Context: an optimization exercise on an open-source flow, tuned for small area. The choices shown serve that exercise and are no tape-out recipe.
Where RTL was checked, it was by simulation tests only, not by an equivalence proof against the original.
The series may have gaps, and a smaller design here may also do less where the tests do not look.
Only the layout flow was run in run 4; the RTL was not checked for function there.
No activity file was given, so power comes from the tool's default toggle rates.

==> run_1/clock_wires.png <==
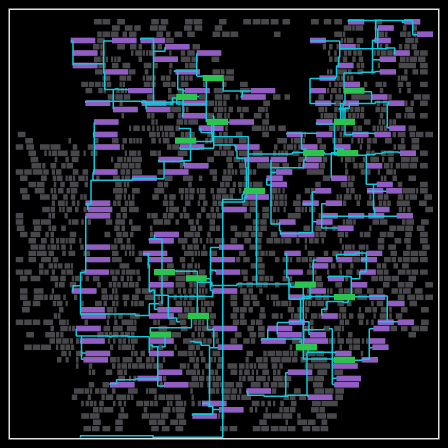
==> run_1/placed.png <==
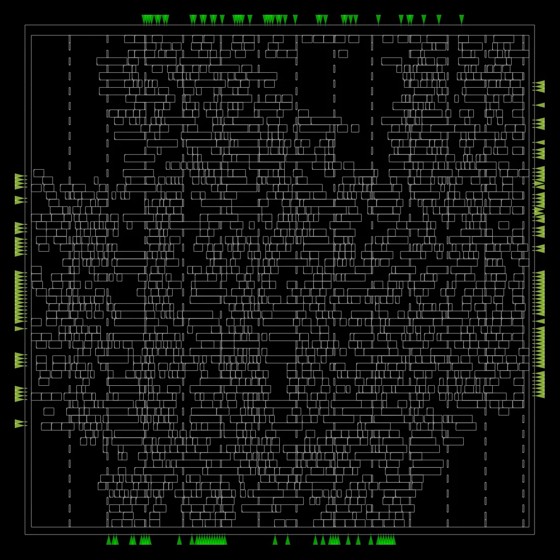
==> run_1/ff_map.png <==
The bar under the picture is 50 um long. Other sequential cells in the stronger grey, the rest of the logic in the fainter grey.
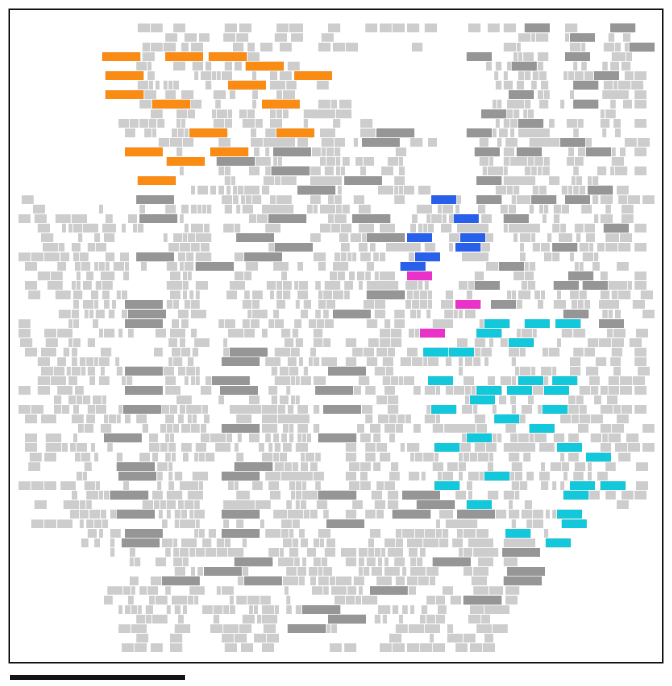
==> run_1/layers.png <==
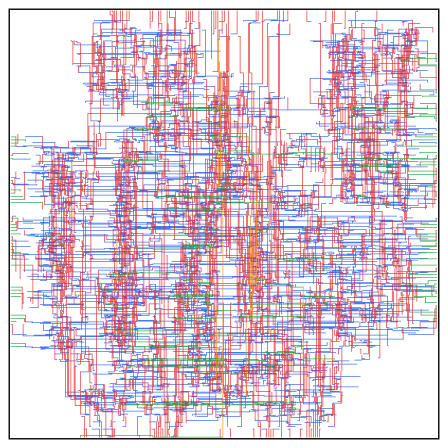
===== flow/config.mk =====
export PLATFORM = sky130hd
export DESIGN_NAME = NMRPulseSequencer
export DESIGN_NICKNAME = NMRPulseSequencer
export VERILOG_FILES = /design/flow/design.v
export SDC_FILE = /design/flow/constraint.sdc
export NUM_CORES = 4
export LEC_CHECK = 0
export CAP_MARGIN = 20
export CORE_MARGIN = 2
export CORE_UTILIZATION = 40
export PLACE_DENSITY = 0.6
export SLEW_MARGIN = 20

===== flow/constraint.sdc =====
create_clock -name core_clock -period 8.0 [get_ports {clk}]
set_input_delay 1.6000 -clock core_clock [delete_from_list [all_inputs] [get_ports {clk}]]
set_output_delay 1.6000 -clock core_clock [all_outputs]
set_load 0.01 [all_outputs]

===== flow/design.v =====
`timescale 1ns / 1ps
module NMRPulseSequencer #(
    parameter US_DIVIDER = 125
    )(
    input wire clk,
    input wire rst,
    input wire force_on,
    input wire amp_on,
    input wire [31:0] Alen_in, 
    input wire [31:0] Blen_in, 
    input wire [31:0] ABdly_in, 
    input wire [31:0] BBdly_in, 
    input wire [15:0] BBcnt_in,
    input wire [31:0] BlankLen_in,
    output wire     sync_out,
    output wire     pulse_out,
    output wire     blank_out
    );
    reg [$clog2(US_DIVIDER)-1:0] us_counter;
    wire us_zero = ~|us_counter;
    always @(posedge clk)
        if(rst) begin
            us_counter <= US_DIVIDER - 1;
        end else begin
            us_counter <= us_counter - 1;
            if (us_zero)
                us_counter <= US_DIVIDER - 1;
        end
     localparam  STATE_A_START = 0;
     localparam  STATE_AH = 1;
     localparam  STATE_AL = 2;
     localparam  STATE_BH = 3;
     localparam  STATE_BNEXT = 4;
     localparam  STATE_BL = 5;
     localparam  STATE_STOP = 6;
     reg  [4:0]  state;
     reg  [31:0] t;
     reg  [15:0] b_cnt;
     reg  [31:0] bn_start;
     reg  [31:0] bn_stop;
     reg         pulse_reg;
     reg         pulse_reg_prv;
     wire        blank_trigger = ~pulse_reg & pulse_reg_prv;
     reg  [31:0] blank_counter;
     wire        blank_counter_zero = ~|blank_counter;
     always @ (posedge clk)
        if(rst) begin
            state <= STATE_AH;
            t <= 0;
            pulse_reg <= 0;
            pulse_reg_prv <= 0;
            blank_counter <= 0;
            b_cnt <= BBcnt_in - 1;
            bn_start <= ABdly_in;
            bn_stop <= ABdly_in + Blen_in;
        end else begin
            if(us_zero)
            begin
                t <= t + 1;
            end
            case(state)
                STATE_AH: begin  
                        pulse_reg <= 1;
                        if( t == Alen_in )
                            state <= STATE_AL;
                    end
                STATE_AL: begin  
                        pulse_reg <= 0;
                        if( t == bn_start )
                        begin
                            if(|BBcnt_in)
                                state <= STATE_BH;
                            else
                                state <= STATE_STOP;
                        end
                    end
                STATE_BH: begin  
                        pulse_reg <= 1;
                        if( t == bn_stop )
                            state <= STATE_BNEXT;
                    end
                STATE_BNEXT: begin  
                        pulse_reg <= 0;
                        bn_start <= bn_start + BBdly_in;
                        bn_stop <= bn_stop + BBdly_in;
                        b_cnt <= b_cnt - 1;
                        if( |b_cnt)
                            state <= STATE_BL;
                        else
                            state <= STATE_STOP;
                    end
                STATE_BL: begin  
                        pulse_reg <= 0;
                        if( t == bn_start)
                            state <= STATE_BH;
                    end
                STATE_STOP: begin  
                        pulse_reg <= 0;
                        state <= STATE_STOP;
                    end
            endcase
            pulse_reg_prv <= pulse_reg;
            if(blank_trigger)
            begin
                blank_counter <= BlankLen_in;
            end
            if(~blank_counter_zero & us_zero)
                blank_counter <= blank_counter -1;
        end
        assign pulse_out = pulse_reg | force_on;
        assign sync_out = (state==STATE_AH) & pulse_out;
        assign blank_out = (~blank_counter_zero | blank_trigger) | ~amp_on;
endmodule

===== flow/run.sh =====
#!/bin/bash
# synth_recipe.tcl (not shown) runs the flow's synth.tcl, then flattens the netlist and writes it again
# the make line also repeats each setting of config.mk as NAME=value (left out here)
make -C /OpenROAD-flow-scripts/flow DESIGN_CONFIG=/design/flow/config.mk WORK_HOME=/design/flow/orfs CLKGATE_MAP_FILE= SYNTH_SCRIPT=/design/flow/synth_recipe.tcl finish

==> run notes, run 1 <==
Hold Vio Cnt, Final=0; Skew-Pair Late Insertion Delay=between 400 and 500 ps; drt via density=approximately 5.6; antenna cell count=0; synthesis-to-finish area growth=20.2%; Worst Skew=11.7 ps; Seq/Total Area, Yosys=between 20 and 30%; Port-buffer cells=roughly 180; Max VDD drop=0.131 mV; largest family of logic cells by synthesized area=simple AND/OR/NAND/NOR gates; Initial Util=around 41%; drt drc=0; Tot GR Track Use=23.0%; number of global-route vias before repair=roughly 12000; total wire length=39900 um; commonest non-fill, non-tap cell in the layout=clkdlybuf4s50_1; final setup fails=0; TritonRoute pass-1 iters=7; H-tree Lvls=4; RSZ-0062 raised after global routing=false; worst path required time=just over 8000 ps; Cells after Synth=1572; compound-gate portion of the synthesized area=around 20%; fraction of layout cells with a size suffix above 1=4.49%; most frequent cells in the layout=clkdlybuf4s50_1, nor2_1, nand2_1; die area=about 35000 um^2; CTS Buffer Depth=2; max-cap viol count=0; min Tclk post-route=approximately 5000 ps; Slew Viols, Final=0; HP Class=flip-flop to flip-flop; FMAX=between 0.15 and 0.2 GHz; Pwr Total=between 2 and 3 mW; routed length per instance=between 15 and 20 um; CP arrival=around 5300 ps; Synth Area in Simple Gates=20.1%; TritonCTS buffer count=17; root buffer cell=clkbuf_16; flop and latch count out of synthesis=156; GR Overflow Total=0; PD cells=182 nW/um^2; nets@finish=slightly below 2000; area share of fa/ha/maj cells after synthesis=around a tenth; initial antenna violation count=0; startpoint type of the worst setup path=primary input; count of flip-flops with a built-in enable after synthesis=80; Static Leak=~6.2 nW; async set-reset flop share out of synthesis=0%; PostCTS Resize Cnt=0; setup TNS after final layout=0 ps; Post-Synth XOR/XNOR Area=14.9%; Final GP Congestion=0.904; Fill cells=between 3000 and 4000; clock sinks=around 160; Die Y=186 um; mux contribution to synthesized area=2.32%; DRT iter0 DRCs=around 1000; number of antenna-violating nets in the routed design=0; Worst Tran Pin Value=about 930 ps; Worst slew margin=between 30% and 40%; post-CTS setup repair buffer count=0; final worst-path cycle share=between 60% and 70%; I/O pins=around 180; Synthesized Nets=approximately 1900; Critical Path Fanout Max=3; Mapped Area=~13000 um^2; critical path type=primary input to flip-flop; largest net degree at the start of global routing=86; Die W=approximately 190 um; Worst Setup End Kind=flip-flop; first-pass GRT wire length=a little over 60000 um; Yosys Warn Count=1; outcome=timing/DRC/antenna clean; Worst-path clk slew=70 ps; hold buffer count at CTS=0; syn avg cell area=8.43 um^2; Primary FF master, synth=edfxtp_1; Final HPWL DP=between 30000 and 40000 um; synth unique cells=83; CTS tree=built; via count=~12000
## Picture notes: clock_wires.png
clock-net drivers -> green  # count 17
clock wires -> cyan  # length 2440 um
flip-flops -> purple  # count 156
routed clock nets = 18
flops lie = widely spread

## Picture notes: placed.png
sequential share of cell area: 24.6%
row count: 66
Core Box Area: 32600 um^2

## Picture notes: ff_map.png
us_counter -> blue  # sequential cells 7
t -> cyan  # sequential cells 32
state -> magenta  # sequential cells 3
b_cnt -> orange  # sequential cells 16
not coloured = 98

## Picture notes: layers.png
M4 -> orange  # wire length 611 um
M2 -> red  # wire length 17900 um
M3 -> green  # wire length 2610 um
M1 -> blue  # wire length 18800 um

run 1: cell families after synthesis:
family / Yosys count
simple gates: 527
compound gates: 418
xor+xnor: 225
flops: 156
buf+inv: 116
fa+ha+maj: 100
mux: 30
run 1: cell usage after synthesis, drive strengths merged (25+ instances only):
| library cell | count | share of area (%) |
|---|---|---|
| nor2 | 145 | 4.2 |
| nand2 | 126 | 3.6 |
| xnor2 | 120 | 7.9 |
| a21oi | 117 | 4.4 |
| o21ai | 108 | 4.1 |
| xor2 | 105 | 6.9 |
| ha | 97 | 9.2 |
| edfxtp | 80 | 18 |
| dfxtp | 76 | 11 |
| clkbuf | 51 | 1.5 |
| a21o | 48 | 2.7 |
| nand3 | 43 | 1.6 |
| inv | 39 | 1.1 |
| nor3 | 39 | 1.6 |
| nand4 | 34 | 1.6 |
| nor4 | 27 | 1.5 |
| buf | 26 | 0.94 |
| a31oi | 25 | 1.2 |
run 1: per-stage QoR:
step | instances | setup WS, ps | hold slack [ps] | util, % | area (um^2)
6_report | 2156 | 2910 | 468 | 48.8 | 15900
5_1_grt | 2156 | 2790 | 500 | 48.8 | 15900
4_1_cts | 2155 | 2950 | 476 | 48.7 | 15900
3_5_place_dp | 2123 | 2510 | 466 | 47.1 | 15300
3_3_place_gp | 2123 | 2490 | 439 | 47.1 | 15300
2_1_floorplan | 1572 | 1110 | 427 | - | 13300
run 1: layer usage:
layer | track usage (%) | share of wire [%] | up-vias
li1 | - | - | 6029
met1 | 32.5 | 47 | 5645
met2 | 36.7 | 45 | 407
met3 | 3.13 | 6.5 | 44
met4 | 5.83 | 1.5 | 0
met5 | 0 | 0 | -
run 1: power by group:
| part | internal [mW] | total (mW) | switching, mW |
|---|---|---|---|
| clock | 0.414 | 0.789 | 0.375 |
| sequential | 0.944 | 1.03 | 0.0875 |
| combinational | 0.495 | 1.08 | 0.581 |
run 1: layout make-up:
type                    instances  area, um^2  share of cell area (%)
repair buffers                187        1880                    11.8
clock inverters                13         104                   0.652
multi-input cells            1300        8870                    55.7
clock buffers                  19         443                    2.78
flip-flops and latches        156        3920                    24.6
inverters                      39         146                   0.919
well taps                     442         553                    3.47
run 1: final timing paths:
path            startpoint       endpoint  slack, ps  cells past startpoint
max            BBdly_in[0]   bn_start[30]       2910                     12
min          us_counter[0]  us_counter[0]        470                      1
max reg2reg    bn_start[0]   bn_start[30]       4050                     11
min reg2reg  us_counter[0]  us_counter[0]        470                      1
run 1: worst max-delay path: stages:
cell and delay, ps:
clkdlybuf4s50_1 440, ha_1 240, fa_1 430, a211oi_1 350
o211ai_1 240, and3_1 270, a2111oi_2 490, o21ai_1 220
a221o_1 380, a311oi_1 350, xor2_1 170, o21ai_1 70
==> run_1/m1.png <==
Supply wires on this layer in grey.
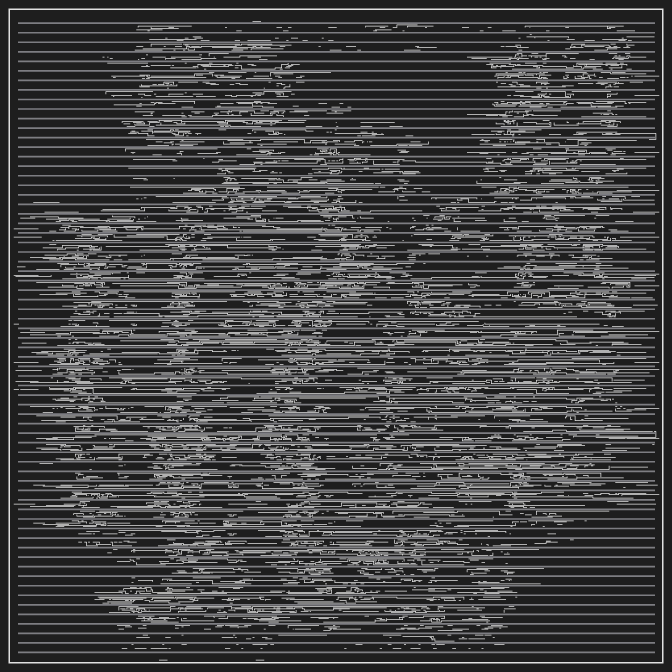

==> run 2, diff against run 1 <==
==> flow/design.v (replaced) <==
`timescale 1ns / 1ps
module NMRPulseSequencer #(
    parameter US_DIVIDER = 125
    )(
    input wire clk,
    input wire rst,
    input wire force_on,
    input wire amp_on,
    input wire [31:0] Alen_in,
    input wire [31:0] Blen_in,
    input wire [31:0] ABdly_in,
    input wire [31:0] BBdly_in,
    input wire [15:0] BBcnt_in,
    input wire [31:0] BlankLen_in,
    output wire     sync_out,
    output wire     pulse_out,
    output wire     blank_out
    );
    reg [$clog2(US_DIVIDER)-1:0] us_counter;
    wire us_zero = ~|us_counter;
    always @(posedge clk)
        if (rst | us_zero)
            us_counter <= US_DIVIDER - 1;
        else
            us_counter <= us_counter - 1;
    localparam STATE_AH    = 3'd0;
    localparam STATE_AL    = 3'd1;
    localparam STATE_BH    = 3'd2;
    localparam STATE_BL    = 3'd3;
    localparam STATE_BNEXT = 3'd4;
    localparam STATE_STOP  = 3'd5;
    reg  [2:0]  state;
    reg  [31:0] p;
    reg  [15:0] b_cnt;
    reg         pulse_reg;
    reg         pulse_reg_prv;
    reg         blank_act;
    reg  [31:0] blank_q;
    reg  [31:0] cmp;
    always @* begin
        case (state[1:0])
            2'd0: cmp = Alen_in;
            2'd1: cmp = ABdly_in;
            2'd2: cmp = Blen_in;
            default: cmp = BBdly_in;
        endcase
    end
    wire hit = (p == cmp);
    wire blank_trigger = ~pulse_reg & pulse_reg_prv;
    wire blank_nz = blank_act & (blank_q != BlankLen_in);
    wire blank_dec = blank_nz & us_zero;
    always @(posedge clk)
        if (rst) begin
            state <= STATE_AH;
            p <= 0;
            pulse_reg <= 0;
            pulse_reg_prv <= 0;
            blank_act <= 0;
            b_cnt <= 16'd1;
        end else begin
            if (~state[2] & state[0] & hit)
                p <= {31'd0, us_zero};
            else if (us_zero)
                p <= p + 1;
            pulse_reg <= 0;
            case (state)
                STATE_AH: begin
                        pulse_reg <= 1;
                        if (hit)
                            state <= STATE_AL;
                    end
                STATE_AL: begin
                        if (hit)
                            state <= (|BBcnt_in) ? STATE_BH : STATE_STOP;
                    end
                STATE_BH: begin
                        pulse_reg <= 1;
                        if (hit)
                            state <= STATE_BNEXT;
                    end
                STATE_BNEXT: begin
                        b_cnt <= b_cnt + 1;
                        state <= (b_cnt == BBcnt_in) ? STATE_STOP : STATE_BL;
                    end
                STATE_BL: begin
                        if (hit)
                            state <= STATE_BH;
                    end
                default: state <= STATE_STOP;
            endcase
            pulse_reg_prv <= pulse_reg;
            if (blank_dec)
                blank_q <= blank_q + 1;
            else if (blank_trigger) begin
                blank_q <= 0;
                blank_act <= 1;
            end
        end
    assign pulse_out = pulse_reg | force_on;
    assign sync_out = (state == STATE_AH) & pulse_out;
    assign blank_out = (blank_nz | blank_trigger) | ~amp_on;
endmodule
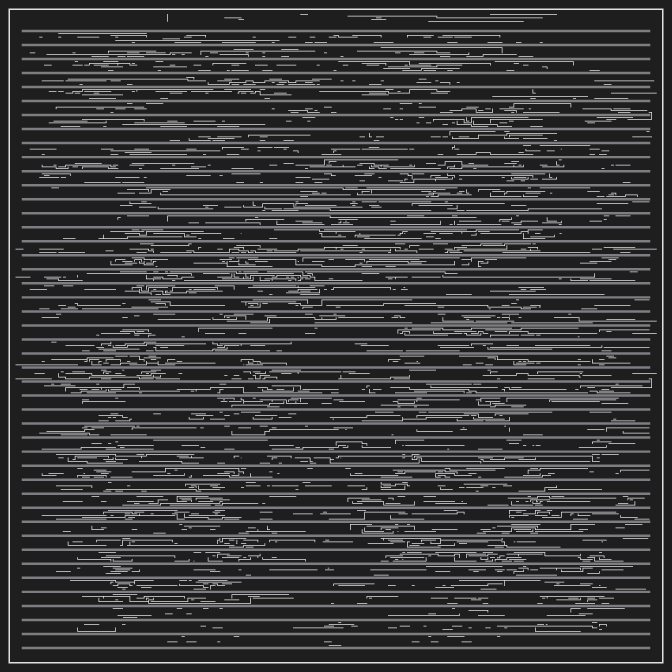
(run_2/m1.png)
Supply wires on this layer in grey.
share of all routed wire = 46%
nets with wire on the layer = 879
main direction = horizontal

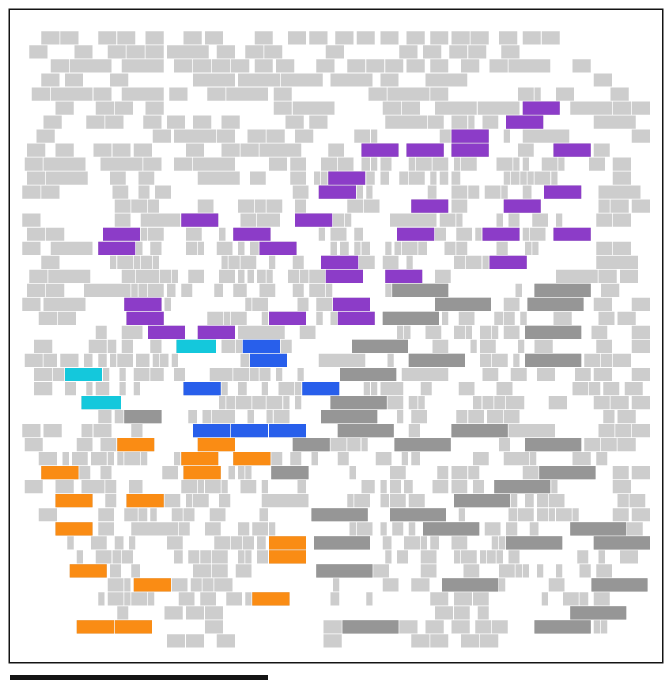
(run_2/ff_map.png)
The bar under the picture is 50 um long. Other sequential cells in the stronger grey, the rest of the logic in the fainter grey.
b_cnt -> orange  # sequential cells 16, where south-west
us_counter -> blue  # sequential cells 7, where centre
state -> cyan  # sequential cells 3
p -> purple  # sequential cells 32
not coloured = 35

==> run notes, run 2 <==
PD cells=~130 nW/um^2; nets@finish=roughly 970; syn avg cell area=just under 10 um^2; async set-reset flop share out of synthesis=0%; number of antenna-violating nets in the routed design=0; top-count cell post-synth=nor2_1; H-tree Lvls=3; final setup fails=0; main area contributors after synthesis=dfxtp_1, edfxtp_1, xor2_1, mux4_2, xnor2_1; Yosys Warn Count=1; Worst Skew=between 9 and 10 ps; outcome=timing/DRC/antenna clean; drt drc=0; routed length per instance=approximately 16 um; Max VDD drop=~0.11 mV; Worst slew margin=~36%; GR Overflow Total=0; CP arrival=between 3000 and 4000 ps; initial antenna violation count=0; critical path type=primary input to primary output; Seq/Total Area, Yosys=about 36%; hold buffer count at CTS=0; flop and latch count out of synthesis=93; Critical Path Fanout Max=2; synthesis-to-finish area growth=37.4%; I/O pins=183; startpoint type of the worst setup path=primary input; final worst-path cycle share=between 60% and 70%; post-CTS setup repair buffer count=0; antenna cell count=0; commonest non-fill, non-tap cell in the layout=clkdlybuf4s50_1; DRT iter0 DRCs=slightly above 300; Cells after Synth=615; Port-buffer cells=between 150 and 200; placed instance count=roughly 960; clock sinks=slightly above 90; Hold Vio Cnt, Final=0; first-pass GRT wire length=25500 um; row count=44; TritonRoute pass-1 iters=6; Die W=around 130 um; worst path required time=around 6400 ps; area share of the largest cell type after synthesis=20.4%; Cell Count, Final, Fillers Out=978; Primary FF master, synth=dfxtp_1; Initial Util=roughly two fifths; most frequent cells after synthesis=nor2_1, xor2_1, xnor2_1; setup TNS after final layout=0 ps; fraction of layout cells with a size suffix above 1=under 10%; root buffer cell=clkbuf_16; number of global-route vias before repair=a little over 5000; FMAX=a little under 0.2 GHz; CTS tree=built; drt via density=between 5 and 6; Worst Setup End Kind=primary output; Final GP Congestion=between 0.8 and 0.9; top flop regs=blank_q (32), p (32), b_cnt (16); Worst Tran Pin Value=between 900 and 1000 ps; Skew-Pair Late Insertion Delay=around 350 ps; min Tclk post-route=5130 ps; HP Class=flip-flop to flip-flop; Die Y=about 130 um; largest net degree at the start of global routing=39; Synthesized Nets=800; synth unique cells=43; Mapped Area=6000 um^2; Static Leak=2.73 nW; PostCTS Resize Cnt=0; Worst-path clk slew=~60 ps; Core Box Area=around 15000 um^2; CTS Buffer Depth=2; Tot GR Track Use=between 20% and 30%; Final HPWL DP=12500 um; count of flip-flops with a built-in enable after synthesis=32; max-cap viol count=0; TritonCTS buffer count=9; Slew Viols, Final=0; most frequent cells in the layout=clkdlybuf4s50_1, nor2_1, xor2_1; area leader, netlist=dfxtp_1; RSZ-0062 raised after global routing=false; die area=around 16000 um^2
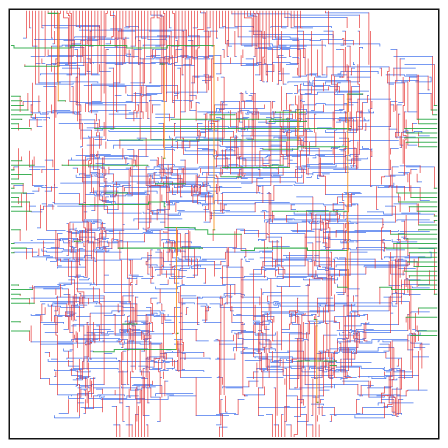
(run_2/layers.png)
total wire length: 15800 um
via count: 5054

## run 2: cell count changes after synthesis, moves of 22 or more
| cell | delta |
|---|---|
| a21o_1 | -47 |
| a21oi_1 | -109 |
| a31oi_1 | -24 |
| clkbuf_1 | -37 |
| edfxtp_1 | -48 |
| ha_1 | -92 |
| inv_1 | -24 |
| mux2i_1 | -23 |
| mux4_2 | +32 |
| nand2_1 | -91 |
| nor2_1 | -46 |
| o211ai_1 | -22 |
| o21ai_0 | -98 |
| xnor2_1 | -50 |
## run 2: cell families (layout without fill, tap and decap cells)
group / Yosys count / in the layout / share of synthesized area (%)
buf+inv: 38 / 217 / 2.88
mux: 33 / 33 / 12.2
flops: 93 / 93 / 36.4
compound gates: 20 / 20 / 2.11
xor+xnor: 157 / 157 / 22.9
fa+ha+maj: 5 / 5 / 1.04
simple gates: 269 / 269 / 22.5
## run 2: power by group
group / switching, mW / internal [mW]
combinational: 0.0421 / 0.108
sequential: 0.00635 / 0.492
clock: 0.181 / 0.218
total: 0.229 / 0.818
## run 2: layout make-up
cell class	count	area [um^2]
fill	1294	6340
multi-input combinational	484	3650
sequential	93	2180
timing repair buffer	187	1860
clock buffer	12	246
tap	184	230
inverter	14	52.6
clock inverter	4	22.5
## run 2: worst paths after layout
check                                     end            start  slack [ps]  cells past startpoint
worst max-delay path                blank_out  BlankLen_in[29]        2870                      7
worst min-delay path            us_counter[0]    us_counter[0]         450                      1
worst max register to register    blank_q[30]    us_counter[0]        4520                      8
worst min register to register  us_counter[0]    us_counter[0]         450                      1
## run 2: layer usage
layer | GRT usage (%) | vias to the layer above | wire length, um
met1 | 27.8 | 2383 | 7240
met3 | 4.81 | 17 | 932
met5 | 0 | - | 0
met2 | 31.4 | 131 | 7360
li1 | - | 2523 | -
met4 | 5.49 | 0 | 234
## run 2: worst max-delay path: stages
cell,delay [ps]
clkdlybuf4s50_1,410
xor2_1,140
nor4_1,390
nand4_1,160
o21ai_1,240
nand3_1,110
clkdlybuf4s50_1,480
## run 2: per-stage QoR
step | area [um^2] | total power [mW] | hold slack (ps) | setup WS (ps) | util [%]
finish | 8240 | 1.05 | 450 | 2870 | 56.5
CTS | 8240 | 1.06 | 456 | 2810 | 56.5
global route | 8240 | 1.09 | 495 | 2740 | 56.5
global placement | 7970 | 0.658 | 440 | 2820 | 54.7
floorplan | 6000 | 0.557 | 424 | 3760 | -
detailed placement | 7970 | 0.660 | 449 | 2820 | 54.7
==> run_2/placed.png <==
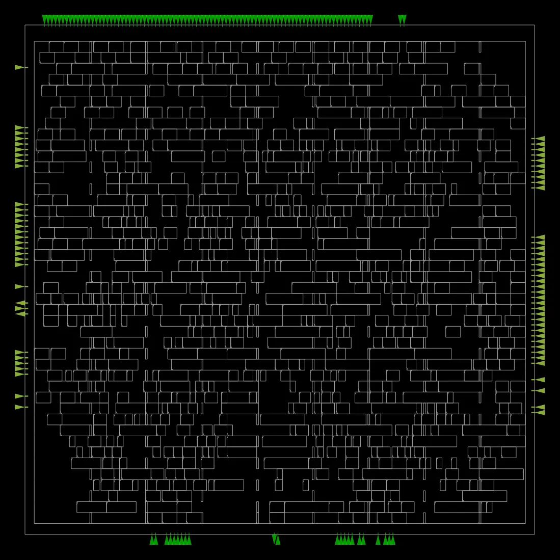

==> run 3, diff against run 2 <==
--- a/flow/design.v
+++ b/flow/design.v
@@ -58,2 +58,3 @@
             blank_act <= 0;
+            blank_q <= 0;
             b_cnt <= 16'd1;
@@ -62,4 +63,4 @@
                 p <= {31'd0, us_zero};
-            else if (us_zero)
-                p <= p + 1;
+            else
+                p <= p + us_zero;
             pulse_reg <= 0;
@@ -81,3 +82,2 @@
                 STATE_BNEXT: begin
-                        b_cnt <= b_cnt + 1;
                         state <= (b_cnt == BBcnt_in) ? STATE_STOP : STATE_BL;
@@ -90,9 +90,9 @@
             endcase
+            b_cnt <= b_cnt + (state == STATE_BNEXT);
             pulse_reg_prv <= pulse_reg;
-            if (blank_dec)
-                blank_q <= blank_q + 1;
-            else if (blank_trigger) begin
+            if (blank_trigger & ~blank_dec) begin
                 blank_q <= 0;
                 blank_act <= 1;
-            end
+            end else
+                blank_q <= blank_q + blank_dec;
         end
==> flow/flow/run.sh (new file) <==
#!/bin/bash
# Layout flow: the standard ORFS flow (standard.sh) with
#  - the standard synthesis, but an area-oriented ABC script (flow/synth.tcl)
#  - minimum-size buffers on the ports (every port still gets one)
#  - small clock-tree buffers
# ORFS writes each step's full log under orfs/logs/; make's output goes to standard.log.
set -euo pipefail
W=$(pwd)
export MY_ABC_SCRIPT=$W/flow/area.abc
bash standard.sh \
  SYNTH_SCRIPT=$W/flow/synth.tcl \
  "BUFFER_PORTS_ARGS=-buffer_cell sky130_fd_sc_hd__buf_1" \
  finish > $W/standard.log 2>&1
==> flow/flow/area.abc (new file) <==
&get -n
&st
&dch -f
&nf -p -a -R 1000
&put
topo
==> flow/flow/synth.tcl (new file) <==
# The standard synthesis (synth_recipe.tcl), with only the ABC script that
# maps the combinational logic replaced by an area-oriented one (flow/area.abc).
# Registers are mapped by dfflibmap before ABC runs, so they are unchanged.
proc synth {args} { yosys synth -nofsm -noshare {*}$args }
proc abc {args} {
  set i [lsearch -exact $args -script]
  if {$i >= 0} { lset args [expr {$i+1}] $::env(MY_ABC_SCRIPT) }
  yosys abc {*}$args
}
source $::env(SCRIPTS_DIR)/synth.tcl
# left out here: clear keep_hierarchy, flatten, clean up, hide names made inside functions, write 1_2_yosys.v
==> flow/standard.sh (new file) <==
#!/bin/bash
# synth_recipe.tcl (not shown) runs the flow's synth.tcl, then flattens the netlist and writes it again
# the make line also repeats each setting of config.mk as NAME=value (left out here)
make -C /OpenROAD-flow-scripts/flow DESIGN_CONFIG=/design/flow/config.mk WORK_HOME=/design/flow/orfs CLKGATE_MAP_FILE= SYNTH_SCRIPT=/design/flow/synth_recipe.tcl "${@:-finish}"
--- a/flow/config.mk
+++ b/flow/config.mk
@@ -10,2 +10,3 @@
 export CORE_UTILIZATION = 40
+export CTS_BUF_LIST = sky130_fd_sc_hd__clkbuf_8
 export PLACE_DENSITY = 0.6
removed: flow/run.sh
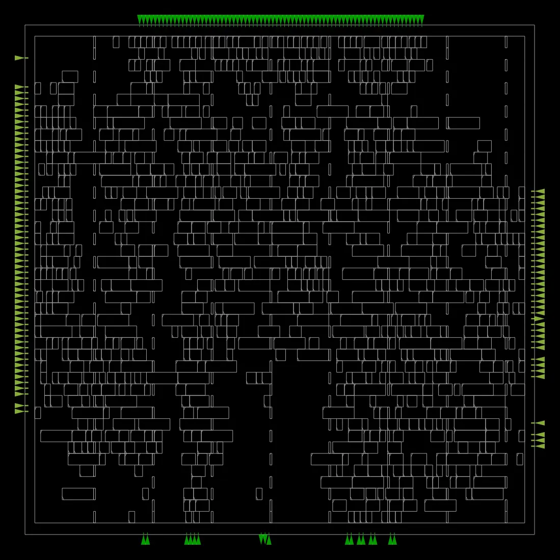
(run_3/placed.png)
Cell Count, Final, Fillers Out: 1031
Core Box Area: 13100 um^2
seq_cells: 93
sequential share of cell area: 28.6%
tap cells: 176

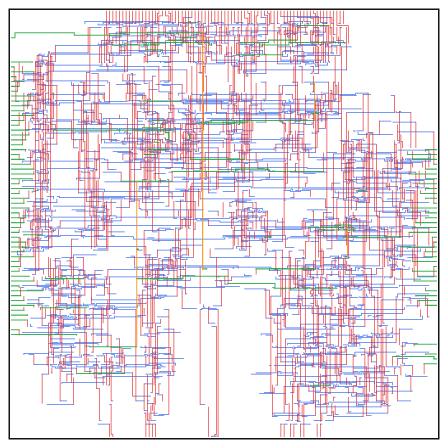
(run_3/layers.png)
M2 -> red  # wire length 6870 um
M1 -> blue  # wire length 6980 um
M3 -> green  # wire length 939 um
M4 -> orange  # wire length 131 um

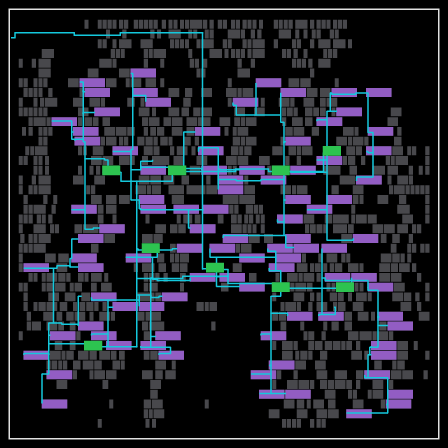
(run_3/clock_wires.png)
clock-net drivers -> green  # count 9
flip-flops -> purple  # count 93
clock wires -> cyan  # length 1220 um
flops lie = widely spread

==> run notes, run 3 <==
Primary FF master, synth=dfxtp_1; R2R setup slack=3950 ps; commonest non-fill, non-tap cell in the layout=buf_1; synthesis-to-finish area growth=21.8%; worst reg-to-reg path cell count=17; root buffer cell=clkbuf_8; setup TNS after final layout=0 ps; area leader, netlist=dfxtp_1; Tot GR Track Use=roughly 21%; Slew Viols, Final=0; Worst slew margin=55.5%; area share of fa/ha/maj cells after synthesis=1.87%; PostCTS Resize Cnt=0; top-count cell post-synth=nand2_1; drt via density=5.25; largest family of logic cells by synthesized area=simple AND/OR/NAND/NOR gates; Worst Tran Pin Value=667 ps; reg-to-reg critical path endpoint=p[30]; Hold Vio Cnt, Final=0; Synthesized Nets=about 840; CP Launch Point=BlankLen_in[21]; Die W=roughly 120 um; CP arrival=3090 ps; initial antenna violation count=0; DP Area=approximately 6300 um^2; min Tclk post-route=roughly 4700 ps; Mapped Area=5350 um^2; synth unique cells=33; Final GP Congestion=0.881; routed length per instance=approximately 14 um; critical path type=primary input to primary output; Worst Skew=~13 ps; top flop regs=blank_q (32), p (32), b_cnt (16); post-route cell area=6510 um^2; compound-gate portion of the synthesized area=under 10%; post-CTS setup repair buffer count=0; Synth Area in Simple Gates=around 30%; Worst Setup End Kind=primary output; Port-buffer cells=approximately 180; CTS Buffer Depth=2; GR Overflow Total=0; flop and latch count out of synthesis=93; async set-reset flop share out of synthesis=0%; HP Class=flip-flop to flip-flop; total wire length=~15000 um; final worst-path cycle share=about three fifths; most frequent cells after synthesis=nand2_1, nor2_1, dfxtp_1; hold buffer count at CTS=0; Seq/Total Area, Yosys=between 30% and 40%; Post-Synth XOR/XNOR Area=between 20% and 30%; CTS tree=built; Max VDD drop=between 0.08 and 0.09 mV; die area=14300 um^2; Setup WS post-layout=3310 ps; Static Leak=2.27 nW; worst path required time=6400 ps; nets@finish=a little over 1000; Yosys Warn Count=1; Setup crit end=blank_out; max-cap viol count=0; number of global-route vias before repair=5138; DP Worst Slack=between 3000 and 4000 ps; mux contribution to synthesized area=less than 1%; via count=5415; most frequent cells in the layout=buf_1, nand2_1, nor2_1; reg2reg start=us_counter[2]; TritonCTS buffer count=9; Worst-path clk slew=~90 ps; main area contributors after synthesis=dfxtp_1, xnor2_1, xor2_1, nand2_1, nor2_1; antenna cell count=0; clock sinks=just over 90; H-tree Lvls=3; DRT iter0 DRCs=between 400 and 500; I/O pins=roughly 180; startpoint type of the worst setup path=primary input; Die Y=approximately 120 um; final setup fails=0; syn avg cell area=just over 8 um^2; Critical Path Fanout Max=2; FMAX=approximately 0.21 GHz; count of flip-flops with a built-in enable after synthesis=0; first-pass GRT wire length=about 24000 um; Final HPWL DP=around 12000 um; drt drc=0; number of antenna-violating nets in the routed design=0; Fill cells=approximately 1300; TritonRoute pass-1 iters=9; Initial Util=roughly two fifths; RSZ-0062 raised after global routing=false; fraction of layout cells with a size suffix above 1=between 2 and 3%; row count=42; PD cells=roughly 130 nW/um^2; area share of the largest cell type after synthesis=34.8%; Skew-Pair Late Insertion Delay=about 370 ps; largest net degree at the start of global routing=33; outcome=timing/DRC/antenna clean; Cells after Synth=650
[run 3: kinds of logic (layout without fill, tap and decap cells)]
logic type | after synthesis | count (layout)
multiplexers | 2 | 2
buffers and inverters | 5 | 210
flip-flops | 93 | 93
adder cells (fa/ha/maj) | 8 | 8
AND/OR/NAND/NOR | 344 | 344
XOR/XNOR | 150 | 150
AO/OA/AOI/OAI | 48 | 48
[run 3: worst min-delay path by stage]
| stage | startpoint | end | slack, ps | cells after the start |
|---|---|---|---|---|
| after floorplan | blank_act | blank_act | 410 | 2 |
| after global placement | blank_act | blank_act | 450 | 2 |
| after detailed placement | blank_act | blank_act | 450 | 2 |
| after CTS | blank_act | blank_act | 470 | 2 |
| after global routing | blank_act | blank_act | 490 | 2 |
| final | blank_act | blank_act | 470 | 2 |
[run 3: cell type report]
| type | count | area (um^2) | share of cell area [%] |
|---|---|---|---|
| Multi-Input combinational cell | 552 | 3480 | 53.4 |
| Clock buffer | 12 | 165 | 2.54 |
| Tap cell | 176 | 220 | 3.38 |
| Inverter | 5 | 18.8 | 0.288 |
| Sequential cell | 93 | 1860 | 28.6 |
| Clock inverter | 4 | 23.8 | 0.365 |
| Timing Repair Buffer | 189 | 743 | 11.4 |
[run 3: stage by stage]
step	hold slack [ps]	util, %	power, mW	instances
final	467	49.5	0.861	1031
after floorplan	411	-	0.518	650
after global routing	491	49.5	0.896	1031
after global placement	451	48.0	0.566	1014
after CTS	466	49.5	0.868	1031
after detailed placement	451	48.1	0.569	1015
[run 3: power breakdown]
group | switching (mW) | internal, mW | leakage, nW
sequential | 0.00296 | 0.466 | 0.751
clock | 0.166 | 0.137 | 0.101
combinational | 0.0461 | 0.0427 | 1.41
total | 0.215 | 0.646 | 2.27
[run 3: worst max-delay path, stage by stage]
cell	delay (ps)
buf_1	80
xor2_1	140
nor4_1	480
nand4_1	170
o21ai_0	330
nand3_1	130
buf_1	140
[run 3: per-layer routing]
metal  vias to the layer above  track usage [%]  share of wire, %
met4                         0             4.19              0.87
met2                       184             34.8                46
li1                       2709                -                 -
met3                        10             4.28               6.3
met1                      2512             27.8                47
met5                         -                0                 0
==> run_3/m1.png <==
Supply wires on this layer in grey.
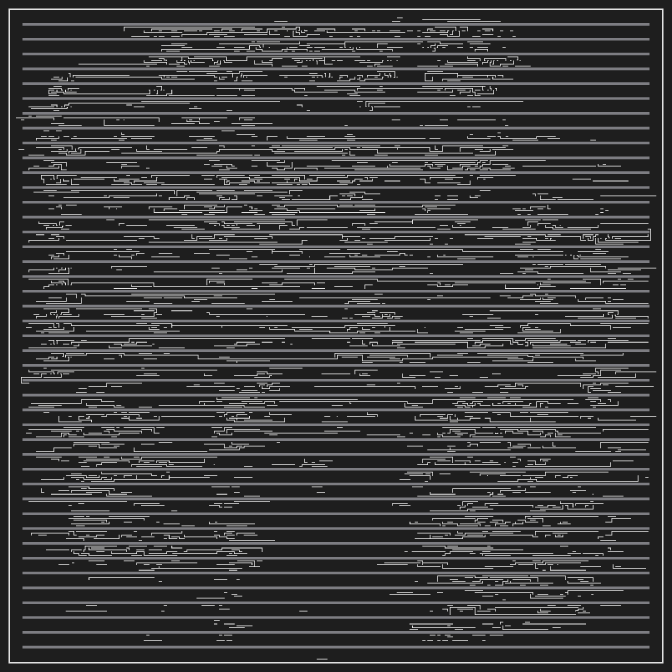

==> run 4, diff against run 3 <==
--- a/flow/design.v
+++ b/flow/design.v
@@ -18,9 +18,9 @@
     );
-    reg [$clog2(US_DIVIDER)-1:0] us_counter;
-    wire us_zero = ~|us_counter;
+    reg  [6:0] us_lfsr;
+    wire us_zero = (us_lfsr == 7'b1010000);
     always @(posedge clk)
         if (rst | us_zero)
-            us_counter <= US_DIVIDER - 1;
+            us_lfsr <= 7'd0;
         else
-            us_counter <= us_counter - 1;
+            us_lfsr <= {us_lfsr[5:0], ~(us_lfsr[6] ^ us_lfsr[5])};
     localparam STATE_AH    = 3'd0;
@@ -36,3 +36,2 @@
     reg         pulse_reg_prv;
-    reg         blank_act;
     reg  [31:0] blank_q;
@@ -49,3 +48,3 @@
     wire blank_trigger = ~pulse_reg & pulse_reg_prv;
-    wire blank_nz = blank_act & (blank_q != BlankLen_in);
+    wire blank_nz = |blank_q;
     wire blank_dec = blank_nz & us_zero;
@@ -57,5 +56,4 @@
             pulse_reg_prv <= 0;
-            blank_act <= 0;
             blank_q <= 0;
-            b_cnt <= 16'd1;
+            b_cnt <= BBcnt_in;
         end else begin
@@ -82,3 +80,3 @@
                 STATE_BNEXT: begin
-                        state <= (b_cnt == BBcnt_in) ? STATE_STOP : STATE_BL;
+                        state <= (b_cnt == 16'd1) ? STATE_STOP : STATE_BL;
                     end
@@ -90,9 +88,8 @@
             endcase
-            b_cnt <= b_cnt + (state == STATE_BNEXT);
+            b_cnt <= b_cnt - (state == STATE_BNEXT);
             pulse_reg_prv <= pulse_reg;
-            if (blank_trigger & ~blank_dec) begin
-                blank_q <= 0;
-                blank_act <= 1;
-            end else
-                blank_q <= blank_q + blank_dec;
+            if (blank_trigger & ~blank_dec)
+                blank_q <= BlankLen_in;
+            else
+                blank_q <= blank_q - blank_dec;
         end
==> flow/flow/run.sh (replaced) <==
#!/bin/bash
# Layout flow: the standard ORFS flow (standard.sh) with
#  - the standard synthesis, but an area-oriented ABC script (flow/synth.tcl,
#    flow/area.abc) for the combinational logic; registers are unchanged
#  - minimum-size buffers on the ports (every port still gets one)
#  - small clock-tree buffers and no dummy clock loads
# ORFS writes each step's full log under orfs/logs/; make's output goes to standard.log.
set -euo pipefail
W=$(pwd)
export MY_ABC_SCRIPT=$W/flow/area.abc
bash standard.sh \
  SYNTH_SCRIPT=$W/flow/synth.tcl \
  "BUFFER_PORTS_ARGS=-buffer_cell sky130_fd_sc_hd__buf_1" \
  "CTS_ARGS=-sink_clustering_enable -repair_clock_nets -dont_use_dummy_load -buf_list sky130_fd_sc_hd__clkbuf_8" \
  finish > $W/standard.log 2>&1
==> flow/flow/area.abc (replaced) <==
&get -n
&st
&deepsyn -T 60
&dch -f
&nf -p -a -R 1000
&put
topo
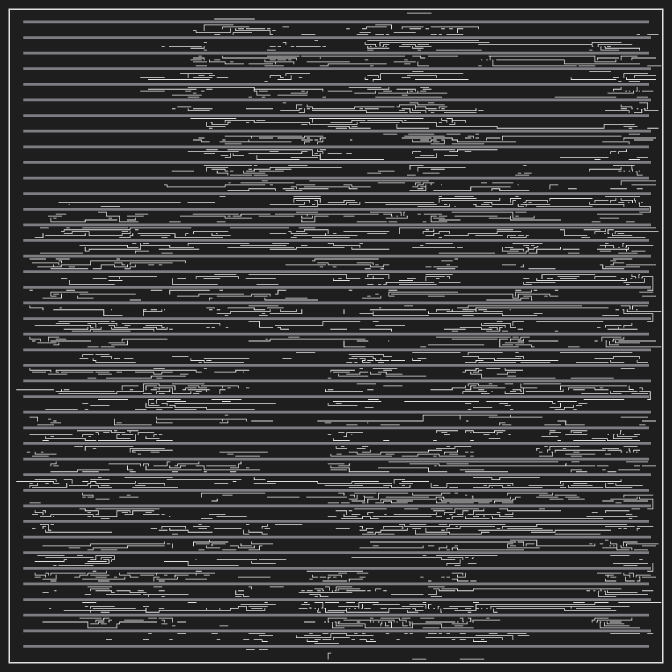
(run_4/m1.png)
Supply wires on this layer in grey.
nets with wire on the layer = 843
longest straight run = 44.6 um
share of all routed wire = 46%
main direction = horizontal

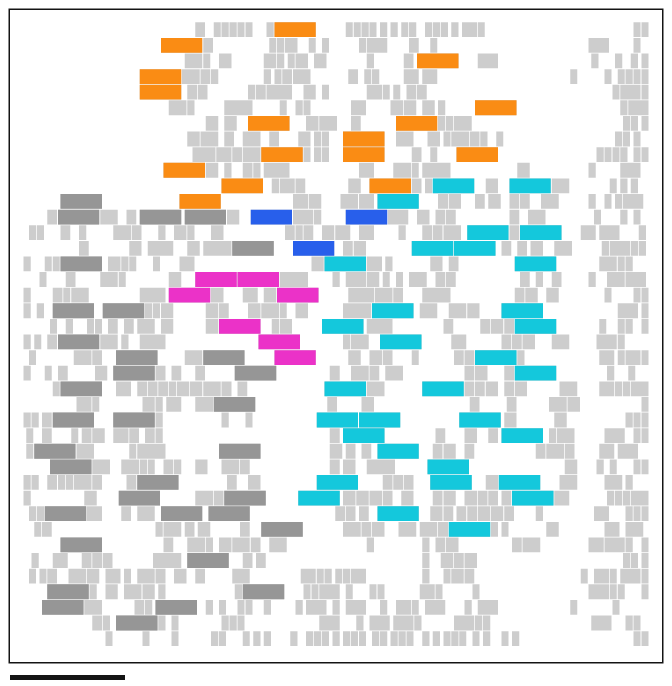
(run_4/ff_map.png)
The bar under the picture is 20 um long. Other sequential cells in the stronger grey, the rest of the logic in the fainter grey.
b_cnt -> orange  # sequential cells 16
state -> blue  # sequential cells 3
p -> cyan  # sequential cells 32
us_lfsr -> magenta  # sequential cells 7

==> run notes, run 4 <==
outcome=timing/DRC/antenna clean; slowest stage cell, crit path=or4_1; Synth Area in Simple Gates=a little over a quarter; first-pass GRT wire length=22200 um; async set-reset flop share out of synthesis=0%; post-CTS setup repair buffer count=0; clock sinks=between 90 and 100; final setup fails=0; top flop regs=blank_q (32), p (32), b_cnt (16); commonest non-fill, non-tap cell in the layout=buf_1; I/O pins=roughly 180; Final GP Congestion=around 0.82; Worst-path clk slew=90 ps; largest net degree at the start of global routing=42; Yosys Warn Count=1; met1 usage=roughly a quarter; most frequent cells in the layout=buf_1, dfxtp_1, nand2_1; Fill cells=approximately 1200; switching share of power=25.6%; Primary FF master, synth=dfxtp_1; CP Cell Sequence=or2_0 > or4_1 > or4_1 > or3_1 > nor3_1 > nand2_1 > nor2_1 > and3_1 > nand3_1 > buf_1; area share of fa/ha/maj cells after synthesis=under 10%; Mapped Area=roughly 4800 um^2; main area contributors after synthesis=dfxtp_1, nand2_1, a222oi_1, xnor2_1, nor3_1; antenna cell count=0; compound-gate portion of the synthesized area=between 20% and 30%; FMAX=0.210 GHz; Hold Vio Cnt, Final=0; die area=between 10000 and 15000 um^2; Skew-Pair Late Insertion Delay=about 370 ps; Synthesized Nets=770; synth unique cells=40; M3 GR Usage=2.87%; final core occ=49.3%; PD cells=~140 nW/um^2; area share of the largest cell type after synthesis=between 30% and 40%; top-count cell post-synth=dfxtp_1; Seq/Total Area, Yosys=between 30% and 40%; number of antenna-violating nets in the routed design=0; RSZ-0062 raised after global routing=false; post-route cell area=roughly 6000 um^2; row count=40; startpoint type of the worst setup path=flip-flop; placed instance count=918; Worst slew margin=32.6%; Tot GR Track Use=around a fifth; Die W=roughly 110 um; CP arrival=around 3200 ps; largest family of logic cells by synthesized area=simple AND/OR/NAND/NOR gates; Worst Tran Pin Value=1010 ps; setup TNS after final layout=0 ps; H-tree Lvls=3; Setup WS post-layout=around 3200 ps; clock share of power=between 20% and 30%; TritonRoute pass-1 iters=8; flop and latch count out of synthesis=92; drt via density=about 5.5; max-cap viol count=0; Max VDD drop=0.0786 mV; Cells after Synth=583; Post-Synth XOR/XNOR Area=8.39%; initial antenna violation count=0; hold slack=457 ps; DP Worst Slack=roughly 3300 ps; min Tclk post-route=between 4000 and 5000 ps; M2 GR Usage=roughly 40%; Internal=0.624 mW; Reg power frac=57.9%; Logic pwr share=12.5%; Worst Skew=around 15 ps; Slew Viols, Final=0; CTS Buffer Depth=2; Final HPWL DP=10600 um; fraction of layout cells with a size suffix above 1=approximately 2.4%; critical path type=flip-flop to primary output; area leader, netlist=dfxtp_1; HP Class=flip-flop to flip-flop; drt drc=0; Port-buffer cells=roughly 180; most frequent cells after synthesis=dfxtp_1, nand2_1, nor3_1; CP dominant cell by count=or4_1; hold path startpoint=us_lfsr[1]; DRT iter0 DRCs=about 310; Critical Path Fanout Max=5; syn avg cell area=8.24 um^2; synthesis-to-finish area growth=21.8%; Pwr Total=between 0.8 and 0.9 mW; final worst-path cycle share=between 50% and 60%; total wire length=between 10000 and 15000 um; root buffer cell=clkbuf_8; mux contribution to synthesized area=less than 1%; reg2reg start=us_lfsr[6]; DP Area=around 5700 um^2; CP Launch Point=blank_q[12]; P_sw=~0.21 mW; PostCTS Resize Cnt=0
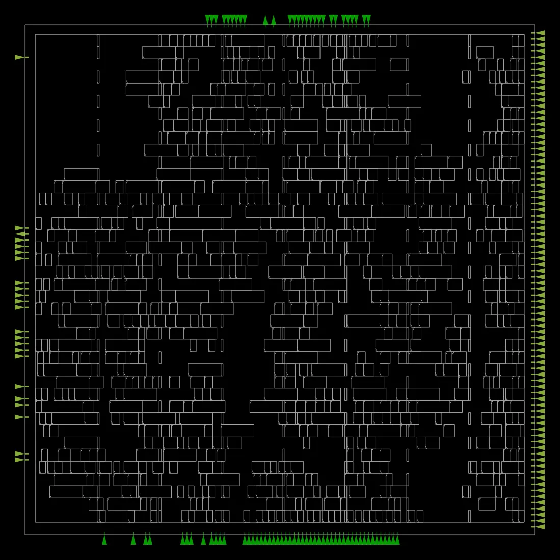
(run_4/placed.png)
Core Box Area: 11900 um^2
Cell Count, Final, Fillers Out: 927

[run 4: critical path: cells and delay by family (launching register included)]
kind | cells | cell delay, ps
simple gates | 9 | 2370
flops | 1 | 320
buf+inv | 1 | 130
[run 4: final cells by class]
| class | count | area (um^2) | area share, % |
|---|---|---|---|
| Clock buffer | 9 | 124 | 2.12 |
| Inverter | 7 | 26.3 | 0.449 |
| Multi-Input combinational cell | 484 | 2950 | 50.4 |
| Sequential cell | 92 | 1840 | 31.5 |
| Tap cell | 147 | 184 | 3.14 |
| Timing Repair Buffer | 188 | 728 | 12.4 |
[run 4: cell families (layout without fill, tap and decap cells)]
group                    count (synthesis)  after routing
AND/OR/NAND/NOR                        263            263
AO/OA/AOI/OAI                          166            166
flip-flops                              92             92
XOR/XNOR                                46             46
adder cells (fa/ha/maj)                  7              7
buffers and inverters                    7            204
multiplexers                             2              2
[run 4: worst paths after layout]
path,endpoint,slack [ps],cells past startpoint
max reg2reg,p[31],3640,19
min reg2reg,us_lfsr[2],460,1
min,us_lfsr[2],460,1
max,blank_out,3230,10
[run 4: metal layers]
layer  part of all wire (%)  wire length (um)
met5                      0                 0
met4                    1.3               181
met3                    5.4               749
met2                     48              6670
met1                     46              6400
[run 4: power groups by stage]
stage | clock network [mW] | logic (mW) | registers [mW]
floorplan | 0 | 0.0538 | 0.493
global placement | 0 | 0.103 | 0.495
detailed placement | 0 | 0.105 | 0.496
CTS | 0.256 | 0.106 | 0.485
global route | 0.271 | 0.118 | 0.488
finish | 0.249 | 0.105 | 0.485
==> run_4/layers.png <==
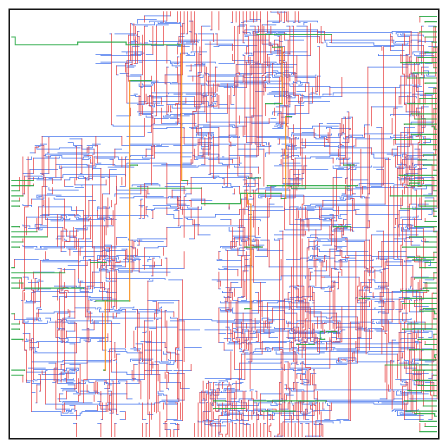

==> run 5, diff against run 4 <==
--- a/flow/design.v
+++ b/flow/design.v
@@ -18,9 +18,22 @@
     );
-    reg  [6:0] us_lfsr;
-    wire us_zero = (us_lfsr == 7'b1010000);
-    always @(posedge clk)
-        if (rst | us_zero)
-            us_lfsr <= 7'd0;
-        else
-            us_lfsr <= {us_lfsr[5:0], ~(us_lfsr[6] ^ us_lfsr[5])};
+    wire us_zero;
+    generate
+        if (US_DIVIDER == 125) begin : g_lfsr
+            reg  [6:0] us_lfsr;
+            assign us_zero = (us_lfsr == 7'b1010000);
+            always @(posedge clk)
+                if (rst | us_zero)
+                    us_lfsr <= 7'd0;
+                else
+                    us_lfsr <= {us_lfsr[5:0], ~(us_lfsr[6] ^ us_lfsr[5])};
+        end else begin : g_count
+            reg [$clog2(US_DIVIDER)-1:0] us_counter;
+            assign us_zero = ~|us_counter;
+            always @(posedge clk)
+                if (rst | us_zero)
+                    us_counter <= US_DIVIDER - 1;
+                else
+                    us_counter <= us_counter - 1;
+        end
+    endgenerate
     localparam STATE_AH    = 3'd0;
@@ -47,2 +60,4 @@
     wire hit = (p == cmp);
+    wire b_start = ~state[2] & state[0] & hit;
+    wire b_zero = ~|b_cnt;
     wire blank_trigger = ~pulse_reg & pulse_reg_prv;
@@ -59,3 +74,3 @@
         end else begin
-            if (~state[2] & state[0] & hit)
+            if (b_start)
                 p <= {31'd0, us_zero};
@@ -72,3 +87,3 @@
                         if (hit)
-                            state <= (|BBcnt_in) ? STATE_BH : STATE_STOP;
+                            state <= b_zero ? STATE_STOP : STATE_BH;
                     end
@@ -80,3 +95,3 @@
                 STATE_BNEXT: begin
-                        state <= (b_cnt == 16'd1) ? STATE_STOP : STATE_BL;
+                        state <= b_zero ? STATE_STOP : STATE_BL;
                     end
@@ -88,3 +103,3 @@
             endcase
-            b_cnt <= b_cnt - (state == STATE_BNEXT);
+            b_cnt <= b_cnt - b_start;
             pulse_reg_prv <= pulse_reg;
--- a/flow/config.mk
+++ b/flow/config.mk
@@ -7,7 +7,6 @@
 export LEC_CHECK = 0
-export CAP_MARGIN = 20
+export CAP_MARGIN = 0
 export CORE_MARGIN = 2
 export CORE_UTILIZATION = 40
-export CTS_BUF_LIST = sky130_fd_sc_hd__clkbuf_8
 export PLACE_DENSITY = 0.6
-export SLEW_MARGIN = 20
+export SLEW_MARGIN = 0
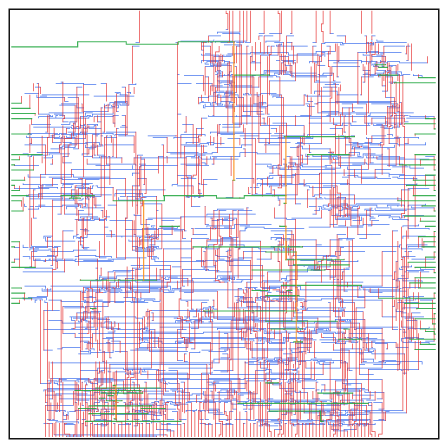
(run_5/layers.png)
M4 -> orange  # wire length 117 um
M3 -> green  # wire length 847 um
M1 -> blue  # wire length 6980 um
M2 -> red  # wire length 6380 um

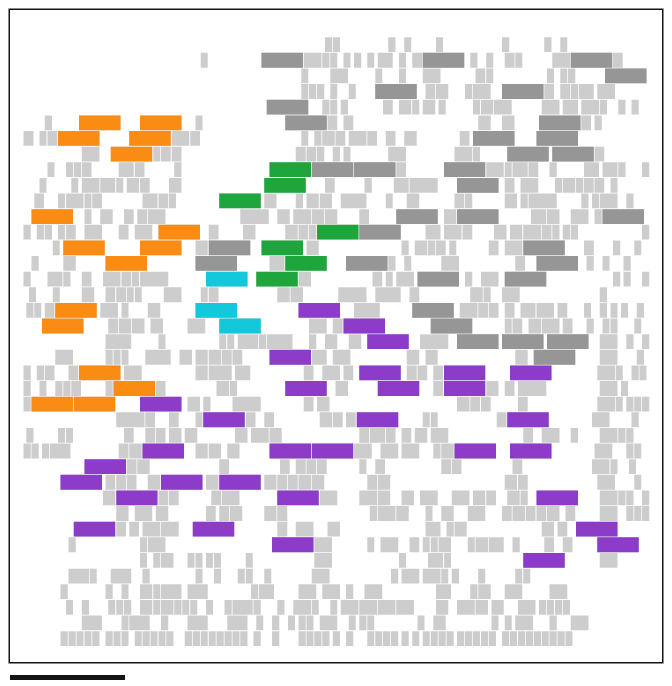
(run_5/ff_map.png)
The bar under the picture is 20 um long. Other sequential cells in the stronger grey, the rest of the logic in the fainter grey.
b_cnt -> orange  # sequential cells 16
p -> purple  # sequential cells 32
state -> cyan  # sequential cells 3
g_lfsr.us_lfsr -> green  # sequential cells 7
not coloured = 34

==> run notes, run 5 <==
P_sw=0.204 mW; first-pass GRT wire length=23300 um; commonest non-fill, non-tap cell in the layout=buf_1; flop and latch count out of synthesis=a little over 90; clock sinks=92; final setup fails=0; Logic pwr share=around an eighth; Worst Tran Pin Value=~1200 ps; drt drc=0; Reg power frac=58.8%; Core Box Area=~12000 um^2; max-cap viol count=0; GR Overflow Total=0; hold buffer count at CTS=0; Tot GR Track Use=between 20% and 30%; DP Area=between 5000 and 6000 um^2; Cells after Synth=~600; Final HPWL DP=11000 um; Worst Setup End Kind=flip-flop; Mapped Area=4790 um^2; CTS tree=built; root buffer cell=clkbuf_8; Worst Skew=~18 ps; initial antenna violation count=0; die area=12900 um^2; HP Class=flip-flop to flip-flop; outcome=timing/DRC/antenna clean; Fill cells=approximately 1200; Port-buffer cells=around 180; DRT iter0 DRCs=roughly 370; synth unique cells=45; worst path required time=just over 8000 ps; fraction of layout cells with a size suffix above 1=1.67%; async set-reset flop share out of synthesis=0%; I/O pins=183; row count=39; Worst slew margin=a little under a fifth; H-tree Lvls=3; Skew-Pair Late Insertion Delay=350 ps; number of global-route vias before repair=about 4900; critical path type=flip-flop to flip-flop; placed instance count=about 910; Static Leak=2.08 nW; antenna cell count=0; FMAX=approximately 0.19 GHz; PostCTS Resize Cnt=0; Yosys Warn Count=1; Top Layer Used=met4; startpoint type of the worst setup path=flip-flop; Synthesized Nets=772; post-route cell area=between 5000 and 6000 um^2; area leader, netlist=dfxtp_1; Worst-path clk slew=80 ps; met1 WL=approximately 7000 um; hold slack=approximately 470 ps; RSZ-0062 raised after global routing=false; most frequent cells after synthesis=dfxtp_1, nand2_1, nor2_1; met2 wire len=around 6400 um; top flop regs=blank_q (32), p (32), b_cnt (16); Slew Viols, Final=0; Met3 Wirelength=846 um; CP arrival=5570 ps; post-CTS setup repair buffer count=0; min Tclk post-route=5360 ps; Seq/Total Area, Yosys=slightly below 40%; setup TNS after final layout=0 ps; clock share of power=29.1%; top-count cell post-synth=dfxtp_1; final core occ=roughly 50%; Initial Util=41.4%; synthesis-to-finish area growth=21.0%; nets@finish=967; routed length per instance=around 16 um; Cell Count, Final, Fillers Out=~920; TritonCTS buffer count=9; number of antenna-violating nets in the routed design=0; most frequent cells in the layout=buf_1, dfxtp_1, nand2_1; Max VDD drop=around 0.12 mV; largest net degree at the start of global routing=around 50; Critical Path Fanout Max=22; Die Y=around 110 um; CTS Buffer Depth=2; Final GP Congestion=0.908; Die W=approximately 110 um; count of flip-flops with a built-in enable after synthesis=0; drt via density=5.63; final worst-path cycle share=67.1%; TritonRoute pass-1 iters=5; area share of the largest cell type after synthesis=between 30 and 40%; syn avg cell area=between 8 and 9 um^2; Internal=0.622 mW; main area contributors after synthesis=dfxtp_1, nand2_1, o21ai_0, nor3_1, xnor2_1; Hold Vio Cnt, Final=0; switching share of power=between 20 and 25%; Primary FF master, synth=dfxtp_1; PD cells=around 140 nW/um^2
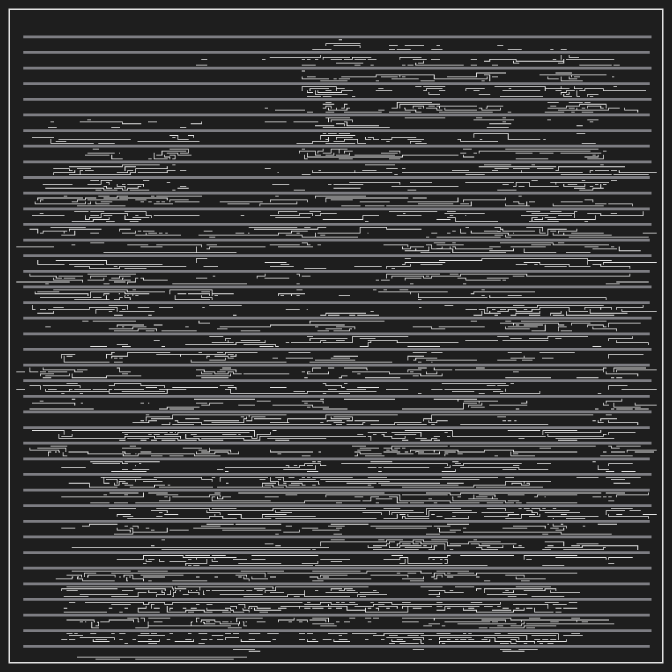
(run_5/m1.png)
Supply wires on this layer in grey.
met1 usage: 32.0%
via count: 5192
total wire length: 14300 um

## run 5: layout make-up
cell class | instances | area [um^2] | area share [%]
clock buffer | 9 | 124 | 2.14
multi-input combinational | 488 | 2930 | 50.6
timing repair buffer | 184 | 699 | 12.1
inverter | 6 | 22.5 | 0.388
sequential | 92 | 1840 | 31.8
tap | 143 | 179 | 3.09
## run 5: power groups by stage
stage	logic, mW	clock network, mW	registers (mW)
6_report	0.0995	0.240	0.486
5_1_grt	0.112	0.271	0.488
4_1_cts	0.0999	0.252	0.486
3_5_place_dp	0.0992	0	0.496
3_3_place_gp	0.0970	0	0.496
2_1_floorplan	0.0492	0	0.493
## run 5: cell families after synthesis
logic type | synth area share (%)
AND/OR/NAND/NOR | 27.8
AO/OA/AOI/OAI | 24.4
flip-flops | 38.4
XOR/XNOR | 7.13
buffers and inverters | 0.470
adder cells (fa/ha/maj) | 1.57
multiplexers | 0.209
## run 5: final timing paths
path	start	end	slack (ps)	cells after the start
setup / recovery	state[0]	b_cnt[12]	2640	19
hold / removal	g_lfsr.us_lfsr[0]	g_lfsr.us_lfsr[1]	470	1
setup reg to reg	state[0]	b_cnt[12]	2640	19
hold reg to reg	g_lfsr.us_lfsr[0]	g_lfsr.us_lfsr[1]	470	1
## run 5: metal layers
metal	GRT usage [%]	vias to the layer above
li1	-	2628
met1	32.0	2392
met2	34.4	159
met3	4.73	13
met4	5.12	0
met5	0	-
## run 5: worst max-delay path, stage by stage, from the launching register on
cell	delay [ps]
dfxtp_1	540
nand2b_1	780
o22a_1	260
o221ai_1	150
a22oi_1	190
o21ai_0	100
a21oi_1	120
o2111ai_1	120
a2111oi_0	340
o2111ai_1	170
nor4_1	630
and2_0	310
ha_1	250
ha_1	210
nand2b_1	100
nor3_1	200
nand2_1	150
nor3_1	360
xnor2_1	160
o21ai_0	80
## run 5: through the flow
stage               setup slack [ps]  total power [mW]
floorplan                       3210             0.542
global placement                2570             0.593
detailed placement              2380             0.596
CTS                             2680             0.838
global route                    1980             0.872
finish                          2640             0.826
==> run_5/placed.png <==
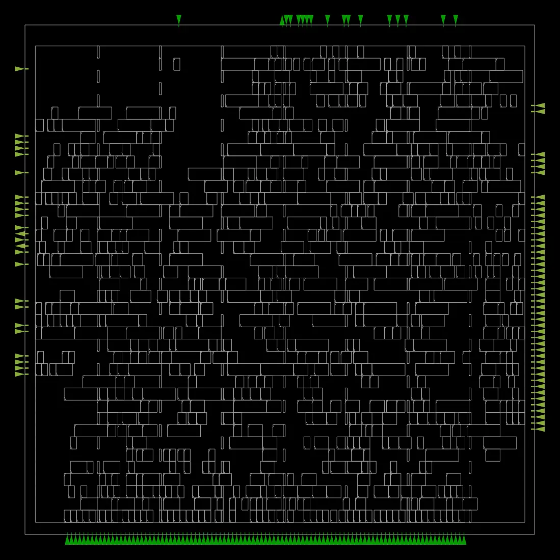

==> run 6, diff against run 5 <==
--- a/flow/config.mk
+++ b/flow/config.mk
@@ -7,6 +7,7 @@
 export LEC_CHECK = 0
-export CAP_MARGIN = 0
+export CAP_MARGIN = 20
 export CORE_MARGIN = 2
 export CORE_UTILIZATION = 40
+export CTS_BUF_LIST = sky130_fd_sc_hd__clkbuf_8
 export PLACE_DENSITY = 0.6
-export SLEW_MARGIN = 0
+export SLEW_MARGIN = 20
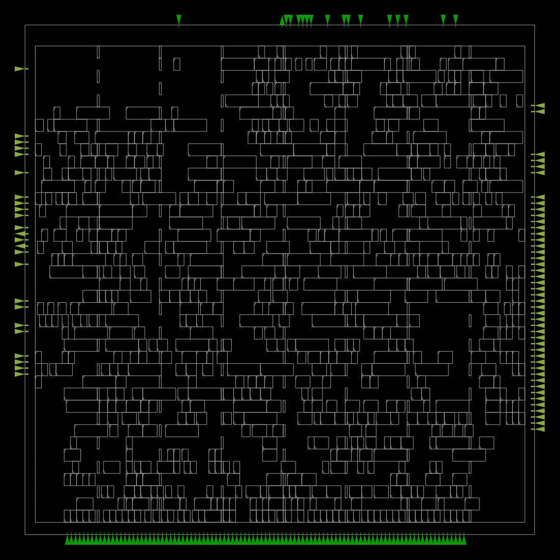
(run_6/placed.png)
tap cells: 143
row count: 39
final core occ: 50.3%

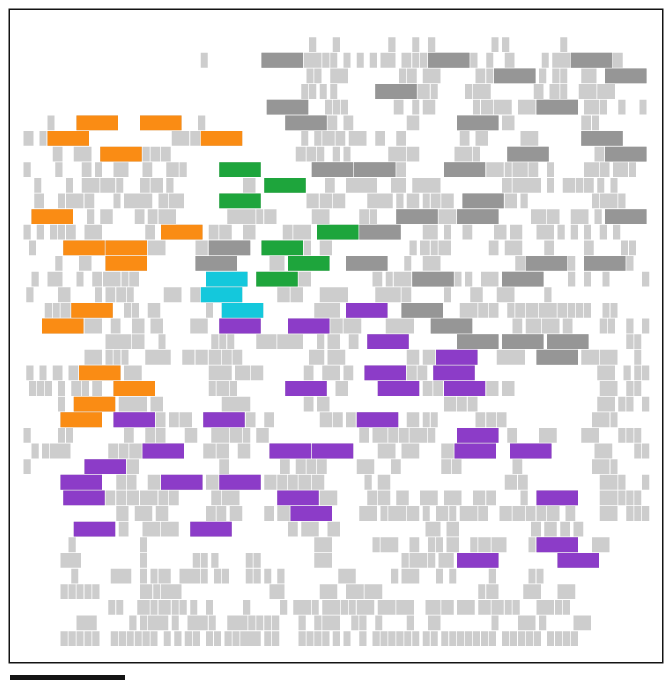
(run_6/ff_map.png)
The bar under the picture is 20 um long. Other sequential cells in the stronger grey, the rest of the logic in the fainter grey.
b_cnt -> orange  # sequential cells 16
state -> cyan  # sequential cells 3
g_lfsr.us_lfsr -> green  # sequential cells 7
p -> purple  # sequential cells 32

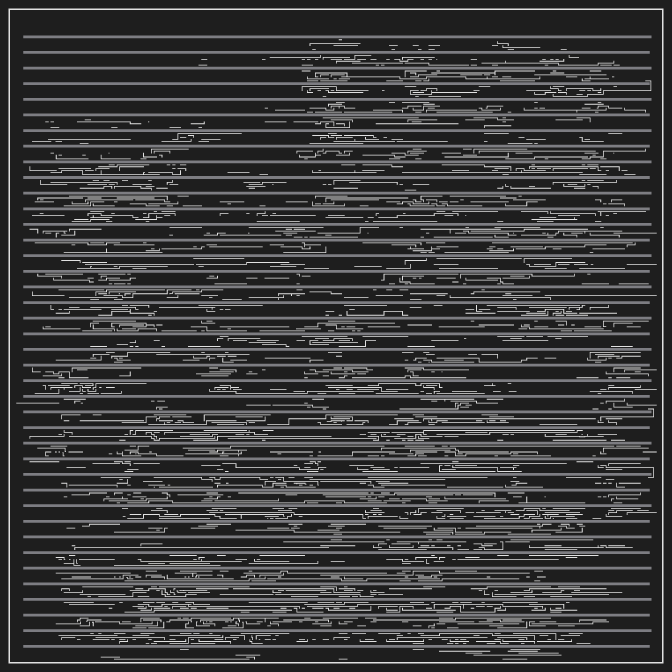
(run_6/m1.png)
Supply wires on this layer in grey.
wire length on this layer = 6930 um
share of all routed wire = 48%
longest straight run = 44.2 um

==> run notes, run 6 <==
CP arrival=between 5000 and 6000 ps; Worst Setup End Kind=flip-flop; Seq/Total Area, Yosys=between 30% and 40%; Worst Skew=roughly 30 ps; Worst Tran Pin Value=944 ps; via count=~5200; DRT iter0 DRCs=about 370; die area=between 10000 and 15000 um^2; Tot GR Track Use=between 20% and 30%; Mapped Area=between 4000 and 5000 um^2; count of flip-flops with a built-in enable after synthesis=0; PD cells=142 nW/um^2; number of global-route vias before repair=~5000; reg2reg start=state[0]; FMAX=0.183 GHz; Max VDD drop=between 0.1 and 0.15 mV; Primary FF master, synth=dfxtp_1; HP Class=flip-flop to flip-flop; Hold Vio Cnt, Final=0; Core Box Area=about 12000 um^2; Setup crit end=b_cnt[12]; max-cap viol count=0; clock sinks=between 90 and 100; clock share of power=29.2%; flop and latch count out of synthesis=92; worst reg-to-reg path cell count=19; Cell Count, Final, Fillers Out=a little over 900; final setup fails=0; reg-to-reg critical path endpoint=b_cnt[12]; number of antenna-violating nets in the routed design=0; min Tclk post-route=approximately 5500 ps; I/O pins=around 180; Logic pwr share=12.1%; R2R setup slack=~2500 ps; most frequent cells after synthesis=dfxtp_1, nand2_1, nor2_1; startpoint type of the worst setup path=flip-flop; area share of the largest cell type after synthesis=slightly below 40%; CTS tree=built; root buffer cell=clkbuf_8; TritonCTS buffer count=9; drt drc=0; outcome=timing/DRC/antenna clean; GR Overflow Total=0; Slew Viols, Final=0; drt via density=between 5 and 6; Worst-path clk slew=approximately 80 ps; PostCTS Resize Cnt=0; critical path type=flip-flop to flip-flop; Die W=between 100 and 150 um; worst path required time=roughly 8000 ps; CP Launch Point=state[0]; H-tree Lvls=3; first-pass GRT wire length=~24000 um; Skew-Pair Late Insertion Delay=~360 ps; total wire length=14400 um; Initial Util=around 41%; Final GP Congestion=a little over 0.9; Worst slew margin=between 30% and 40%; Cells after Synth=586; largest net degree at the start of global routing=49; hold buffer count at CTS=0; synth unique cells=45; syn avg cell area=8.18 um^2; setup TNS after final layout=0 ps; commonest non-fill, non-tap cell in the layout=buf_1; RSZ-0062 raised after global routing=false; CTS Buffer Depth=2; switching share of power=around a quarter; routed length per instance=around 16 um; Final HPWL DP=around 11000 um; antenna cell count=0; main area contributors after synthesis=dfxtp_1, nand2_1, o21ai_0, nor3_1, xnor2_1; Static Leak=about 2.1 nW; initial antenna violation count=0; synthesis-to-finish area growth=21.3%; Port-buffer cells=approximately 180; post-CTS setup repair buffer count=0; Die Y=113 um; most frequent cells in the layout=buf_1, dfxtp_1, nand2_1; Internal=a little over 0.6 mW; Synthesized Nets=~770; top-count cell post-synth=dfxtp_1; final worst-path cycle share=68.2%; Critical Path Fanout Max=22; P_sw=0.205 mW; Yosys Warn Count=1; top flop regs=blank_q (32), p (32), b_cnt (16); area leader, netlist=dfxtp_1; TritonRoute pass-1 iters=6; fraction of layout cells with a size suffix above 1=a little under 2%; placed instance count=a little over 900; async set-reset flop share out of synthesis=0%; Reg power frac=58.8%; nets@finish=about 970
==> run 6: cell counts after synthesis <==
No cell type changed its count.
==> run 6: cells by family (layout without fill, tap and decap cells) <==
kind of cell / count (synthesis) / in the layout / synth area share (%)
AO/OA/AOI/OAI: 175 / 175 / 24.4
XOR/XNOR: 39 / 39 / 7.13
adder cells (fa/ha/maj): 6 / 6 / 1.57
buffers and inverters: 6 / 200 / 0.470
flip-flops: 92 / 92 / 38.4
multiplexers: 1 / 1 / 0.209
AND/OR/NAND/NOR: 267 / 267 / 27.8
==> run 6: routing by layer <==
metal,vias to the layer above,wire length (um),GRT usage [%]
met2,162,6540,35.1
met1,2438,6930,31.6
met4,0,86,5.12
met3,7,805,4.89
li1,2628,-,-
met5,-,0,0
==> run 6: critical path, cell delays in order, from the launching register on <==
cell	delay (ps)
dfxtp_1	540
nand2b_1	780
o22a_1	260
o221ai_1	160
a22oi_1	200
o21ai_0	100
a21oi_1	120
o2111ai_1	120
a2111oi_0	320
o2111ai_1	170
nor4_1	680
and2_0	320
ha_1	260
ha_1	200
nand2b_1	100
nor3_1	190
nand2_1	150
nor3_1	360
xnor2_1	160
o21ai_0	90
==> run 6: worst min path at each step <==
stage	start	to	slack [ps]	cells after the start
final	g_lfsr.us_lfsr[3]	g_lfsr.us_lfsr[4]	470	1
after global routing	g_lfsr.us_lfsr[1]	g_lfsr.us_lfsr[2]	480	1
after CTS	g_lfsr.us_lfsr[3]	g_lfsr.us_lfsr[4]	480	1
after detailed placement	g_lfsr.us_lfsr[0]	g_lfsr.us_lfsr[1]	460	1
after global placement	g_lfsr.us_lfsr[0]	g_lfsr.us_lfsr[1]	450	1
after floorplan	g_lfsr.us_lfsr[1]	g_lfsr.us_lfsr[2]	440	1
==> run 6: per-stage QoR <==
stage                     utilization (%)  cell area, um^2  worst slack (ps)  hold slack (ps)  total power [mW]
final                                50.3             5820              2540              473             0.827
after global routing                 50.3             5820              1950              475             0.874
after CTS                            50.3             5810              2620              477             0.838
after detailed placement             49.2             5690              2310              459             0.596
after global placement               49.1             5670              2570              451             0.593
after floorplan                         -             4790              3210              439             0.542
==> run 6: final cells by class <==
cell class / instances / area (um^2)
flip-flops and latches: 92 / 1840
repair buffers: 185 / 714
clock buffers: 9 / 124
fillers: 1170 / 5750
well taps: 143 / 179
multi-input cells: 488 / 2930
inverters: 6 / 22.5
==> run 6: power by group through the flow <==
stage / Combinational, mW / Sequential, mW / Clock, mW
CTS: 0.0998 / 0.486 / 0.253
global route: 0.112 / 0.488 / 0.274
detailed placement: 0.0990 / 0.497 / 0
floorplan: 0.0492 / 0.493 / 0
global placement: 0.0970 / 0.496 / 0
finish: 0.0997 / 0.486 / 0.241
==> run_6/layers.png <==
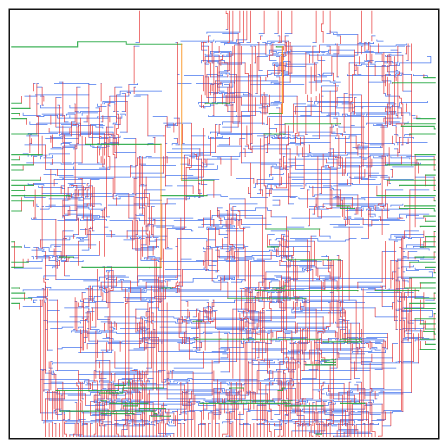

==> run 7, diff against run 6 <==
--- a/flow/config.mk
+++ b/flow/config.mk
@@ -9,5 +9,4 @@
 export CORE_MARGIN = 2
-export CORE_UTILIZATION = 40
-export CTS_BUF_LIST = sky130_fd_sc_hd__clkbuf_8
-export PLACE_DENSITY = 0.6
+export CORE_UTILIZATION = 60
+export PLACE_DENSITY = 0.75
 export SLEW_MARGIN = 20
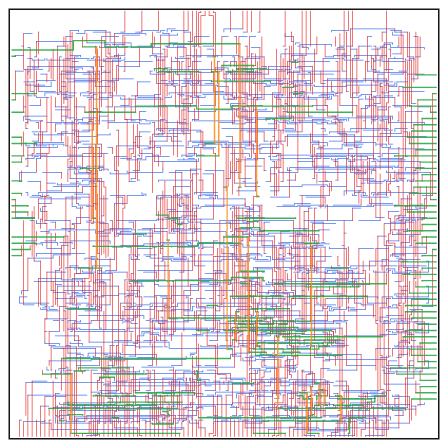
(run_7/layers.png)
M2 -> red  # wire length 6770 um
M3 -> green  # wire length 1240 um
M1 -> blue  # wire length 5880 um
M4 -> orange  # wire length 337 um

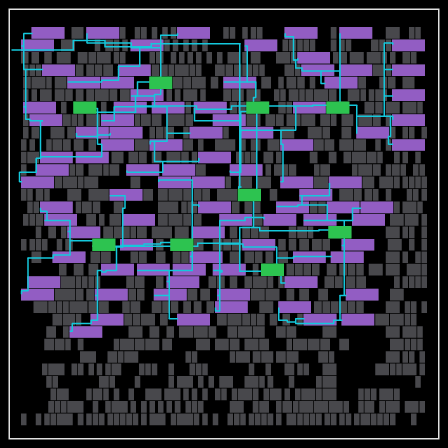
(run_7/clock_wires.png)
flip-flops -> purple  # count 92
clock wires -> cyan  # length 966 um
clock-net drivers -> green  # count 9
routed clock nets = 10

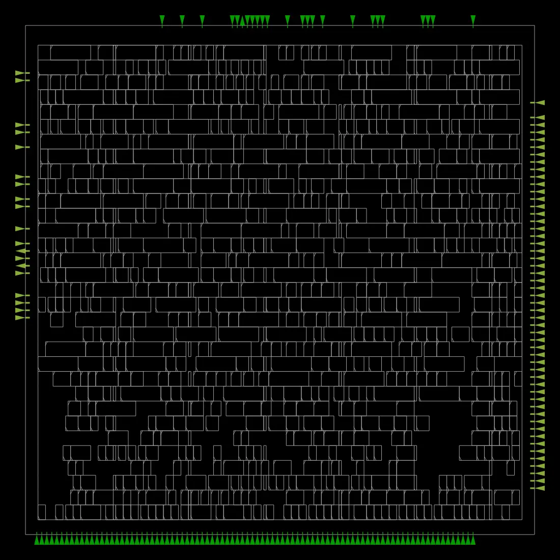
(run_7/placed.png)
Cell Count, Final, Fillers Out: 881
tap cells: 102
seq_cells: 92
row count: 32
Core Box Area: 7730 um^2

==> run notes, run 7 <==
outcome=timing/DRC/antenna clean; Die Y=approximately 93 um; Cells after Synth=just under 600; TritonCTS buffer count=9; Mapped Area=~4800 um^2; largest net degree at the start of global routing=just under 50; flop and latch count out of synthesis=92; Die W=~93 um; final worst-path cycle share=between 60% and 70%; switching share of power=approximately a quarter; Skew-Pair Late Insertion Delay=360 ps; Yosys Warn Count=1; via count=5408; RSZ-0062 raised after global routing=false; Static Leak=between 2 and 2.5 nW; I/O pins=183; Internal=between 0.6 and 0.7 mW; total wire length=between 10000 and 15000 um; Critical Path Fanout Max=4; syn avg cell area=~8.2 um^2; first-pass GRT wire length=roughly 23000 um; most frequent cells in the layout=buf_1, dfxtp_1, nand2_1; most frequent cells after synthesis=dfxtp_1, nand2_1, nor2_1; Seq/Total Area, Yosys=between 30% and 40%; fraction of layout cells with a size suffix above 1=1.80%; CP arrival=5770 ps; top flop regs=blank_q (32), p (32), b_cnt (16); post-CTS setup repair buffer count=0; area leader, netlist=dfxtp_1; startpoint type of the worst setup path=primary input; Logic pwr share=around 12%; P_sw=0.206 mW; async set-reset flop share out of synthesis=0%; Slew Viols, Final=0; antenna cell count=0; Worst Tran Pin Value=906 ps; clock share of power=between 20% and 30%; number of antenna-violating nets in the routed design=0; Max VDD drop=about 0.17 mV; Port-buffer cells=182; Hold Vio Cnt, Final=0; Final GP Congestion=0.942; Tot GR Track Use=approximately a third; max-cap viol count=0; root buffer cell=clkbuf_8; routed length per instance=16.1 um; CTS tree=built; GR Overflow Total=0; Worst Skew=~26 ps; synthesis-to-finish area growth=20.0%; Synthesized Nets=just under 800; critical path type=primary input to flip-flop; Fill cells=roughly 630; initial antenna violation count=0; H-tree Lvls=3; placed instance count=around 870; DRT iter0 DRCs=around 370; final setup fails=0; CTS Buffer Depth=2; top-count cell post-synth=dfxtp_1; Final HPWL DP=approximately 11000 um; die area=about 8700 um^2; Initial Util=~62%; count of flip-flops with a built-in enable after synthesis=0; FMAX=around 0.18 GHz; worst path required time=between 8000 and 9000 ps; clock sinks=~90; Reg power frac=roughly three fifths; min Tclk post-route=roughly 5600 ps; number of global-route vias before repair=around 5000; commonest non-fill, non-tap cell in the layout=buf_1; HP Class=flip-flop to flip-flop; nets@finish=967
run 7: through the flow:
step                instance area, um^2  util [%]  worst slack, ps  hold slack [ps]
CTS                                5750      74.4             2520              475
detailed placement                 5620      72.8             2170              457
finish                             5750      74.5             2450              476
global placement                   5620      72.8             2560              447
floorplan                          4790         -             3210              439
global route                       5750      74.5             1990              488
run 7: kinds of logic after synthesis:
| family | synth area share, % |
|---|---|
| xor+xnor | 7.13 |
| fa+ha+maj | 1.57 |
| mux | 0.209 |
| buf+inv | 0.470 |
| flops | 38.4 |
| compound gates | 24.4 |
| simple gates | 27.8 |
run 7: layout make-up:
class                           instances  area, um^2  share of cell area (%)
Multi-Input combinational cell        488        2940                    51.1
Timing Repair Buffer                  184         699                    12.2
Sequential cell                        92        1840                    32.0
Tap cell                              102         128                    2.22
Inverter                                6        22.5                   0.391
Clock buffer                            9         124                    2.15
run 7: critical path, cell delays in order:
cell and delay [ps]:
buf_1 80, o22a_1 130, o221ai_1 170, a22oi_1 250, o21ai_0 100, a21oi_1 130, o2111ai_1 130, a2111oi_0 390
o2111ai_1 180, nor4_1 630, and2_0 310, ha_1 290, ha_1 240, nand2b_1 110, nor3_1 210, nand2_1 140
nor3_1 380, a31o_1 210, o21ai_0 90
run 7: power groups by stage:
stage	logic, mW	registers [mW]	clock network [mW]
global placement	0.0955	0.496	0
CTS	0.0998	0.486	0.242
global route	0.112	0.489	0.263
detailed placement	0.0985	0.496	0
finish	0.101	0.486	0.240
floorplan	0.0492	0.493	0
run 7: final timing paths:
| check | from | to | slack (ps) | cells past startpoint |
|---|---|---|---|---|
| worst max-delay path | Alen_in[30] | b_cnt[14] | 2450 | 19 |
| worst min-delay path | g_lfsr.us_lfsr[6] | g_lfsr.us_lfsr[0] | 480 | 2 |
| worst max register to register | state[0] | b_cnt[14] | 2470 | 19 |
| worst min register to register | g_lfsr.us_lfsr[6] | g_lfsr.us_lfsr[0] | 480 | 2 |
run 7: metal layers:
layer	GRT usage (%)	vias up	part of all wire (%)
met3	8.54	41	8.7
met2	54.8	265	48
met5	0	-	0
met4	10.0	0	2.4
met1	40.1	2481	41
li1	-	2621	-
==> run_7/ff_map.png <==
The bar under the picture is 20 um long. Other sequential cells in the stronger grey, the rest of the logic in the fainter grey.
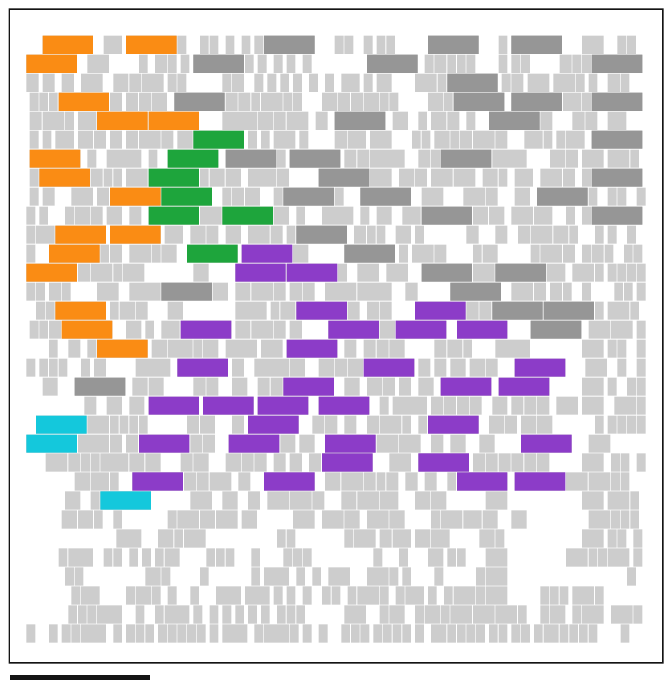

==> run 8, diff against run 7 <==
--- a/flow/flow/run.sh
+++ b/flow/flow/run.sh
@@ -13,3 +13,3 @@
   "BUFFER_PORTS_ARGS=-buffer_cell sky130_fd_sc_hd__buf_1" \
-  "CTS_ARGS=-sink_clustering_enable -repair_clock_nets -dont_use_dummy_load -buf_list sky130_fd_sc_hd__clkbuf_8" \
+  "CTS_ARGS=-sink_clustering_enable -repair_clock_nets -dont_use_dummy_load -buf_list {sky130_fd_sc_hd__clkbuf_4 sky130_fd_sc_hd__clkbuf_8 sky130_fd_sc_hd__clkbuf_16}" \
   finish > $W/standard.log 2>&1
--- a/flow/config.mk
+++ b/flow/config.mk
@@ -9,4 +9,5 @@
 export CORE_MARGIN = 2
-export CORE_UTILIZATION = 60
-export PLACE_DENSITY = 0.75
+export CORE_UTILIZATION = 40
+export CTS_BUF_LIST = sky130_fd_sc_hd__clkbuf_8
+export PLACE_DENSITY = 0.6
 export SLEW_MARGIN = 20
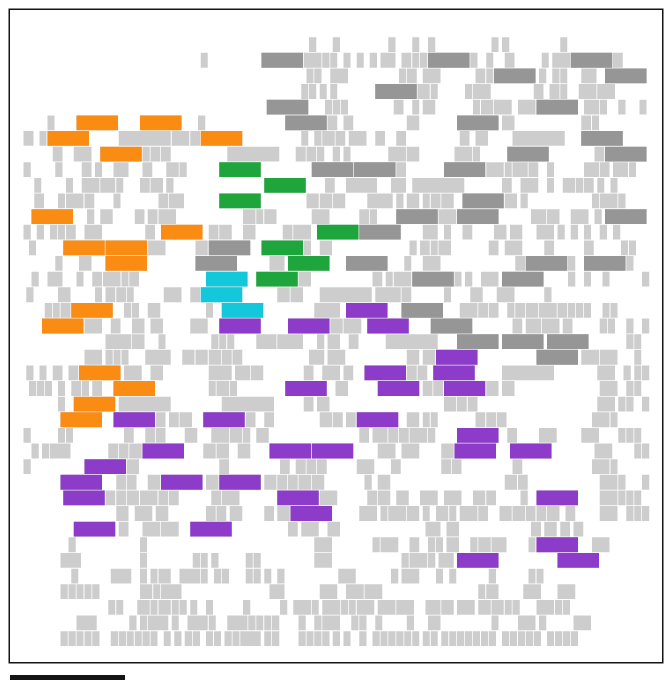
(run_8/ff_map.png)
The bar under the picture is 20 um long. Other sequential cells in the stronger grey, the rest of the logic in the fainter grey.
p -> purple  # sequential cells 32
g_lfsr.us_lfsr -> green  # sequential cells 7
state -> cyan  # sequential cells 3
b_cnt -> orange  # sequential cells 16

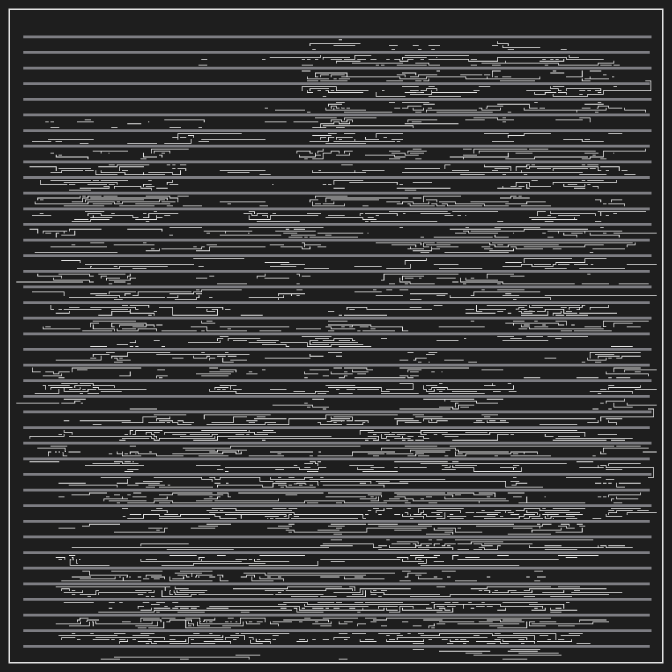
(run_8/m1.png)
Supply wires on this layer in grey.
wire length on this layer = 6910 um
share of all routed wire = 48%
longest straight run = 44.6 um

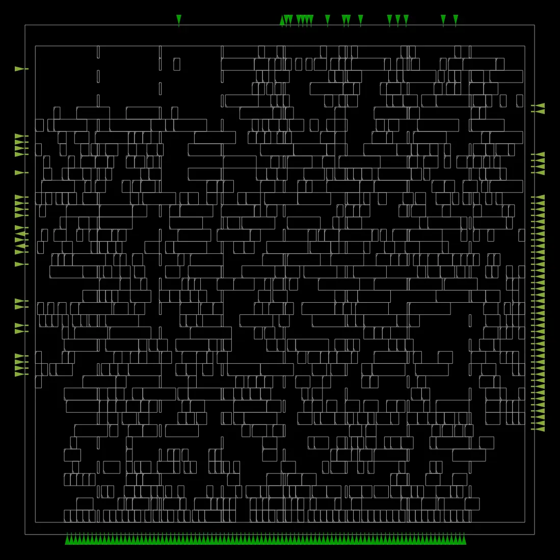
(run_8/placed.png)
final core occ: 51.2%
sequential share of cell area: 31.1%
Fill cells: 1161

==> run notes, run 8 <==
outcome=timing/DRC/antenna clean; top flop regs=blank_q (32), p (32), b_cnt (16); DRT iter0 DRCs=366; GR Overflow Total=0; main area contributors after synthesis=dfxtp_1, nand2_1, o21ai_0, nor3_1, xnor2_1; first-pass GRT wire length=roughly 24000 um; Hold Vio Cnt, Final=0; count of flip-flops with a built-in enable after synthesis=0; area occupied by multi-input gates=2930 um^2; Worst-path clk slew=roughly 60 ps; DP Worst Slack=roughly 2300 ps; final setup fails=0; Synthesized Nets=about 770; via count=5202; R2R setup slack=2590 ps; top-count cell post-synth=dfxtp_1; min Tclk post-route=5410 ps; RSZ-0062 raised after global routing=false; Static Leak=around 2.1 nW; largest net degree at the start of global routing=between 40 and 50; Cell Count, Final, Fillers Out=slightly above 900; reg2reg start=state[0]; Primary FF master, synth=dfxtp_1; Tot GR Track Use=between 20% and 30%; synthesis-to-finish area growth=23.4%; CTS Buffer Depth=2; HP Class=flip-flop to flip-flop; drt via density=5.64; Port-buffer cells=about 180; max-cap viol count=0; CP arrival=about 5600 ps; flop and latch count out of synthesis=92; Skew-Pair Late Insertion Delay=approximately 340 ps; Initial Util=between 40 and 50%; PostCTS Resize Cnt=0; Worst Setup End Kind=flip-flop; area leader, netlist=dfxtp_1; PD cells=around 160 nW/um^2; row count=39; Worst Tran Pin Value=between 900 and 1000 ps; most frequent cells after synthesis=dfxtp_1, nand2_1, nor2_1; routed length per instance=about 16 um; final worst-path cycle share=between 60% and 70%; Final HPWL DP=11100 um; placed instance count=about 910; Die W=roughly 110 um; area share of the largest cell type after synthesis=between 30% and 40%; startpoint type of the worst setup path=flip-flop; worst path required time=8180 ps; Worst slew margin=between 30 and 40%; Final GP Congestion=0.908; fraction of layout cells with a size suffix above 1=under 10%; CTS tree=built; hold path startpoint=g_lfsr.us_lfsr[0]; Die Y=around 110 um; Slew Viols, Final=0; antenna cell count=0; Cells after Synth=roughly 590; initial antenna violation count=0; Reg area=1840 um^2; Critical Path Fanout Max=22; H-tree Lvls=3; post-CTS setup repair buffer count=0; die area=between 10000 and 15000 um^2; Worst Skew=between 20 and 25 ps; drt drc=0; clock sinks=just over 90; Setup WS post-layout=2590 ps; Seq/Total Area, Yosys=between 30% and 40%; syn avg cell area=8.18 um^2; most frequent cells in the layout=buf_1, dfxtp_1, nand2_1; synth unique cells=between 40 and 50; Mapped Area=~4800 um^2; async set-reset flop share out of synthesis=0%; root buffer cell=clkbuf_16; FMAX=approximately 0.18 GHz
==> run 8: cell count changes in the layout (fill, tap and decap cells not counted), sizes merged <==
| cell | before | now |
|---|---|---|
| buf | 183 | 184 |
==> run 8: final cells by class <==
cell class,instances,area share [%]
clock buffers,9,3.81
well taps,143,3.02
inverters,6,0.381
multi-input cells,488,49.6
repair buffers,185,12.1
flip-flops and latches,92,31.1
==> run 8: report_power, final <==
group | internal (mW) | switching (mW) | total [mW]
sequential | 0.473 | 0.0134 | 0.487
combinational | 0.0485 | 0.0513 | 0.0997
clock | 0.198 | 0.153 | 0.351
==> run 8: cells by family after synthesis <==
| group | synth area share, % |
|---|---|
| compound gates | 24.4 |
| simple gates | 27.8 |
| mux | 0.209 |
| xor+xnor | 7.13 |
| fa+ha+maj | 1.57 |
| flops | 38.4 |
| buf+inv | 0.470 |
==> run 8: final timing paths <==
| check | to | cells past startpoint |
|---|---|---|
| setup reg to reg | b_cnt[12] | 19 |
| setup / recovery | b_cnt[12] | 19 |
| hold / removal | g_lfsr.us_lfsr[1] | 1 |
| hold reg to reg | g_lfsr.us_lfsr[1] | 1 |
==> run 8: routing by layer <==
metal  up-vias  track usage (%)  wire length, um
li1       2628                -                -
met1      2412             31.3             6910
met2       156             35.5             6550
met3         6             5.47              871
met4         0             4.80               88
met5         -                0                0
==> run 8: worst max-delay path: stages (launching register included) <==
cell       delay [ps]
dfxtp_1           530
nand2b_1          800
o22a_1            260
o221ai_1          150
a22oi_1           200
o21ai_0           110
a21oi_1           120
o2111ai_1         120
a2111oi_0         320
o2111ai_1         170
nor4_1            650
and2_0            320
ha_1              260
ha_1              200
nand2b_1          100
nor3_1            190
nand2_1           150
nor3_1            360
xnor2_1           160
o21ai_0            90
==> run 8: metrics by stage <==
| stage | util, % | power, mW | hold slack (ps) | cell area, um^2 |
|---|---|---|---|---|
| floorplan | - | 0.542 | 439 | 4790 |
| global placement | 49.1 | 0.593 | 451 | 5670 |
| detailed placement | 49.2 | 0.596 | 459 | 5690 |
| CTS | 51.1 | 0.950 | 472 | 5910 |
| global route | 51.2 | 0.984 | 481 | 5920 |
| finish | 51.2 | 0.937 | 471 | 5920 |
==> run_8/layers.png <==
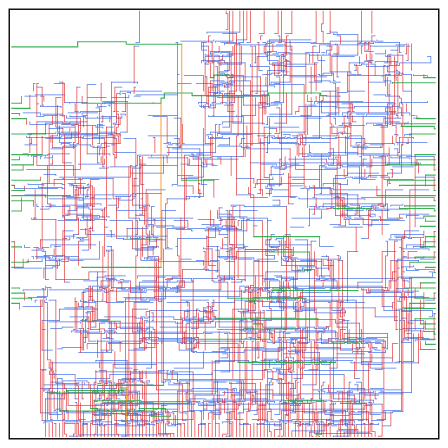

==> run 9, diff against run 8 <==
==> flow/design.v (replaced) <==
`timescale 1ns / 1ps
module NMRPulseSequencer #(
    parameter US_DIVIDER = 125
    )(
    input wire clk,
    input wire rst,
    input wire force_on,
    input wire amp_on,
    input wire [31:0] Alen_in,
    input wire [31:0] Blen_in,
    input wire [31:0] ABdly_in,
    input wire [31:0] BBdly_in,
    input wire [15:0] BBcnt_in,
    input wire [31:0] BlankLen_in,
    output wire     sync_out,
    output wire     pulse_out,
    output wire     blank_out
    );
    wire us_zero;
    generate
        if (US_DIVIDER == 125) begin : g_lfsr
            reg  [6:0] us_lfsr;
            assign us_zero = (us_lfsr == 7'b1010000);
            always @(posedge clk)
                if (rst | us_zero)
                    us_lfsr <= 7'd0;
                else
                    us_lfsr <= {us_lfsr[5:0], ~(us_lfsr[6] ^ us_lfsr[5])};
        end else begin : g_count
            reg [$clog2(US_DIVIDER)-1:0] us_counter;
            assign us_zero = ~|us_counter;
            always @(posedge clk)
                if (rst | us_zero)
                    us_counter <= US_DIVIDER - 1;
                else
                    us_counter <= us_counter - 1;
        end
    endgenerate
    reg  [1:0]  m;
    reg  [1:0]  s;
    reg  [31:0] p;
    reg  [15:0] b_cnt;
    reg  [31:0] blank_q;
    reg  [31:0] cmp;
    always @* begin
        case (s)
            2'd0: cmp = ABdly_in;
            2'd1: cmp = Blen_in;
            2'd2: cmp = BBdly_in;
            default: cmp = Alen_in;
        endcase
    end
    wire hit = (p == cmp);
    wire pulse_reg = ~m[1] & m[0];
    wire blank_trigger = m[1] & ~m[0];
    wire st_ah = (m == 2'b11) | (pulse_reg & (s == 2'd3));
    wire st_bnext = pulse_reg & (s == 2'd2);
    wire st_high = st_ah | (s == 2'd1);        
    wire b_start = hit & ((s == 2'd0) | ((s == 2'd2) & ~m[0]));
    wire b_zero = ~|b_cnt;
    wire blank_nz = |blank_q;
    wire blank_dec = blank_nz & us_zero;
    reg  [1:0] s_next;
    always @* begin
        if (st_ah)
            s_next = hit ? 2'd0 : 2'd3;
        else if (st_bnext)
            s_next = b_zero ? 2'd3 : 2'd2;
        else case (s)
            2'd0: s_next = hit ? (b_zero ? 2'd3 : 2'd1) : 2'd0;
            2'd1: s_next = hit ? 2'd2 : 2'd1;
            2'd2: s_next = hit ? 2'd1 : 2'd2;
            default: s_next = 2'd3;
        endcase
    end
    always @(posedge clk)
        if (rst) begin
            m <= 2'b11;
            s <= 2'd3;
            p <= 0;
            blank_q <= 0;
            b_cnt <= BBcnt_in;
        end else begin
            if (b_start)
                p <= {31'd0, us_zero};
            else
                p <= p + us_zero;
            m <= {~st_high & pulse_reg, st_high};
            s <= s_next;
            b_cnt <= b_cnt - b_start;
            if (blank_trigger & ~blank_dec)
                blank_q <= BlankLen_in;
            else
                blank_q <= blank_q - blank_dec;
        end
    assign pulse_out = pulse_reg | force_on;
    assign sync_out = st_ah & pulse_out;
    assign blank_out = (blank_nz | blank_trigger) | ~amp_on;
endmodule
--- a/flow/flow/run.sh
+++ b/flow/flow/run.sh
@@ -13,3 +13,3 @@
   "BUFFER_PORTS_ARGS=-buffer_cell sky130_fd_sc_hd__buf_1" \
-  "CTS_ARGS=-sink_clustering_enable -repair_clock_nets -dont_use_dummy_load -buf_list {sky130_fd_sc_hd__clkbuf_4 sky130_fd_sc_hd__clkbuf_8 sky130_fd_sc_hd__clkbuf_16}" \
+  "CTS_ARGS=-sink_clustering_enable -repair_clock_nets -dont_use_dummy_load -buf_list sky130_fd_sc_hd__clkbuf_8" \
   finish > $W/standard.log 2>&1
--- a/flow/config.mk
+++ b/flow/config.mk
@@ -7,7 +7,6 @@
 export LEC_CHECK = 0
-export CAP_MARGIN = 20
+export CAP_MARGIN = 0
 export CORE_MARGIN = 2
-export CORE_UTILIZATION = 40
-export CTS_BUF_LIST = sky130_fd_sc_hd__clkbuf_8
-export PLACE_DENSITY = 0.6
-export SLEW_MARGIN = 20
+export CORE_UTILIZATION = 60
+export PLACE_DENSITY = 0.75
+export SLEW_MARGIN = 0
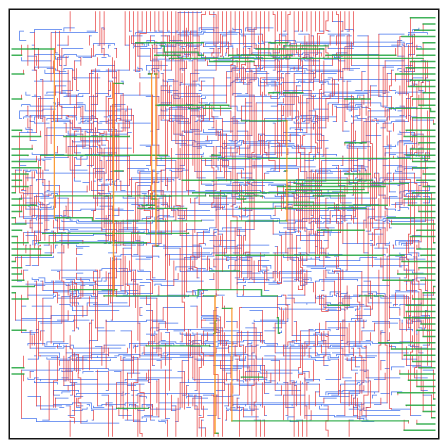
(run_9/layers.png)
total wire length: 13800 um
via count: 5346
Tot GR Track Use: 31.5%
routed length per instance: 15.5 um

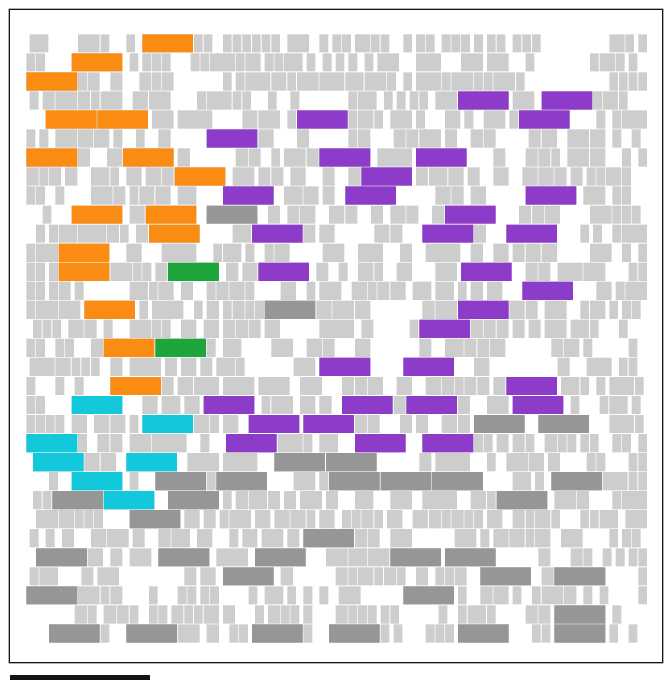
(run_9/ff_map.png)
The bar under the picture is 20 um long. Other sequential cells in the stronger grey, the rest of the logic in the fainter grey.
g_lfsr.us_lfsr -> cyan  # sequential cells 7
m -> green  # sequential cells 2
p -> purple  # sequential cells 32
b_cnt -> orange  # sequential cells 16

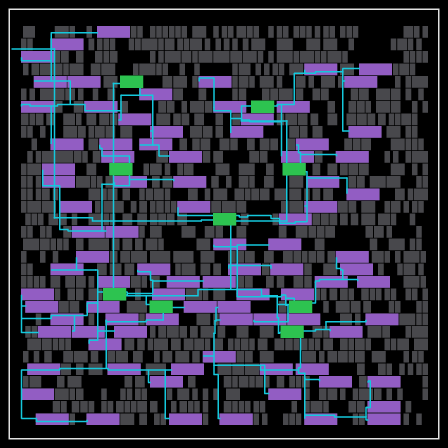
(run_9/clock_wires.png)
Clk. pwr: 0.242 mW
Worst Skew: 23.8 ps
Skew-Pair Late Insertion Delay: 360 ps
clock share of power: 30.6%

==> run notes, run 9 <==
I/O pins=183; Worst-path clk slew=90 ps; hold buffer count at CTS=0; most frequent cells after synthesis=dfxtp_1, nand2_1, a21oi_1; root buffer cell=clkbuf_8; min Tclk post-route=a little over 5000 ps; CP arrival=approximately 5300 ps; Mapped Area=around 4800 um^2; final worst-path cycle share=a little over three fifths; number of antenna-violating nets in the routed design=0; most frequent cells in the layout=buf_1, dfxtp_1, nand2_1; RSZ-0062 raised after global routing=false; number of global-route vias before repair=roughly 4800; worst path required time=around 8300 ps; CTS Buffer Depth=2; Setup WS post-layout=slightly below 3000 ps; initial antenna violation count=0; Pwr Total=0.791 mW; CTS tree=built; Static Leak=roughly 2.1 nW; hold slack=469 ps; TritonCTS buffer count=9; row count=32; synthesis-to-finish area growth=20.4%; TritonRoute pass-1 iters=7; Initial Util=between 60% and 70%; Cells after Synth=roughly 600; GR Overflow Total=0; top flop regs=blank_q (32), p (32), b_cnt (16); top-count cell post-synth=dfxtp_1; FMAX=0.199 GHz; main area contributors after synthesis=dfxtp_1, nand2_1, a21oi_1, o21ai_0, nor3_1; DP Worst Slack=approximately 2700 ps; Seq/Total Area, Yosys=between 30% and 40%; Primary FF master, synth=dfxtp_1; reg2reg start=s[0]; DRT iter0 DRCs=around 420; Port-buffer cells=around 180; HP Class=flip-flop to flip-flop; Die W=around 93 um; post-CTS setup repair buffer count=0; first-pass GRT wire length=21700 um; outcome=timing/DRC/antenna clean; commonest non-fill, non-tap cell in the layout=buf_1; Fill cells=650; die area=8680 um^2; Die Y=93.2 um; largest net degree at the start of global routing=33; hold path startpoint=g_lfsr.us_lfsr[1]; Synthesized Nets=between 700 and 800; Worst slew margin=between 20% and 30%; Critical Path Fanout Max=5; PD cells=approximately 140 nW/um^2; DP Area=between 5000 and 6000 um^2; clock sinks=just over 90; Max VDD drop=0.112 mV; antenna cell count=0; Hold Vio Cnt, Final=0; drt via density=approximately 6.0; max-cap viol count=0; final setup fails=0; flop and latch count out of synthesis=approximately 90; CP Launch Point=Blen_in[2]; critical path type=primary input to flip-flop; count of flip-flops with a built-in enable after synthesis=0; fraction of layout cells with a size suffix above 1=1.90%; Yosys Warn Count=1; Worst Setup End Kind=flip-flop; post-route cell area=between 5000 and 6000 um^2; area share of the largest cell type after synthesis=between 30% and 40%; nets@finish=between 900 and 1000; Final HPWL DP=10400 um; area leader, netlist=dfxtp_1; PostCTS Resize Cnt=0; synth unique cells=41; drt drc=0; setup TNS after final layout=0 ps; async set-reset flop share out of synthesis=0%; Final GP Congestion=~0.96; H-tree Lvls=3; Worst Tran Pin Value=1200 ps; startpoint type of the worst setup path=primary input; Core Box Area=between 7000 and 8000 um^2; syn avg cell area=slightly above 8 um^2; Slew Viols, Final=0
==> run 9: cell count changes after synthesis, sizes merged, moves of 4 or more <==
| cell | previous run | this run |
|---|---|---|
| a221oi | 3 | 7 |
| o221ai | 16 | 9 |
| a222oi | 10 | 16 |
| nand3 | 3 | 12 |
| o21ai | 44 | 49 |
| or4 | 5 | 0 |
| a21boi | 1 | 9 |
| nor3 | 43 | 39 |
| o22a | 16 | 7 |
| a21oi | 41 | 50 |
| xor2 | 15 | 11 |
==> run 9: worst max-delay path, stage by stage <==
cell      delay (ps)
buf_1             70
a222oi_1         300
nand2_1          140
xor2_1           160
nor4_1           330
nand4_1          150
nor4_1           320
nand4_1          260
nand2b_1         300
clkinv_1          80
ha_1             170
nand2_1           70
or2_0            250
nand2b_1         210
nand2b_1         220
nor3b_1          250
xor2_1           100
mux2_1           290
==> run 9: final timing paths <==
kind	depth (start not counted)	slack (ps)	endpoint
worst min-delay path	1	470	g_lfsr.us_lfsr[2]
worst max register to register	18	3240	b_cnt[15]
worst min register to register	1	470	g_lfsr.us_lfsr[2]
worst max-delay path	18	2970	b_cnt[15]
==> run 9: kinds of logic (layout without fill, tap and decap cells) <==
group                    Yosys count  count (layout)  share of synthesized area (%)
buffers and inverters              8             204                          0.630
XOR/XNOR                          32              32                           5.88
adder cells (fa/ha/maj)            6               6                           1.57
multiplexers                       2               2                          0.446
flip-flops                        91              91                           38.2
AND/OR/NAND/NOR                  265             265                           27.5
AO/OA/AOI/OAI                    189             189                           25.8
==> run 9: layer usage <==
| metal | global-route usage, % | up-vias | part of all wire [%] |
|---|---|---|---|
| li1 | - | 2648 | - |
| met1 | 39.1 | 2447 | 40 |
| met2 | 54.6 | 233 | 48 |
| met3 | 6.29 | 18 | 9.7 |
| met4 | 10.8 | 0 | 1.6 |
| met5 | 0 | - | 0 |
==> run 9: cell type report <==
type | count | area, um^2 | share of cell area, %
Inverter | 8 | 30.0 | 0.523
Timing Repair Buffer | 187 | 721 | 12.5
Multi-Input combinational cell | 494 | 2920 | 50.8
Sequential cell | 91 | 1820 | 31.7
Tap cell | 102 | 128 | 2.22
Clock buffer | 9 | 124 | 2.16
==> run 9: report_power, final <==
part           leakage, nW  total (mW)  switching, mW  internal, mW
combinational         1.34      0.0804         0.0410        0.0394
clock               0.0647       0.242          0.141         0.101
sequential           0.740       0.469        0.00727         0.462
total                 2.14       0.791          0.189         0.602
==> run 9: per-stage QoR <==
stage	util, %	cells
finish	74.3	891
floorplan	-	593
detailed placement	72.7	882
global route	74.3	891
CTS	74.3	891
global placement	72.7	882
==> run_9/placed.png <==
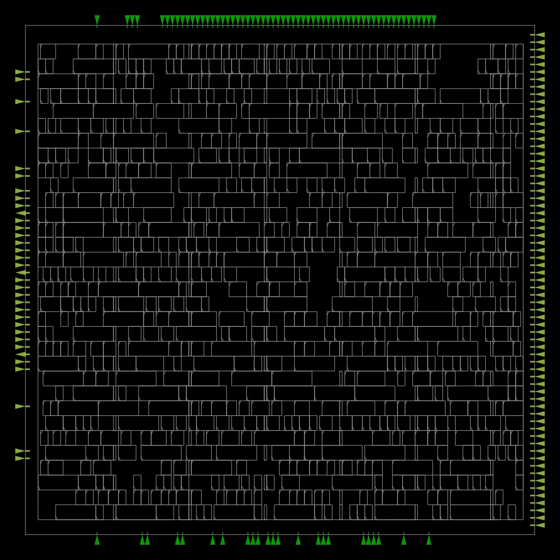

==> run 10, diff against run 9 <==
==> flow/flow/area.abc (replaced) <==
&get -n
&st
&deepsyn -T 60 -S 3
&dch -f
&nf -p -a -R 1000
&put
topo
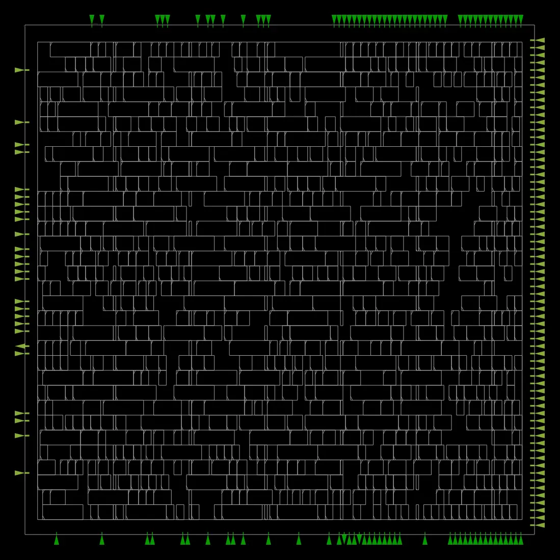
(run_10/placed.png)
sequential share of cell area: 31.8%
final core occ: 74.5%

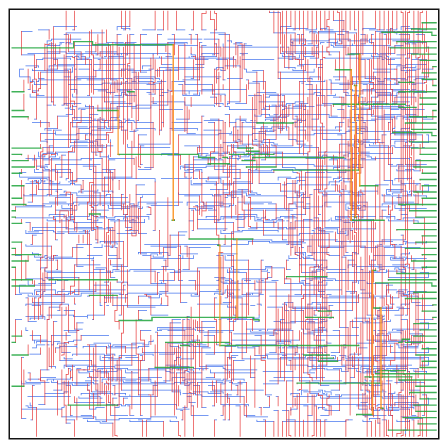
(run_10/layers.png)
M1 -> blue  # wire length 5650 um
M4 -> orange  # wire length 229 um
M3 -> green  # wire length 800 um
M2 -> red  # wire length 6490 um

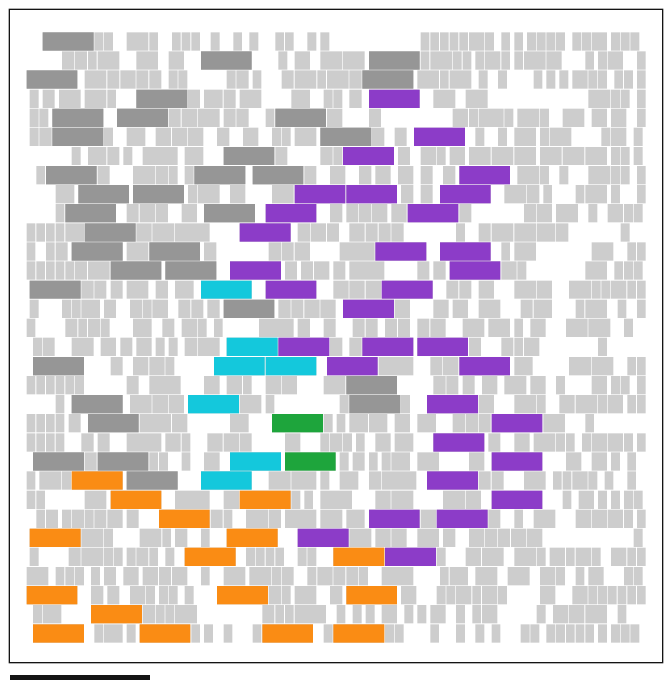
(run_10/ff_map.png)
The bar under the picture is 20 um long. Other sequential cells in the stronger grey, the rest of the logic in the fainter grey.
b_cnt -> orange  # sequential cells 16
m -> green  # sequential cells 2
g_lfsr.us_lfsr -> cyan  # sequential cells 7
p -> purple  # sequential cells 32
not coloured = 34

==> run notes, run 10 <==
nets@finish=slightly below 1000; CP Launch Point=Alen_in[11]; count of flip-flops with a built-in enable after synthesis=0; most frequent cells after synthesis=dfxtp_1, nand2_1, nor2_1; Logic pwr share=approximately an eighth; die area=8630 um^2; drt via density=5.80; PostCTS Resize Cnt=0; worst reg-to-reg path cell count=20; Max VDD drop=between 0.09 and 0.1 mV; commonest non-fill, non-tap cell in the layout=buf_1; Top Layer Used=met4; TritonRoute pass-1 iters=4; DRT iter0 DRCs=between 200 and 250; RSZ-0062 raised after global routing=false; GR Overflow Total=0; post-CTS setup repair buffer count=0; Seq/Total Area, Yosys=38.4%; critical path type=primary input to flip-flop; Tot GR Track Use=just under 30%; HP Class=flip-flop to flip-flop; main area contributors after synthesis=dfxtp_1, xnor2_1, o22ai_1, nand2_1, o21ai_0; drt drc=0; outcome=timing/DRC/antenna clean; Die W=approximately 93 um; Critical Path Fanout Max=4; H-tree Lvls=3; Reg power frac=58.3%; Worst Setup End Kind=flip-flop; reg-to-reg critical path endpoint=b_cnt[13]; CP arrival=approximately 5400 ps; hold path startpoint=g_lfsr.us_lfsr[0]; root buffer cell=clkbuf_8; final setup fails=0; PD cells=roughly 150 nW/um^2; Initial Util=61.7%; FMAX=approximately 0.2 GHz; Primary FF master, synth=dfxtp_1; Skew-Pair Late Insertion Delay=between 300 and 400 ps; synthesis-to-finish area growth=20.8%; top-count cell post-synth=dfxtp_1; final worst-path cycle share=between 60% and 70%; fraction of layout cells with a size suffix above 1=between 2 and 2.5%; Cells after Synth=roughly 600; Setup crit end=b_cnt[13]; row count=32; I/O pins=around 180; Final GP Congestion=about 0.97; Slew Viols, Final=0; startpoint type of the worst setup path=primary input; max-cap viol count=0; clock sinks=between 90 and 100; async set-reset flop share out of synthesis=0%; most frequent cells in the layout=buf_1, dfxtp_1, nand2_1; via count=5141; hold buffer count at CTS=0; worst path required time=8200 ps; clock share of power=roughly 29%; P_sw=~0.21 mW; switching share of power=about 25%; Yosys Warn Count=1; CTS tree=built; routed length per instance=between 10 and 15 um; Static Leak=about 2 nW; TritonCTS buffer count=9; first-pass GRT wire length=20900 um; Met3 Wirelength=800 um; Mapped Area=4740 um^2; Worst Tran Pin Value=about 1200 ps
## run 10: cell types whose count changed in the layout (fill, tap and decap cells not counted), sizes merged, moves of 8 or more
cell | before | now
nor2 | 47 | 55
xnor2 | 21 | 30
a222oi | 16 | 0
o22ai | 15 | 40
nand2 | 73 | 65
a21oi | 50 | 38
a21boi | 9 | 0
## run 10: power by group through the flow
stage	clock network [mW]	logic, mW	registers, mW
finish	0.238	0.109	0.485
global route	0.259	0.122	0.487
CTS	0.241	0.109	0.484
detailed placement	0	0.108	0.495
global placement	0	0.105	0.494
floorplan	0	0.0579	0.491
## run 10: routing by layer
| layer | GRT usage, % | vias to the layer above |
|---|---|---|
| li1 | - | 2606 |
| met1 | 36.3 | 2342 |
| met2 | 52.8 | 175 |
| met3 | 5.45 | 18 |
| met4 | 10.2 | 0 |
| met5 | 0 | - |
## run 10: worst min path at each step
stage | end | slack [ps] | depth (start not counted)
final | g_lfsr.us_lfsr[1] | 460 | 1
after global routing | g_lfsr.us_lfsr[1] | 470 | 1
after CTS | g_lfsr.us_lfsr[1] | 470 | 1
after global placement | b_cnt[6] | 450 | 2
after detailed placement | g_lfsr.us_lfsr[3] | 460 | 1
after floorplan | g_lfsr.us_lfsr[2] | 440 | 1
## run 10: cell type report
type / instances / area [um^2]
Clock buffer: 9 / 124
Timing Repair Buffer: 188 / 728
Inverter: 8 / 30.0
Sequential cell: 91 / 1820
Fill cell: 636 / 1960
Multi-Input combinational cell: 489 / 2890
Tap cell: 102 / 128
## run 10: metrics by stage
step	hold slack, ps	area (um^2)	worst slack [ps]	std cells
global route	470	5730	2460	887
finish	461	5730	2860	887
detailed placement	461	5600	2520	878
floorplan	439	4740	2770	588
CTS	467	5730	2870	887
global placement	454	5600	2730	878
## run 10: cell families (layout without fill, tap and decap cells)
kind of cell / after synthesis / after routing / synth area share (%)
AOI/OAI and AO/OA: 181 / 181 / 24.2
xor gates and xnor gates: 48 / 48 / 8.87
adders and majority gates: 6 / 6 / 1.58
buffers and inverters: 8 / 205 / 0.634
DFF: 91 / 91 / 38.4
muxes: 1 / 1 / 0.211
and+or+nand+nor: 253 / 253 / 26.1
## run 10: critical path, stage by stage
cell and delay (ps):
buf_1 70, o22a_1 140, o221ai_1 130, a221o_1 390
a2111oi_0 390, nand4_1 180, nor4_1 570, nand2_1 220
nor2_1 220, ha_1 210, nand2_1 90, nor2_1 190
nand2_1 120, nor3_1 280, nand2_1 120, nor3_1 180
xnor2_1 150, o21ai_0 90
==> run 11, diff against run 10 <==
--- a/flow/config.mk
+++ b/flow/config.mk
@@ -9,4 +9,4 @@
 export CORE_MARGIN = 2
-export CORE_UTILIZATION = 60
-export PLACE_DENSITY = 0.75
+export CORE_UTILIZATION = 75
+export PLACE_DENSITY = 0.85
 export SLEW_MARGIN = 0
==> run notes, run 11 <==
Last stage=global placement (3_3_place_gp); outcome=stopped before the end; Yosys Warn Count=1; Die W=83.5 um; row count=28; Mapped Area=4740 um^2; count of flip-flops with a built-in enable after synthesis=0; area share of the largest cell type after synthesis=between 30% and 40%; Seq/Total Area, Yosys=about 38%; area leader, netlist=dfxtp_1; Port-buffer cells=~180; syn avg cell area=about 8 um^2; Die Y=83.5 um; Primary FF master, synth=dfxtp_1; top-count cell post-synth=dfxtp_1; Cells after Synth=588; synth unique cells=39; Run Error=[ERROR GPL-0301] Utilization 102.527 % exceeds 100%.; flop and latch count out of synthesis=slightly above 90; most frequent cells after synthesis=dfxtp_1, nand2_1, nor2_1; Synthesized Nets=around 770; async set-reset flop share out of synthesis=0%; I/O pins=between 150 and 200; Initial Util=between 70 and 80%; main area contributors after synthesis=dfxtp_1, xnor2_1, o22ai_1, nand2_1, o21ai_0
[run 11: kinds of logic after synthesis]
kind of cell | synth area share, %
AND/OR/NAND/NOR | 26.1
AO/OA/AOI/OAI | 24.2
flip-flops | 38.4
XOR/XNOR | 8.87
buffers and inverters | 0.634
adder cells (fa/ha/maj) | 1.58
multiplexers | 0.211

==> layout pictures side by side <==
Metal 1.
Supply wires on this layer in grey.
shot_01.png
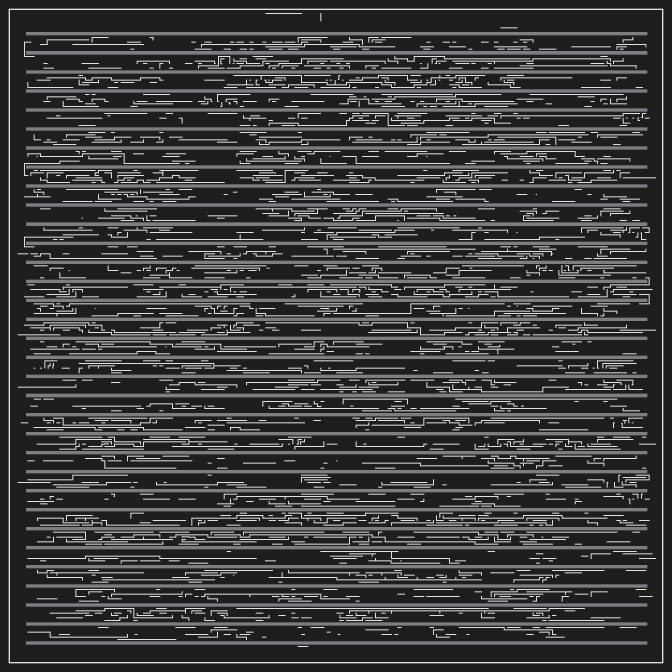
shot_02.png
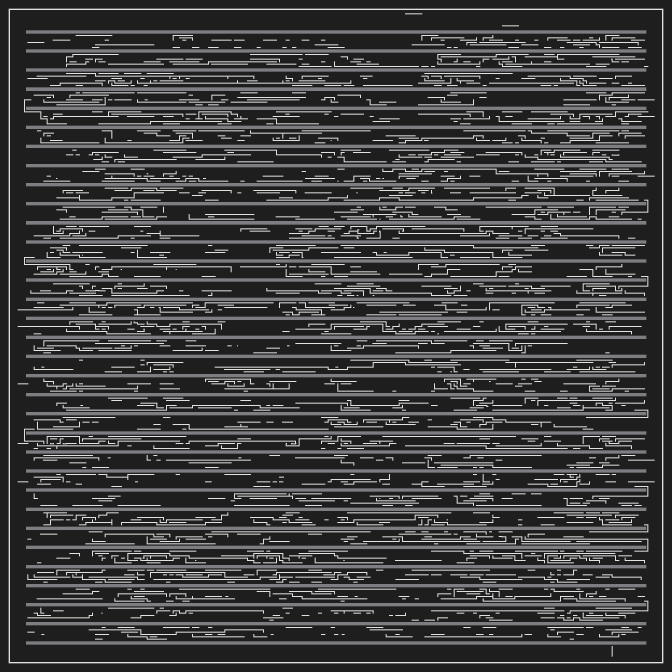
shot_01.png -> run 9
shot_02.png -> run 10

Key to shot_02.png:
longest straight run = 30.4 um
wire length on this layer = 5650 um
main direction = horizontal
nets with wire on the layer = 842
share of all routed wire = 43%


==> screenshots <==
Clock distribution.
Plate I
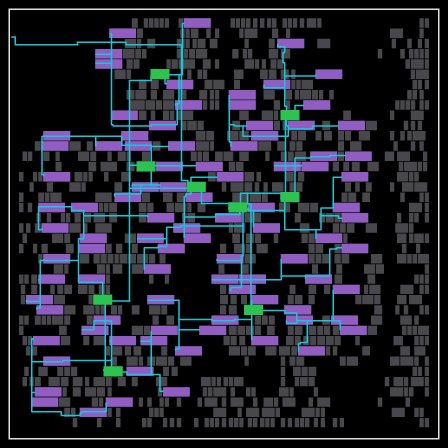
Plate II
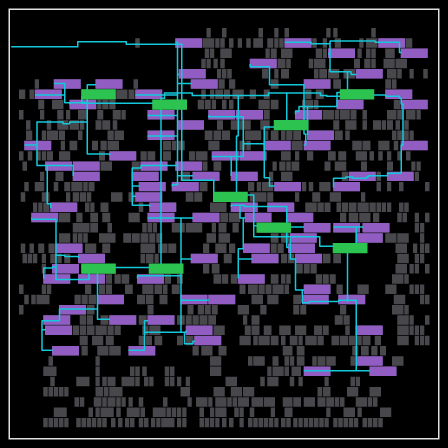
Plate III
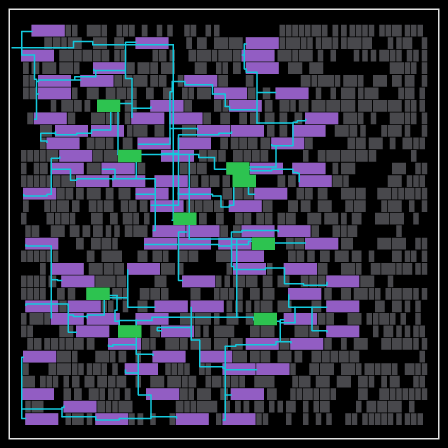
Plate IV
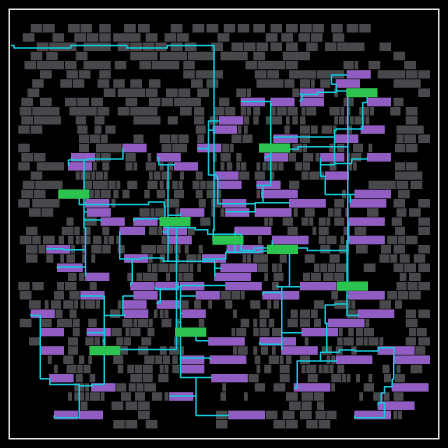
Plate I -> run 4
Plate IV -> run 2
Plate III -> run 10
Plate II -> run 8

what the ideal ports hide:
Ports are ideal in the flow. The routed layouts listed here were re-timed in OpenROAD.
Step 1: set_driving_cell puts a clkbuf_16 on clk and a buf_2 on each other input, an assumption about the parent block.
Step 2 moves the port delays by t, midway between the first and last clock arrival at a register: inputs arrive t later, outputs are due t later. That takes back most of the time a late clock gives input paths.
Slacks: ideal ports / drivers / drivers and shift; pairs: ideal ports / drivers.
run | t, ns | setup WS [ns] | hold WS [ns] | worst setup path at the end | latest minus earliest clock arrival (ns)
run 1 | 0.486 | 2.905 / 2.929 / 2.443 | 0.468 / 0.468 / 0.468 | input to register | 0.014 / 0.014
run 2 | 0.393 | 2.867 / 2.841 / 2.841 | 0.450 / 0.450 / 0.450 | input to output | 0.010 / 0.010
run 3 | 0.400 | 3.313 / 3.294 / 3.157 | 0.467 / 0.467 / 0.467 | input to register | 0.014 / 0.013
run 4 | 0.386 | 3.229 / 3.199 / 3.299 | 0.457 / 0.457 / 0.457 | input to register | 0.026 / 0.026
run 5 | 0.380 | 2.635 / 2.636 / 2.327 | 0.466 / 0.466 / 0.466 | input to register | 0.019 / 0.019
run 6 | 0.372 | 2.542 / 2.542 / 2.262 | 0.473 / 0.473 / 0.473 | input to register | 0.029 / 0.030
run 7 | 0.381 | 2.449 / 2.459 / 2.078 | 0.476 / 0.476 / 0.476 | input to register | 0.026 / 0.026
run 8 | 0.364 | 2.590 / 2.591 / 2.299 | 0.471 / 0.471 / 0.471 | input to register | 0.021 / 0.021
run 9 | 0.379 | 2.967 / 2.980 / 2.601 | 0.469 / 0.469 / 0.469 | input to register | 0.027 / 0.026
run 10 | 0.365 | 2.857 / 2.862 / 2.496 | 0.461 / 0.461 / 0.461 | input to register | 0.021 / 0.021
After both steps setup and hold are still met in every run listed. For run 1, which loses most, drivers alone change the setup slack by +0.024 ns; drivers and shift together by -0.462 ns.
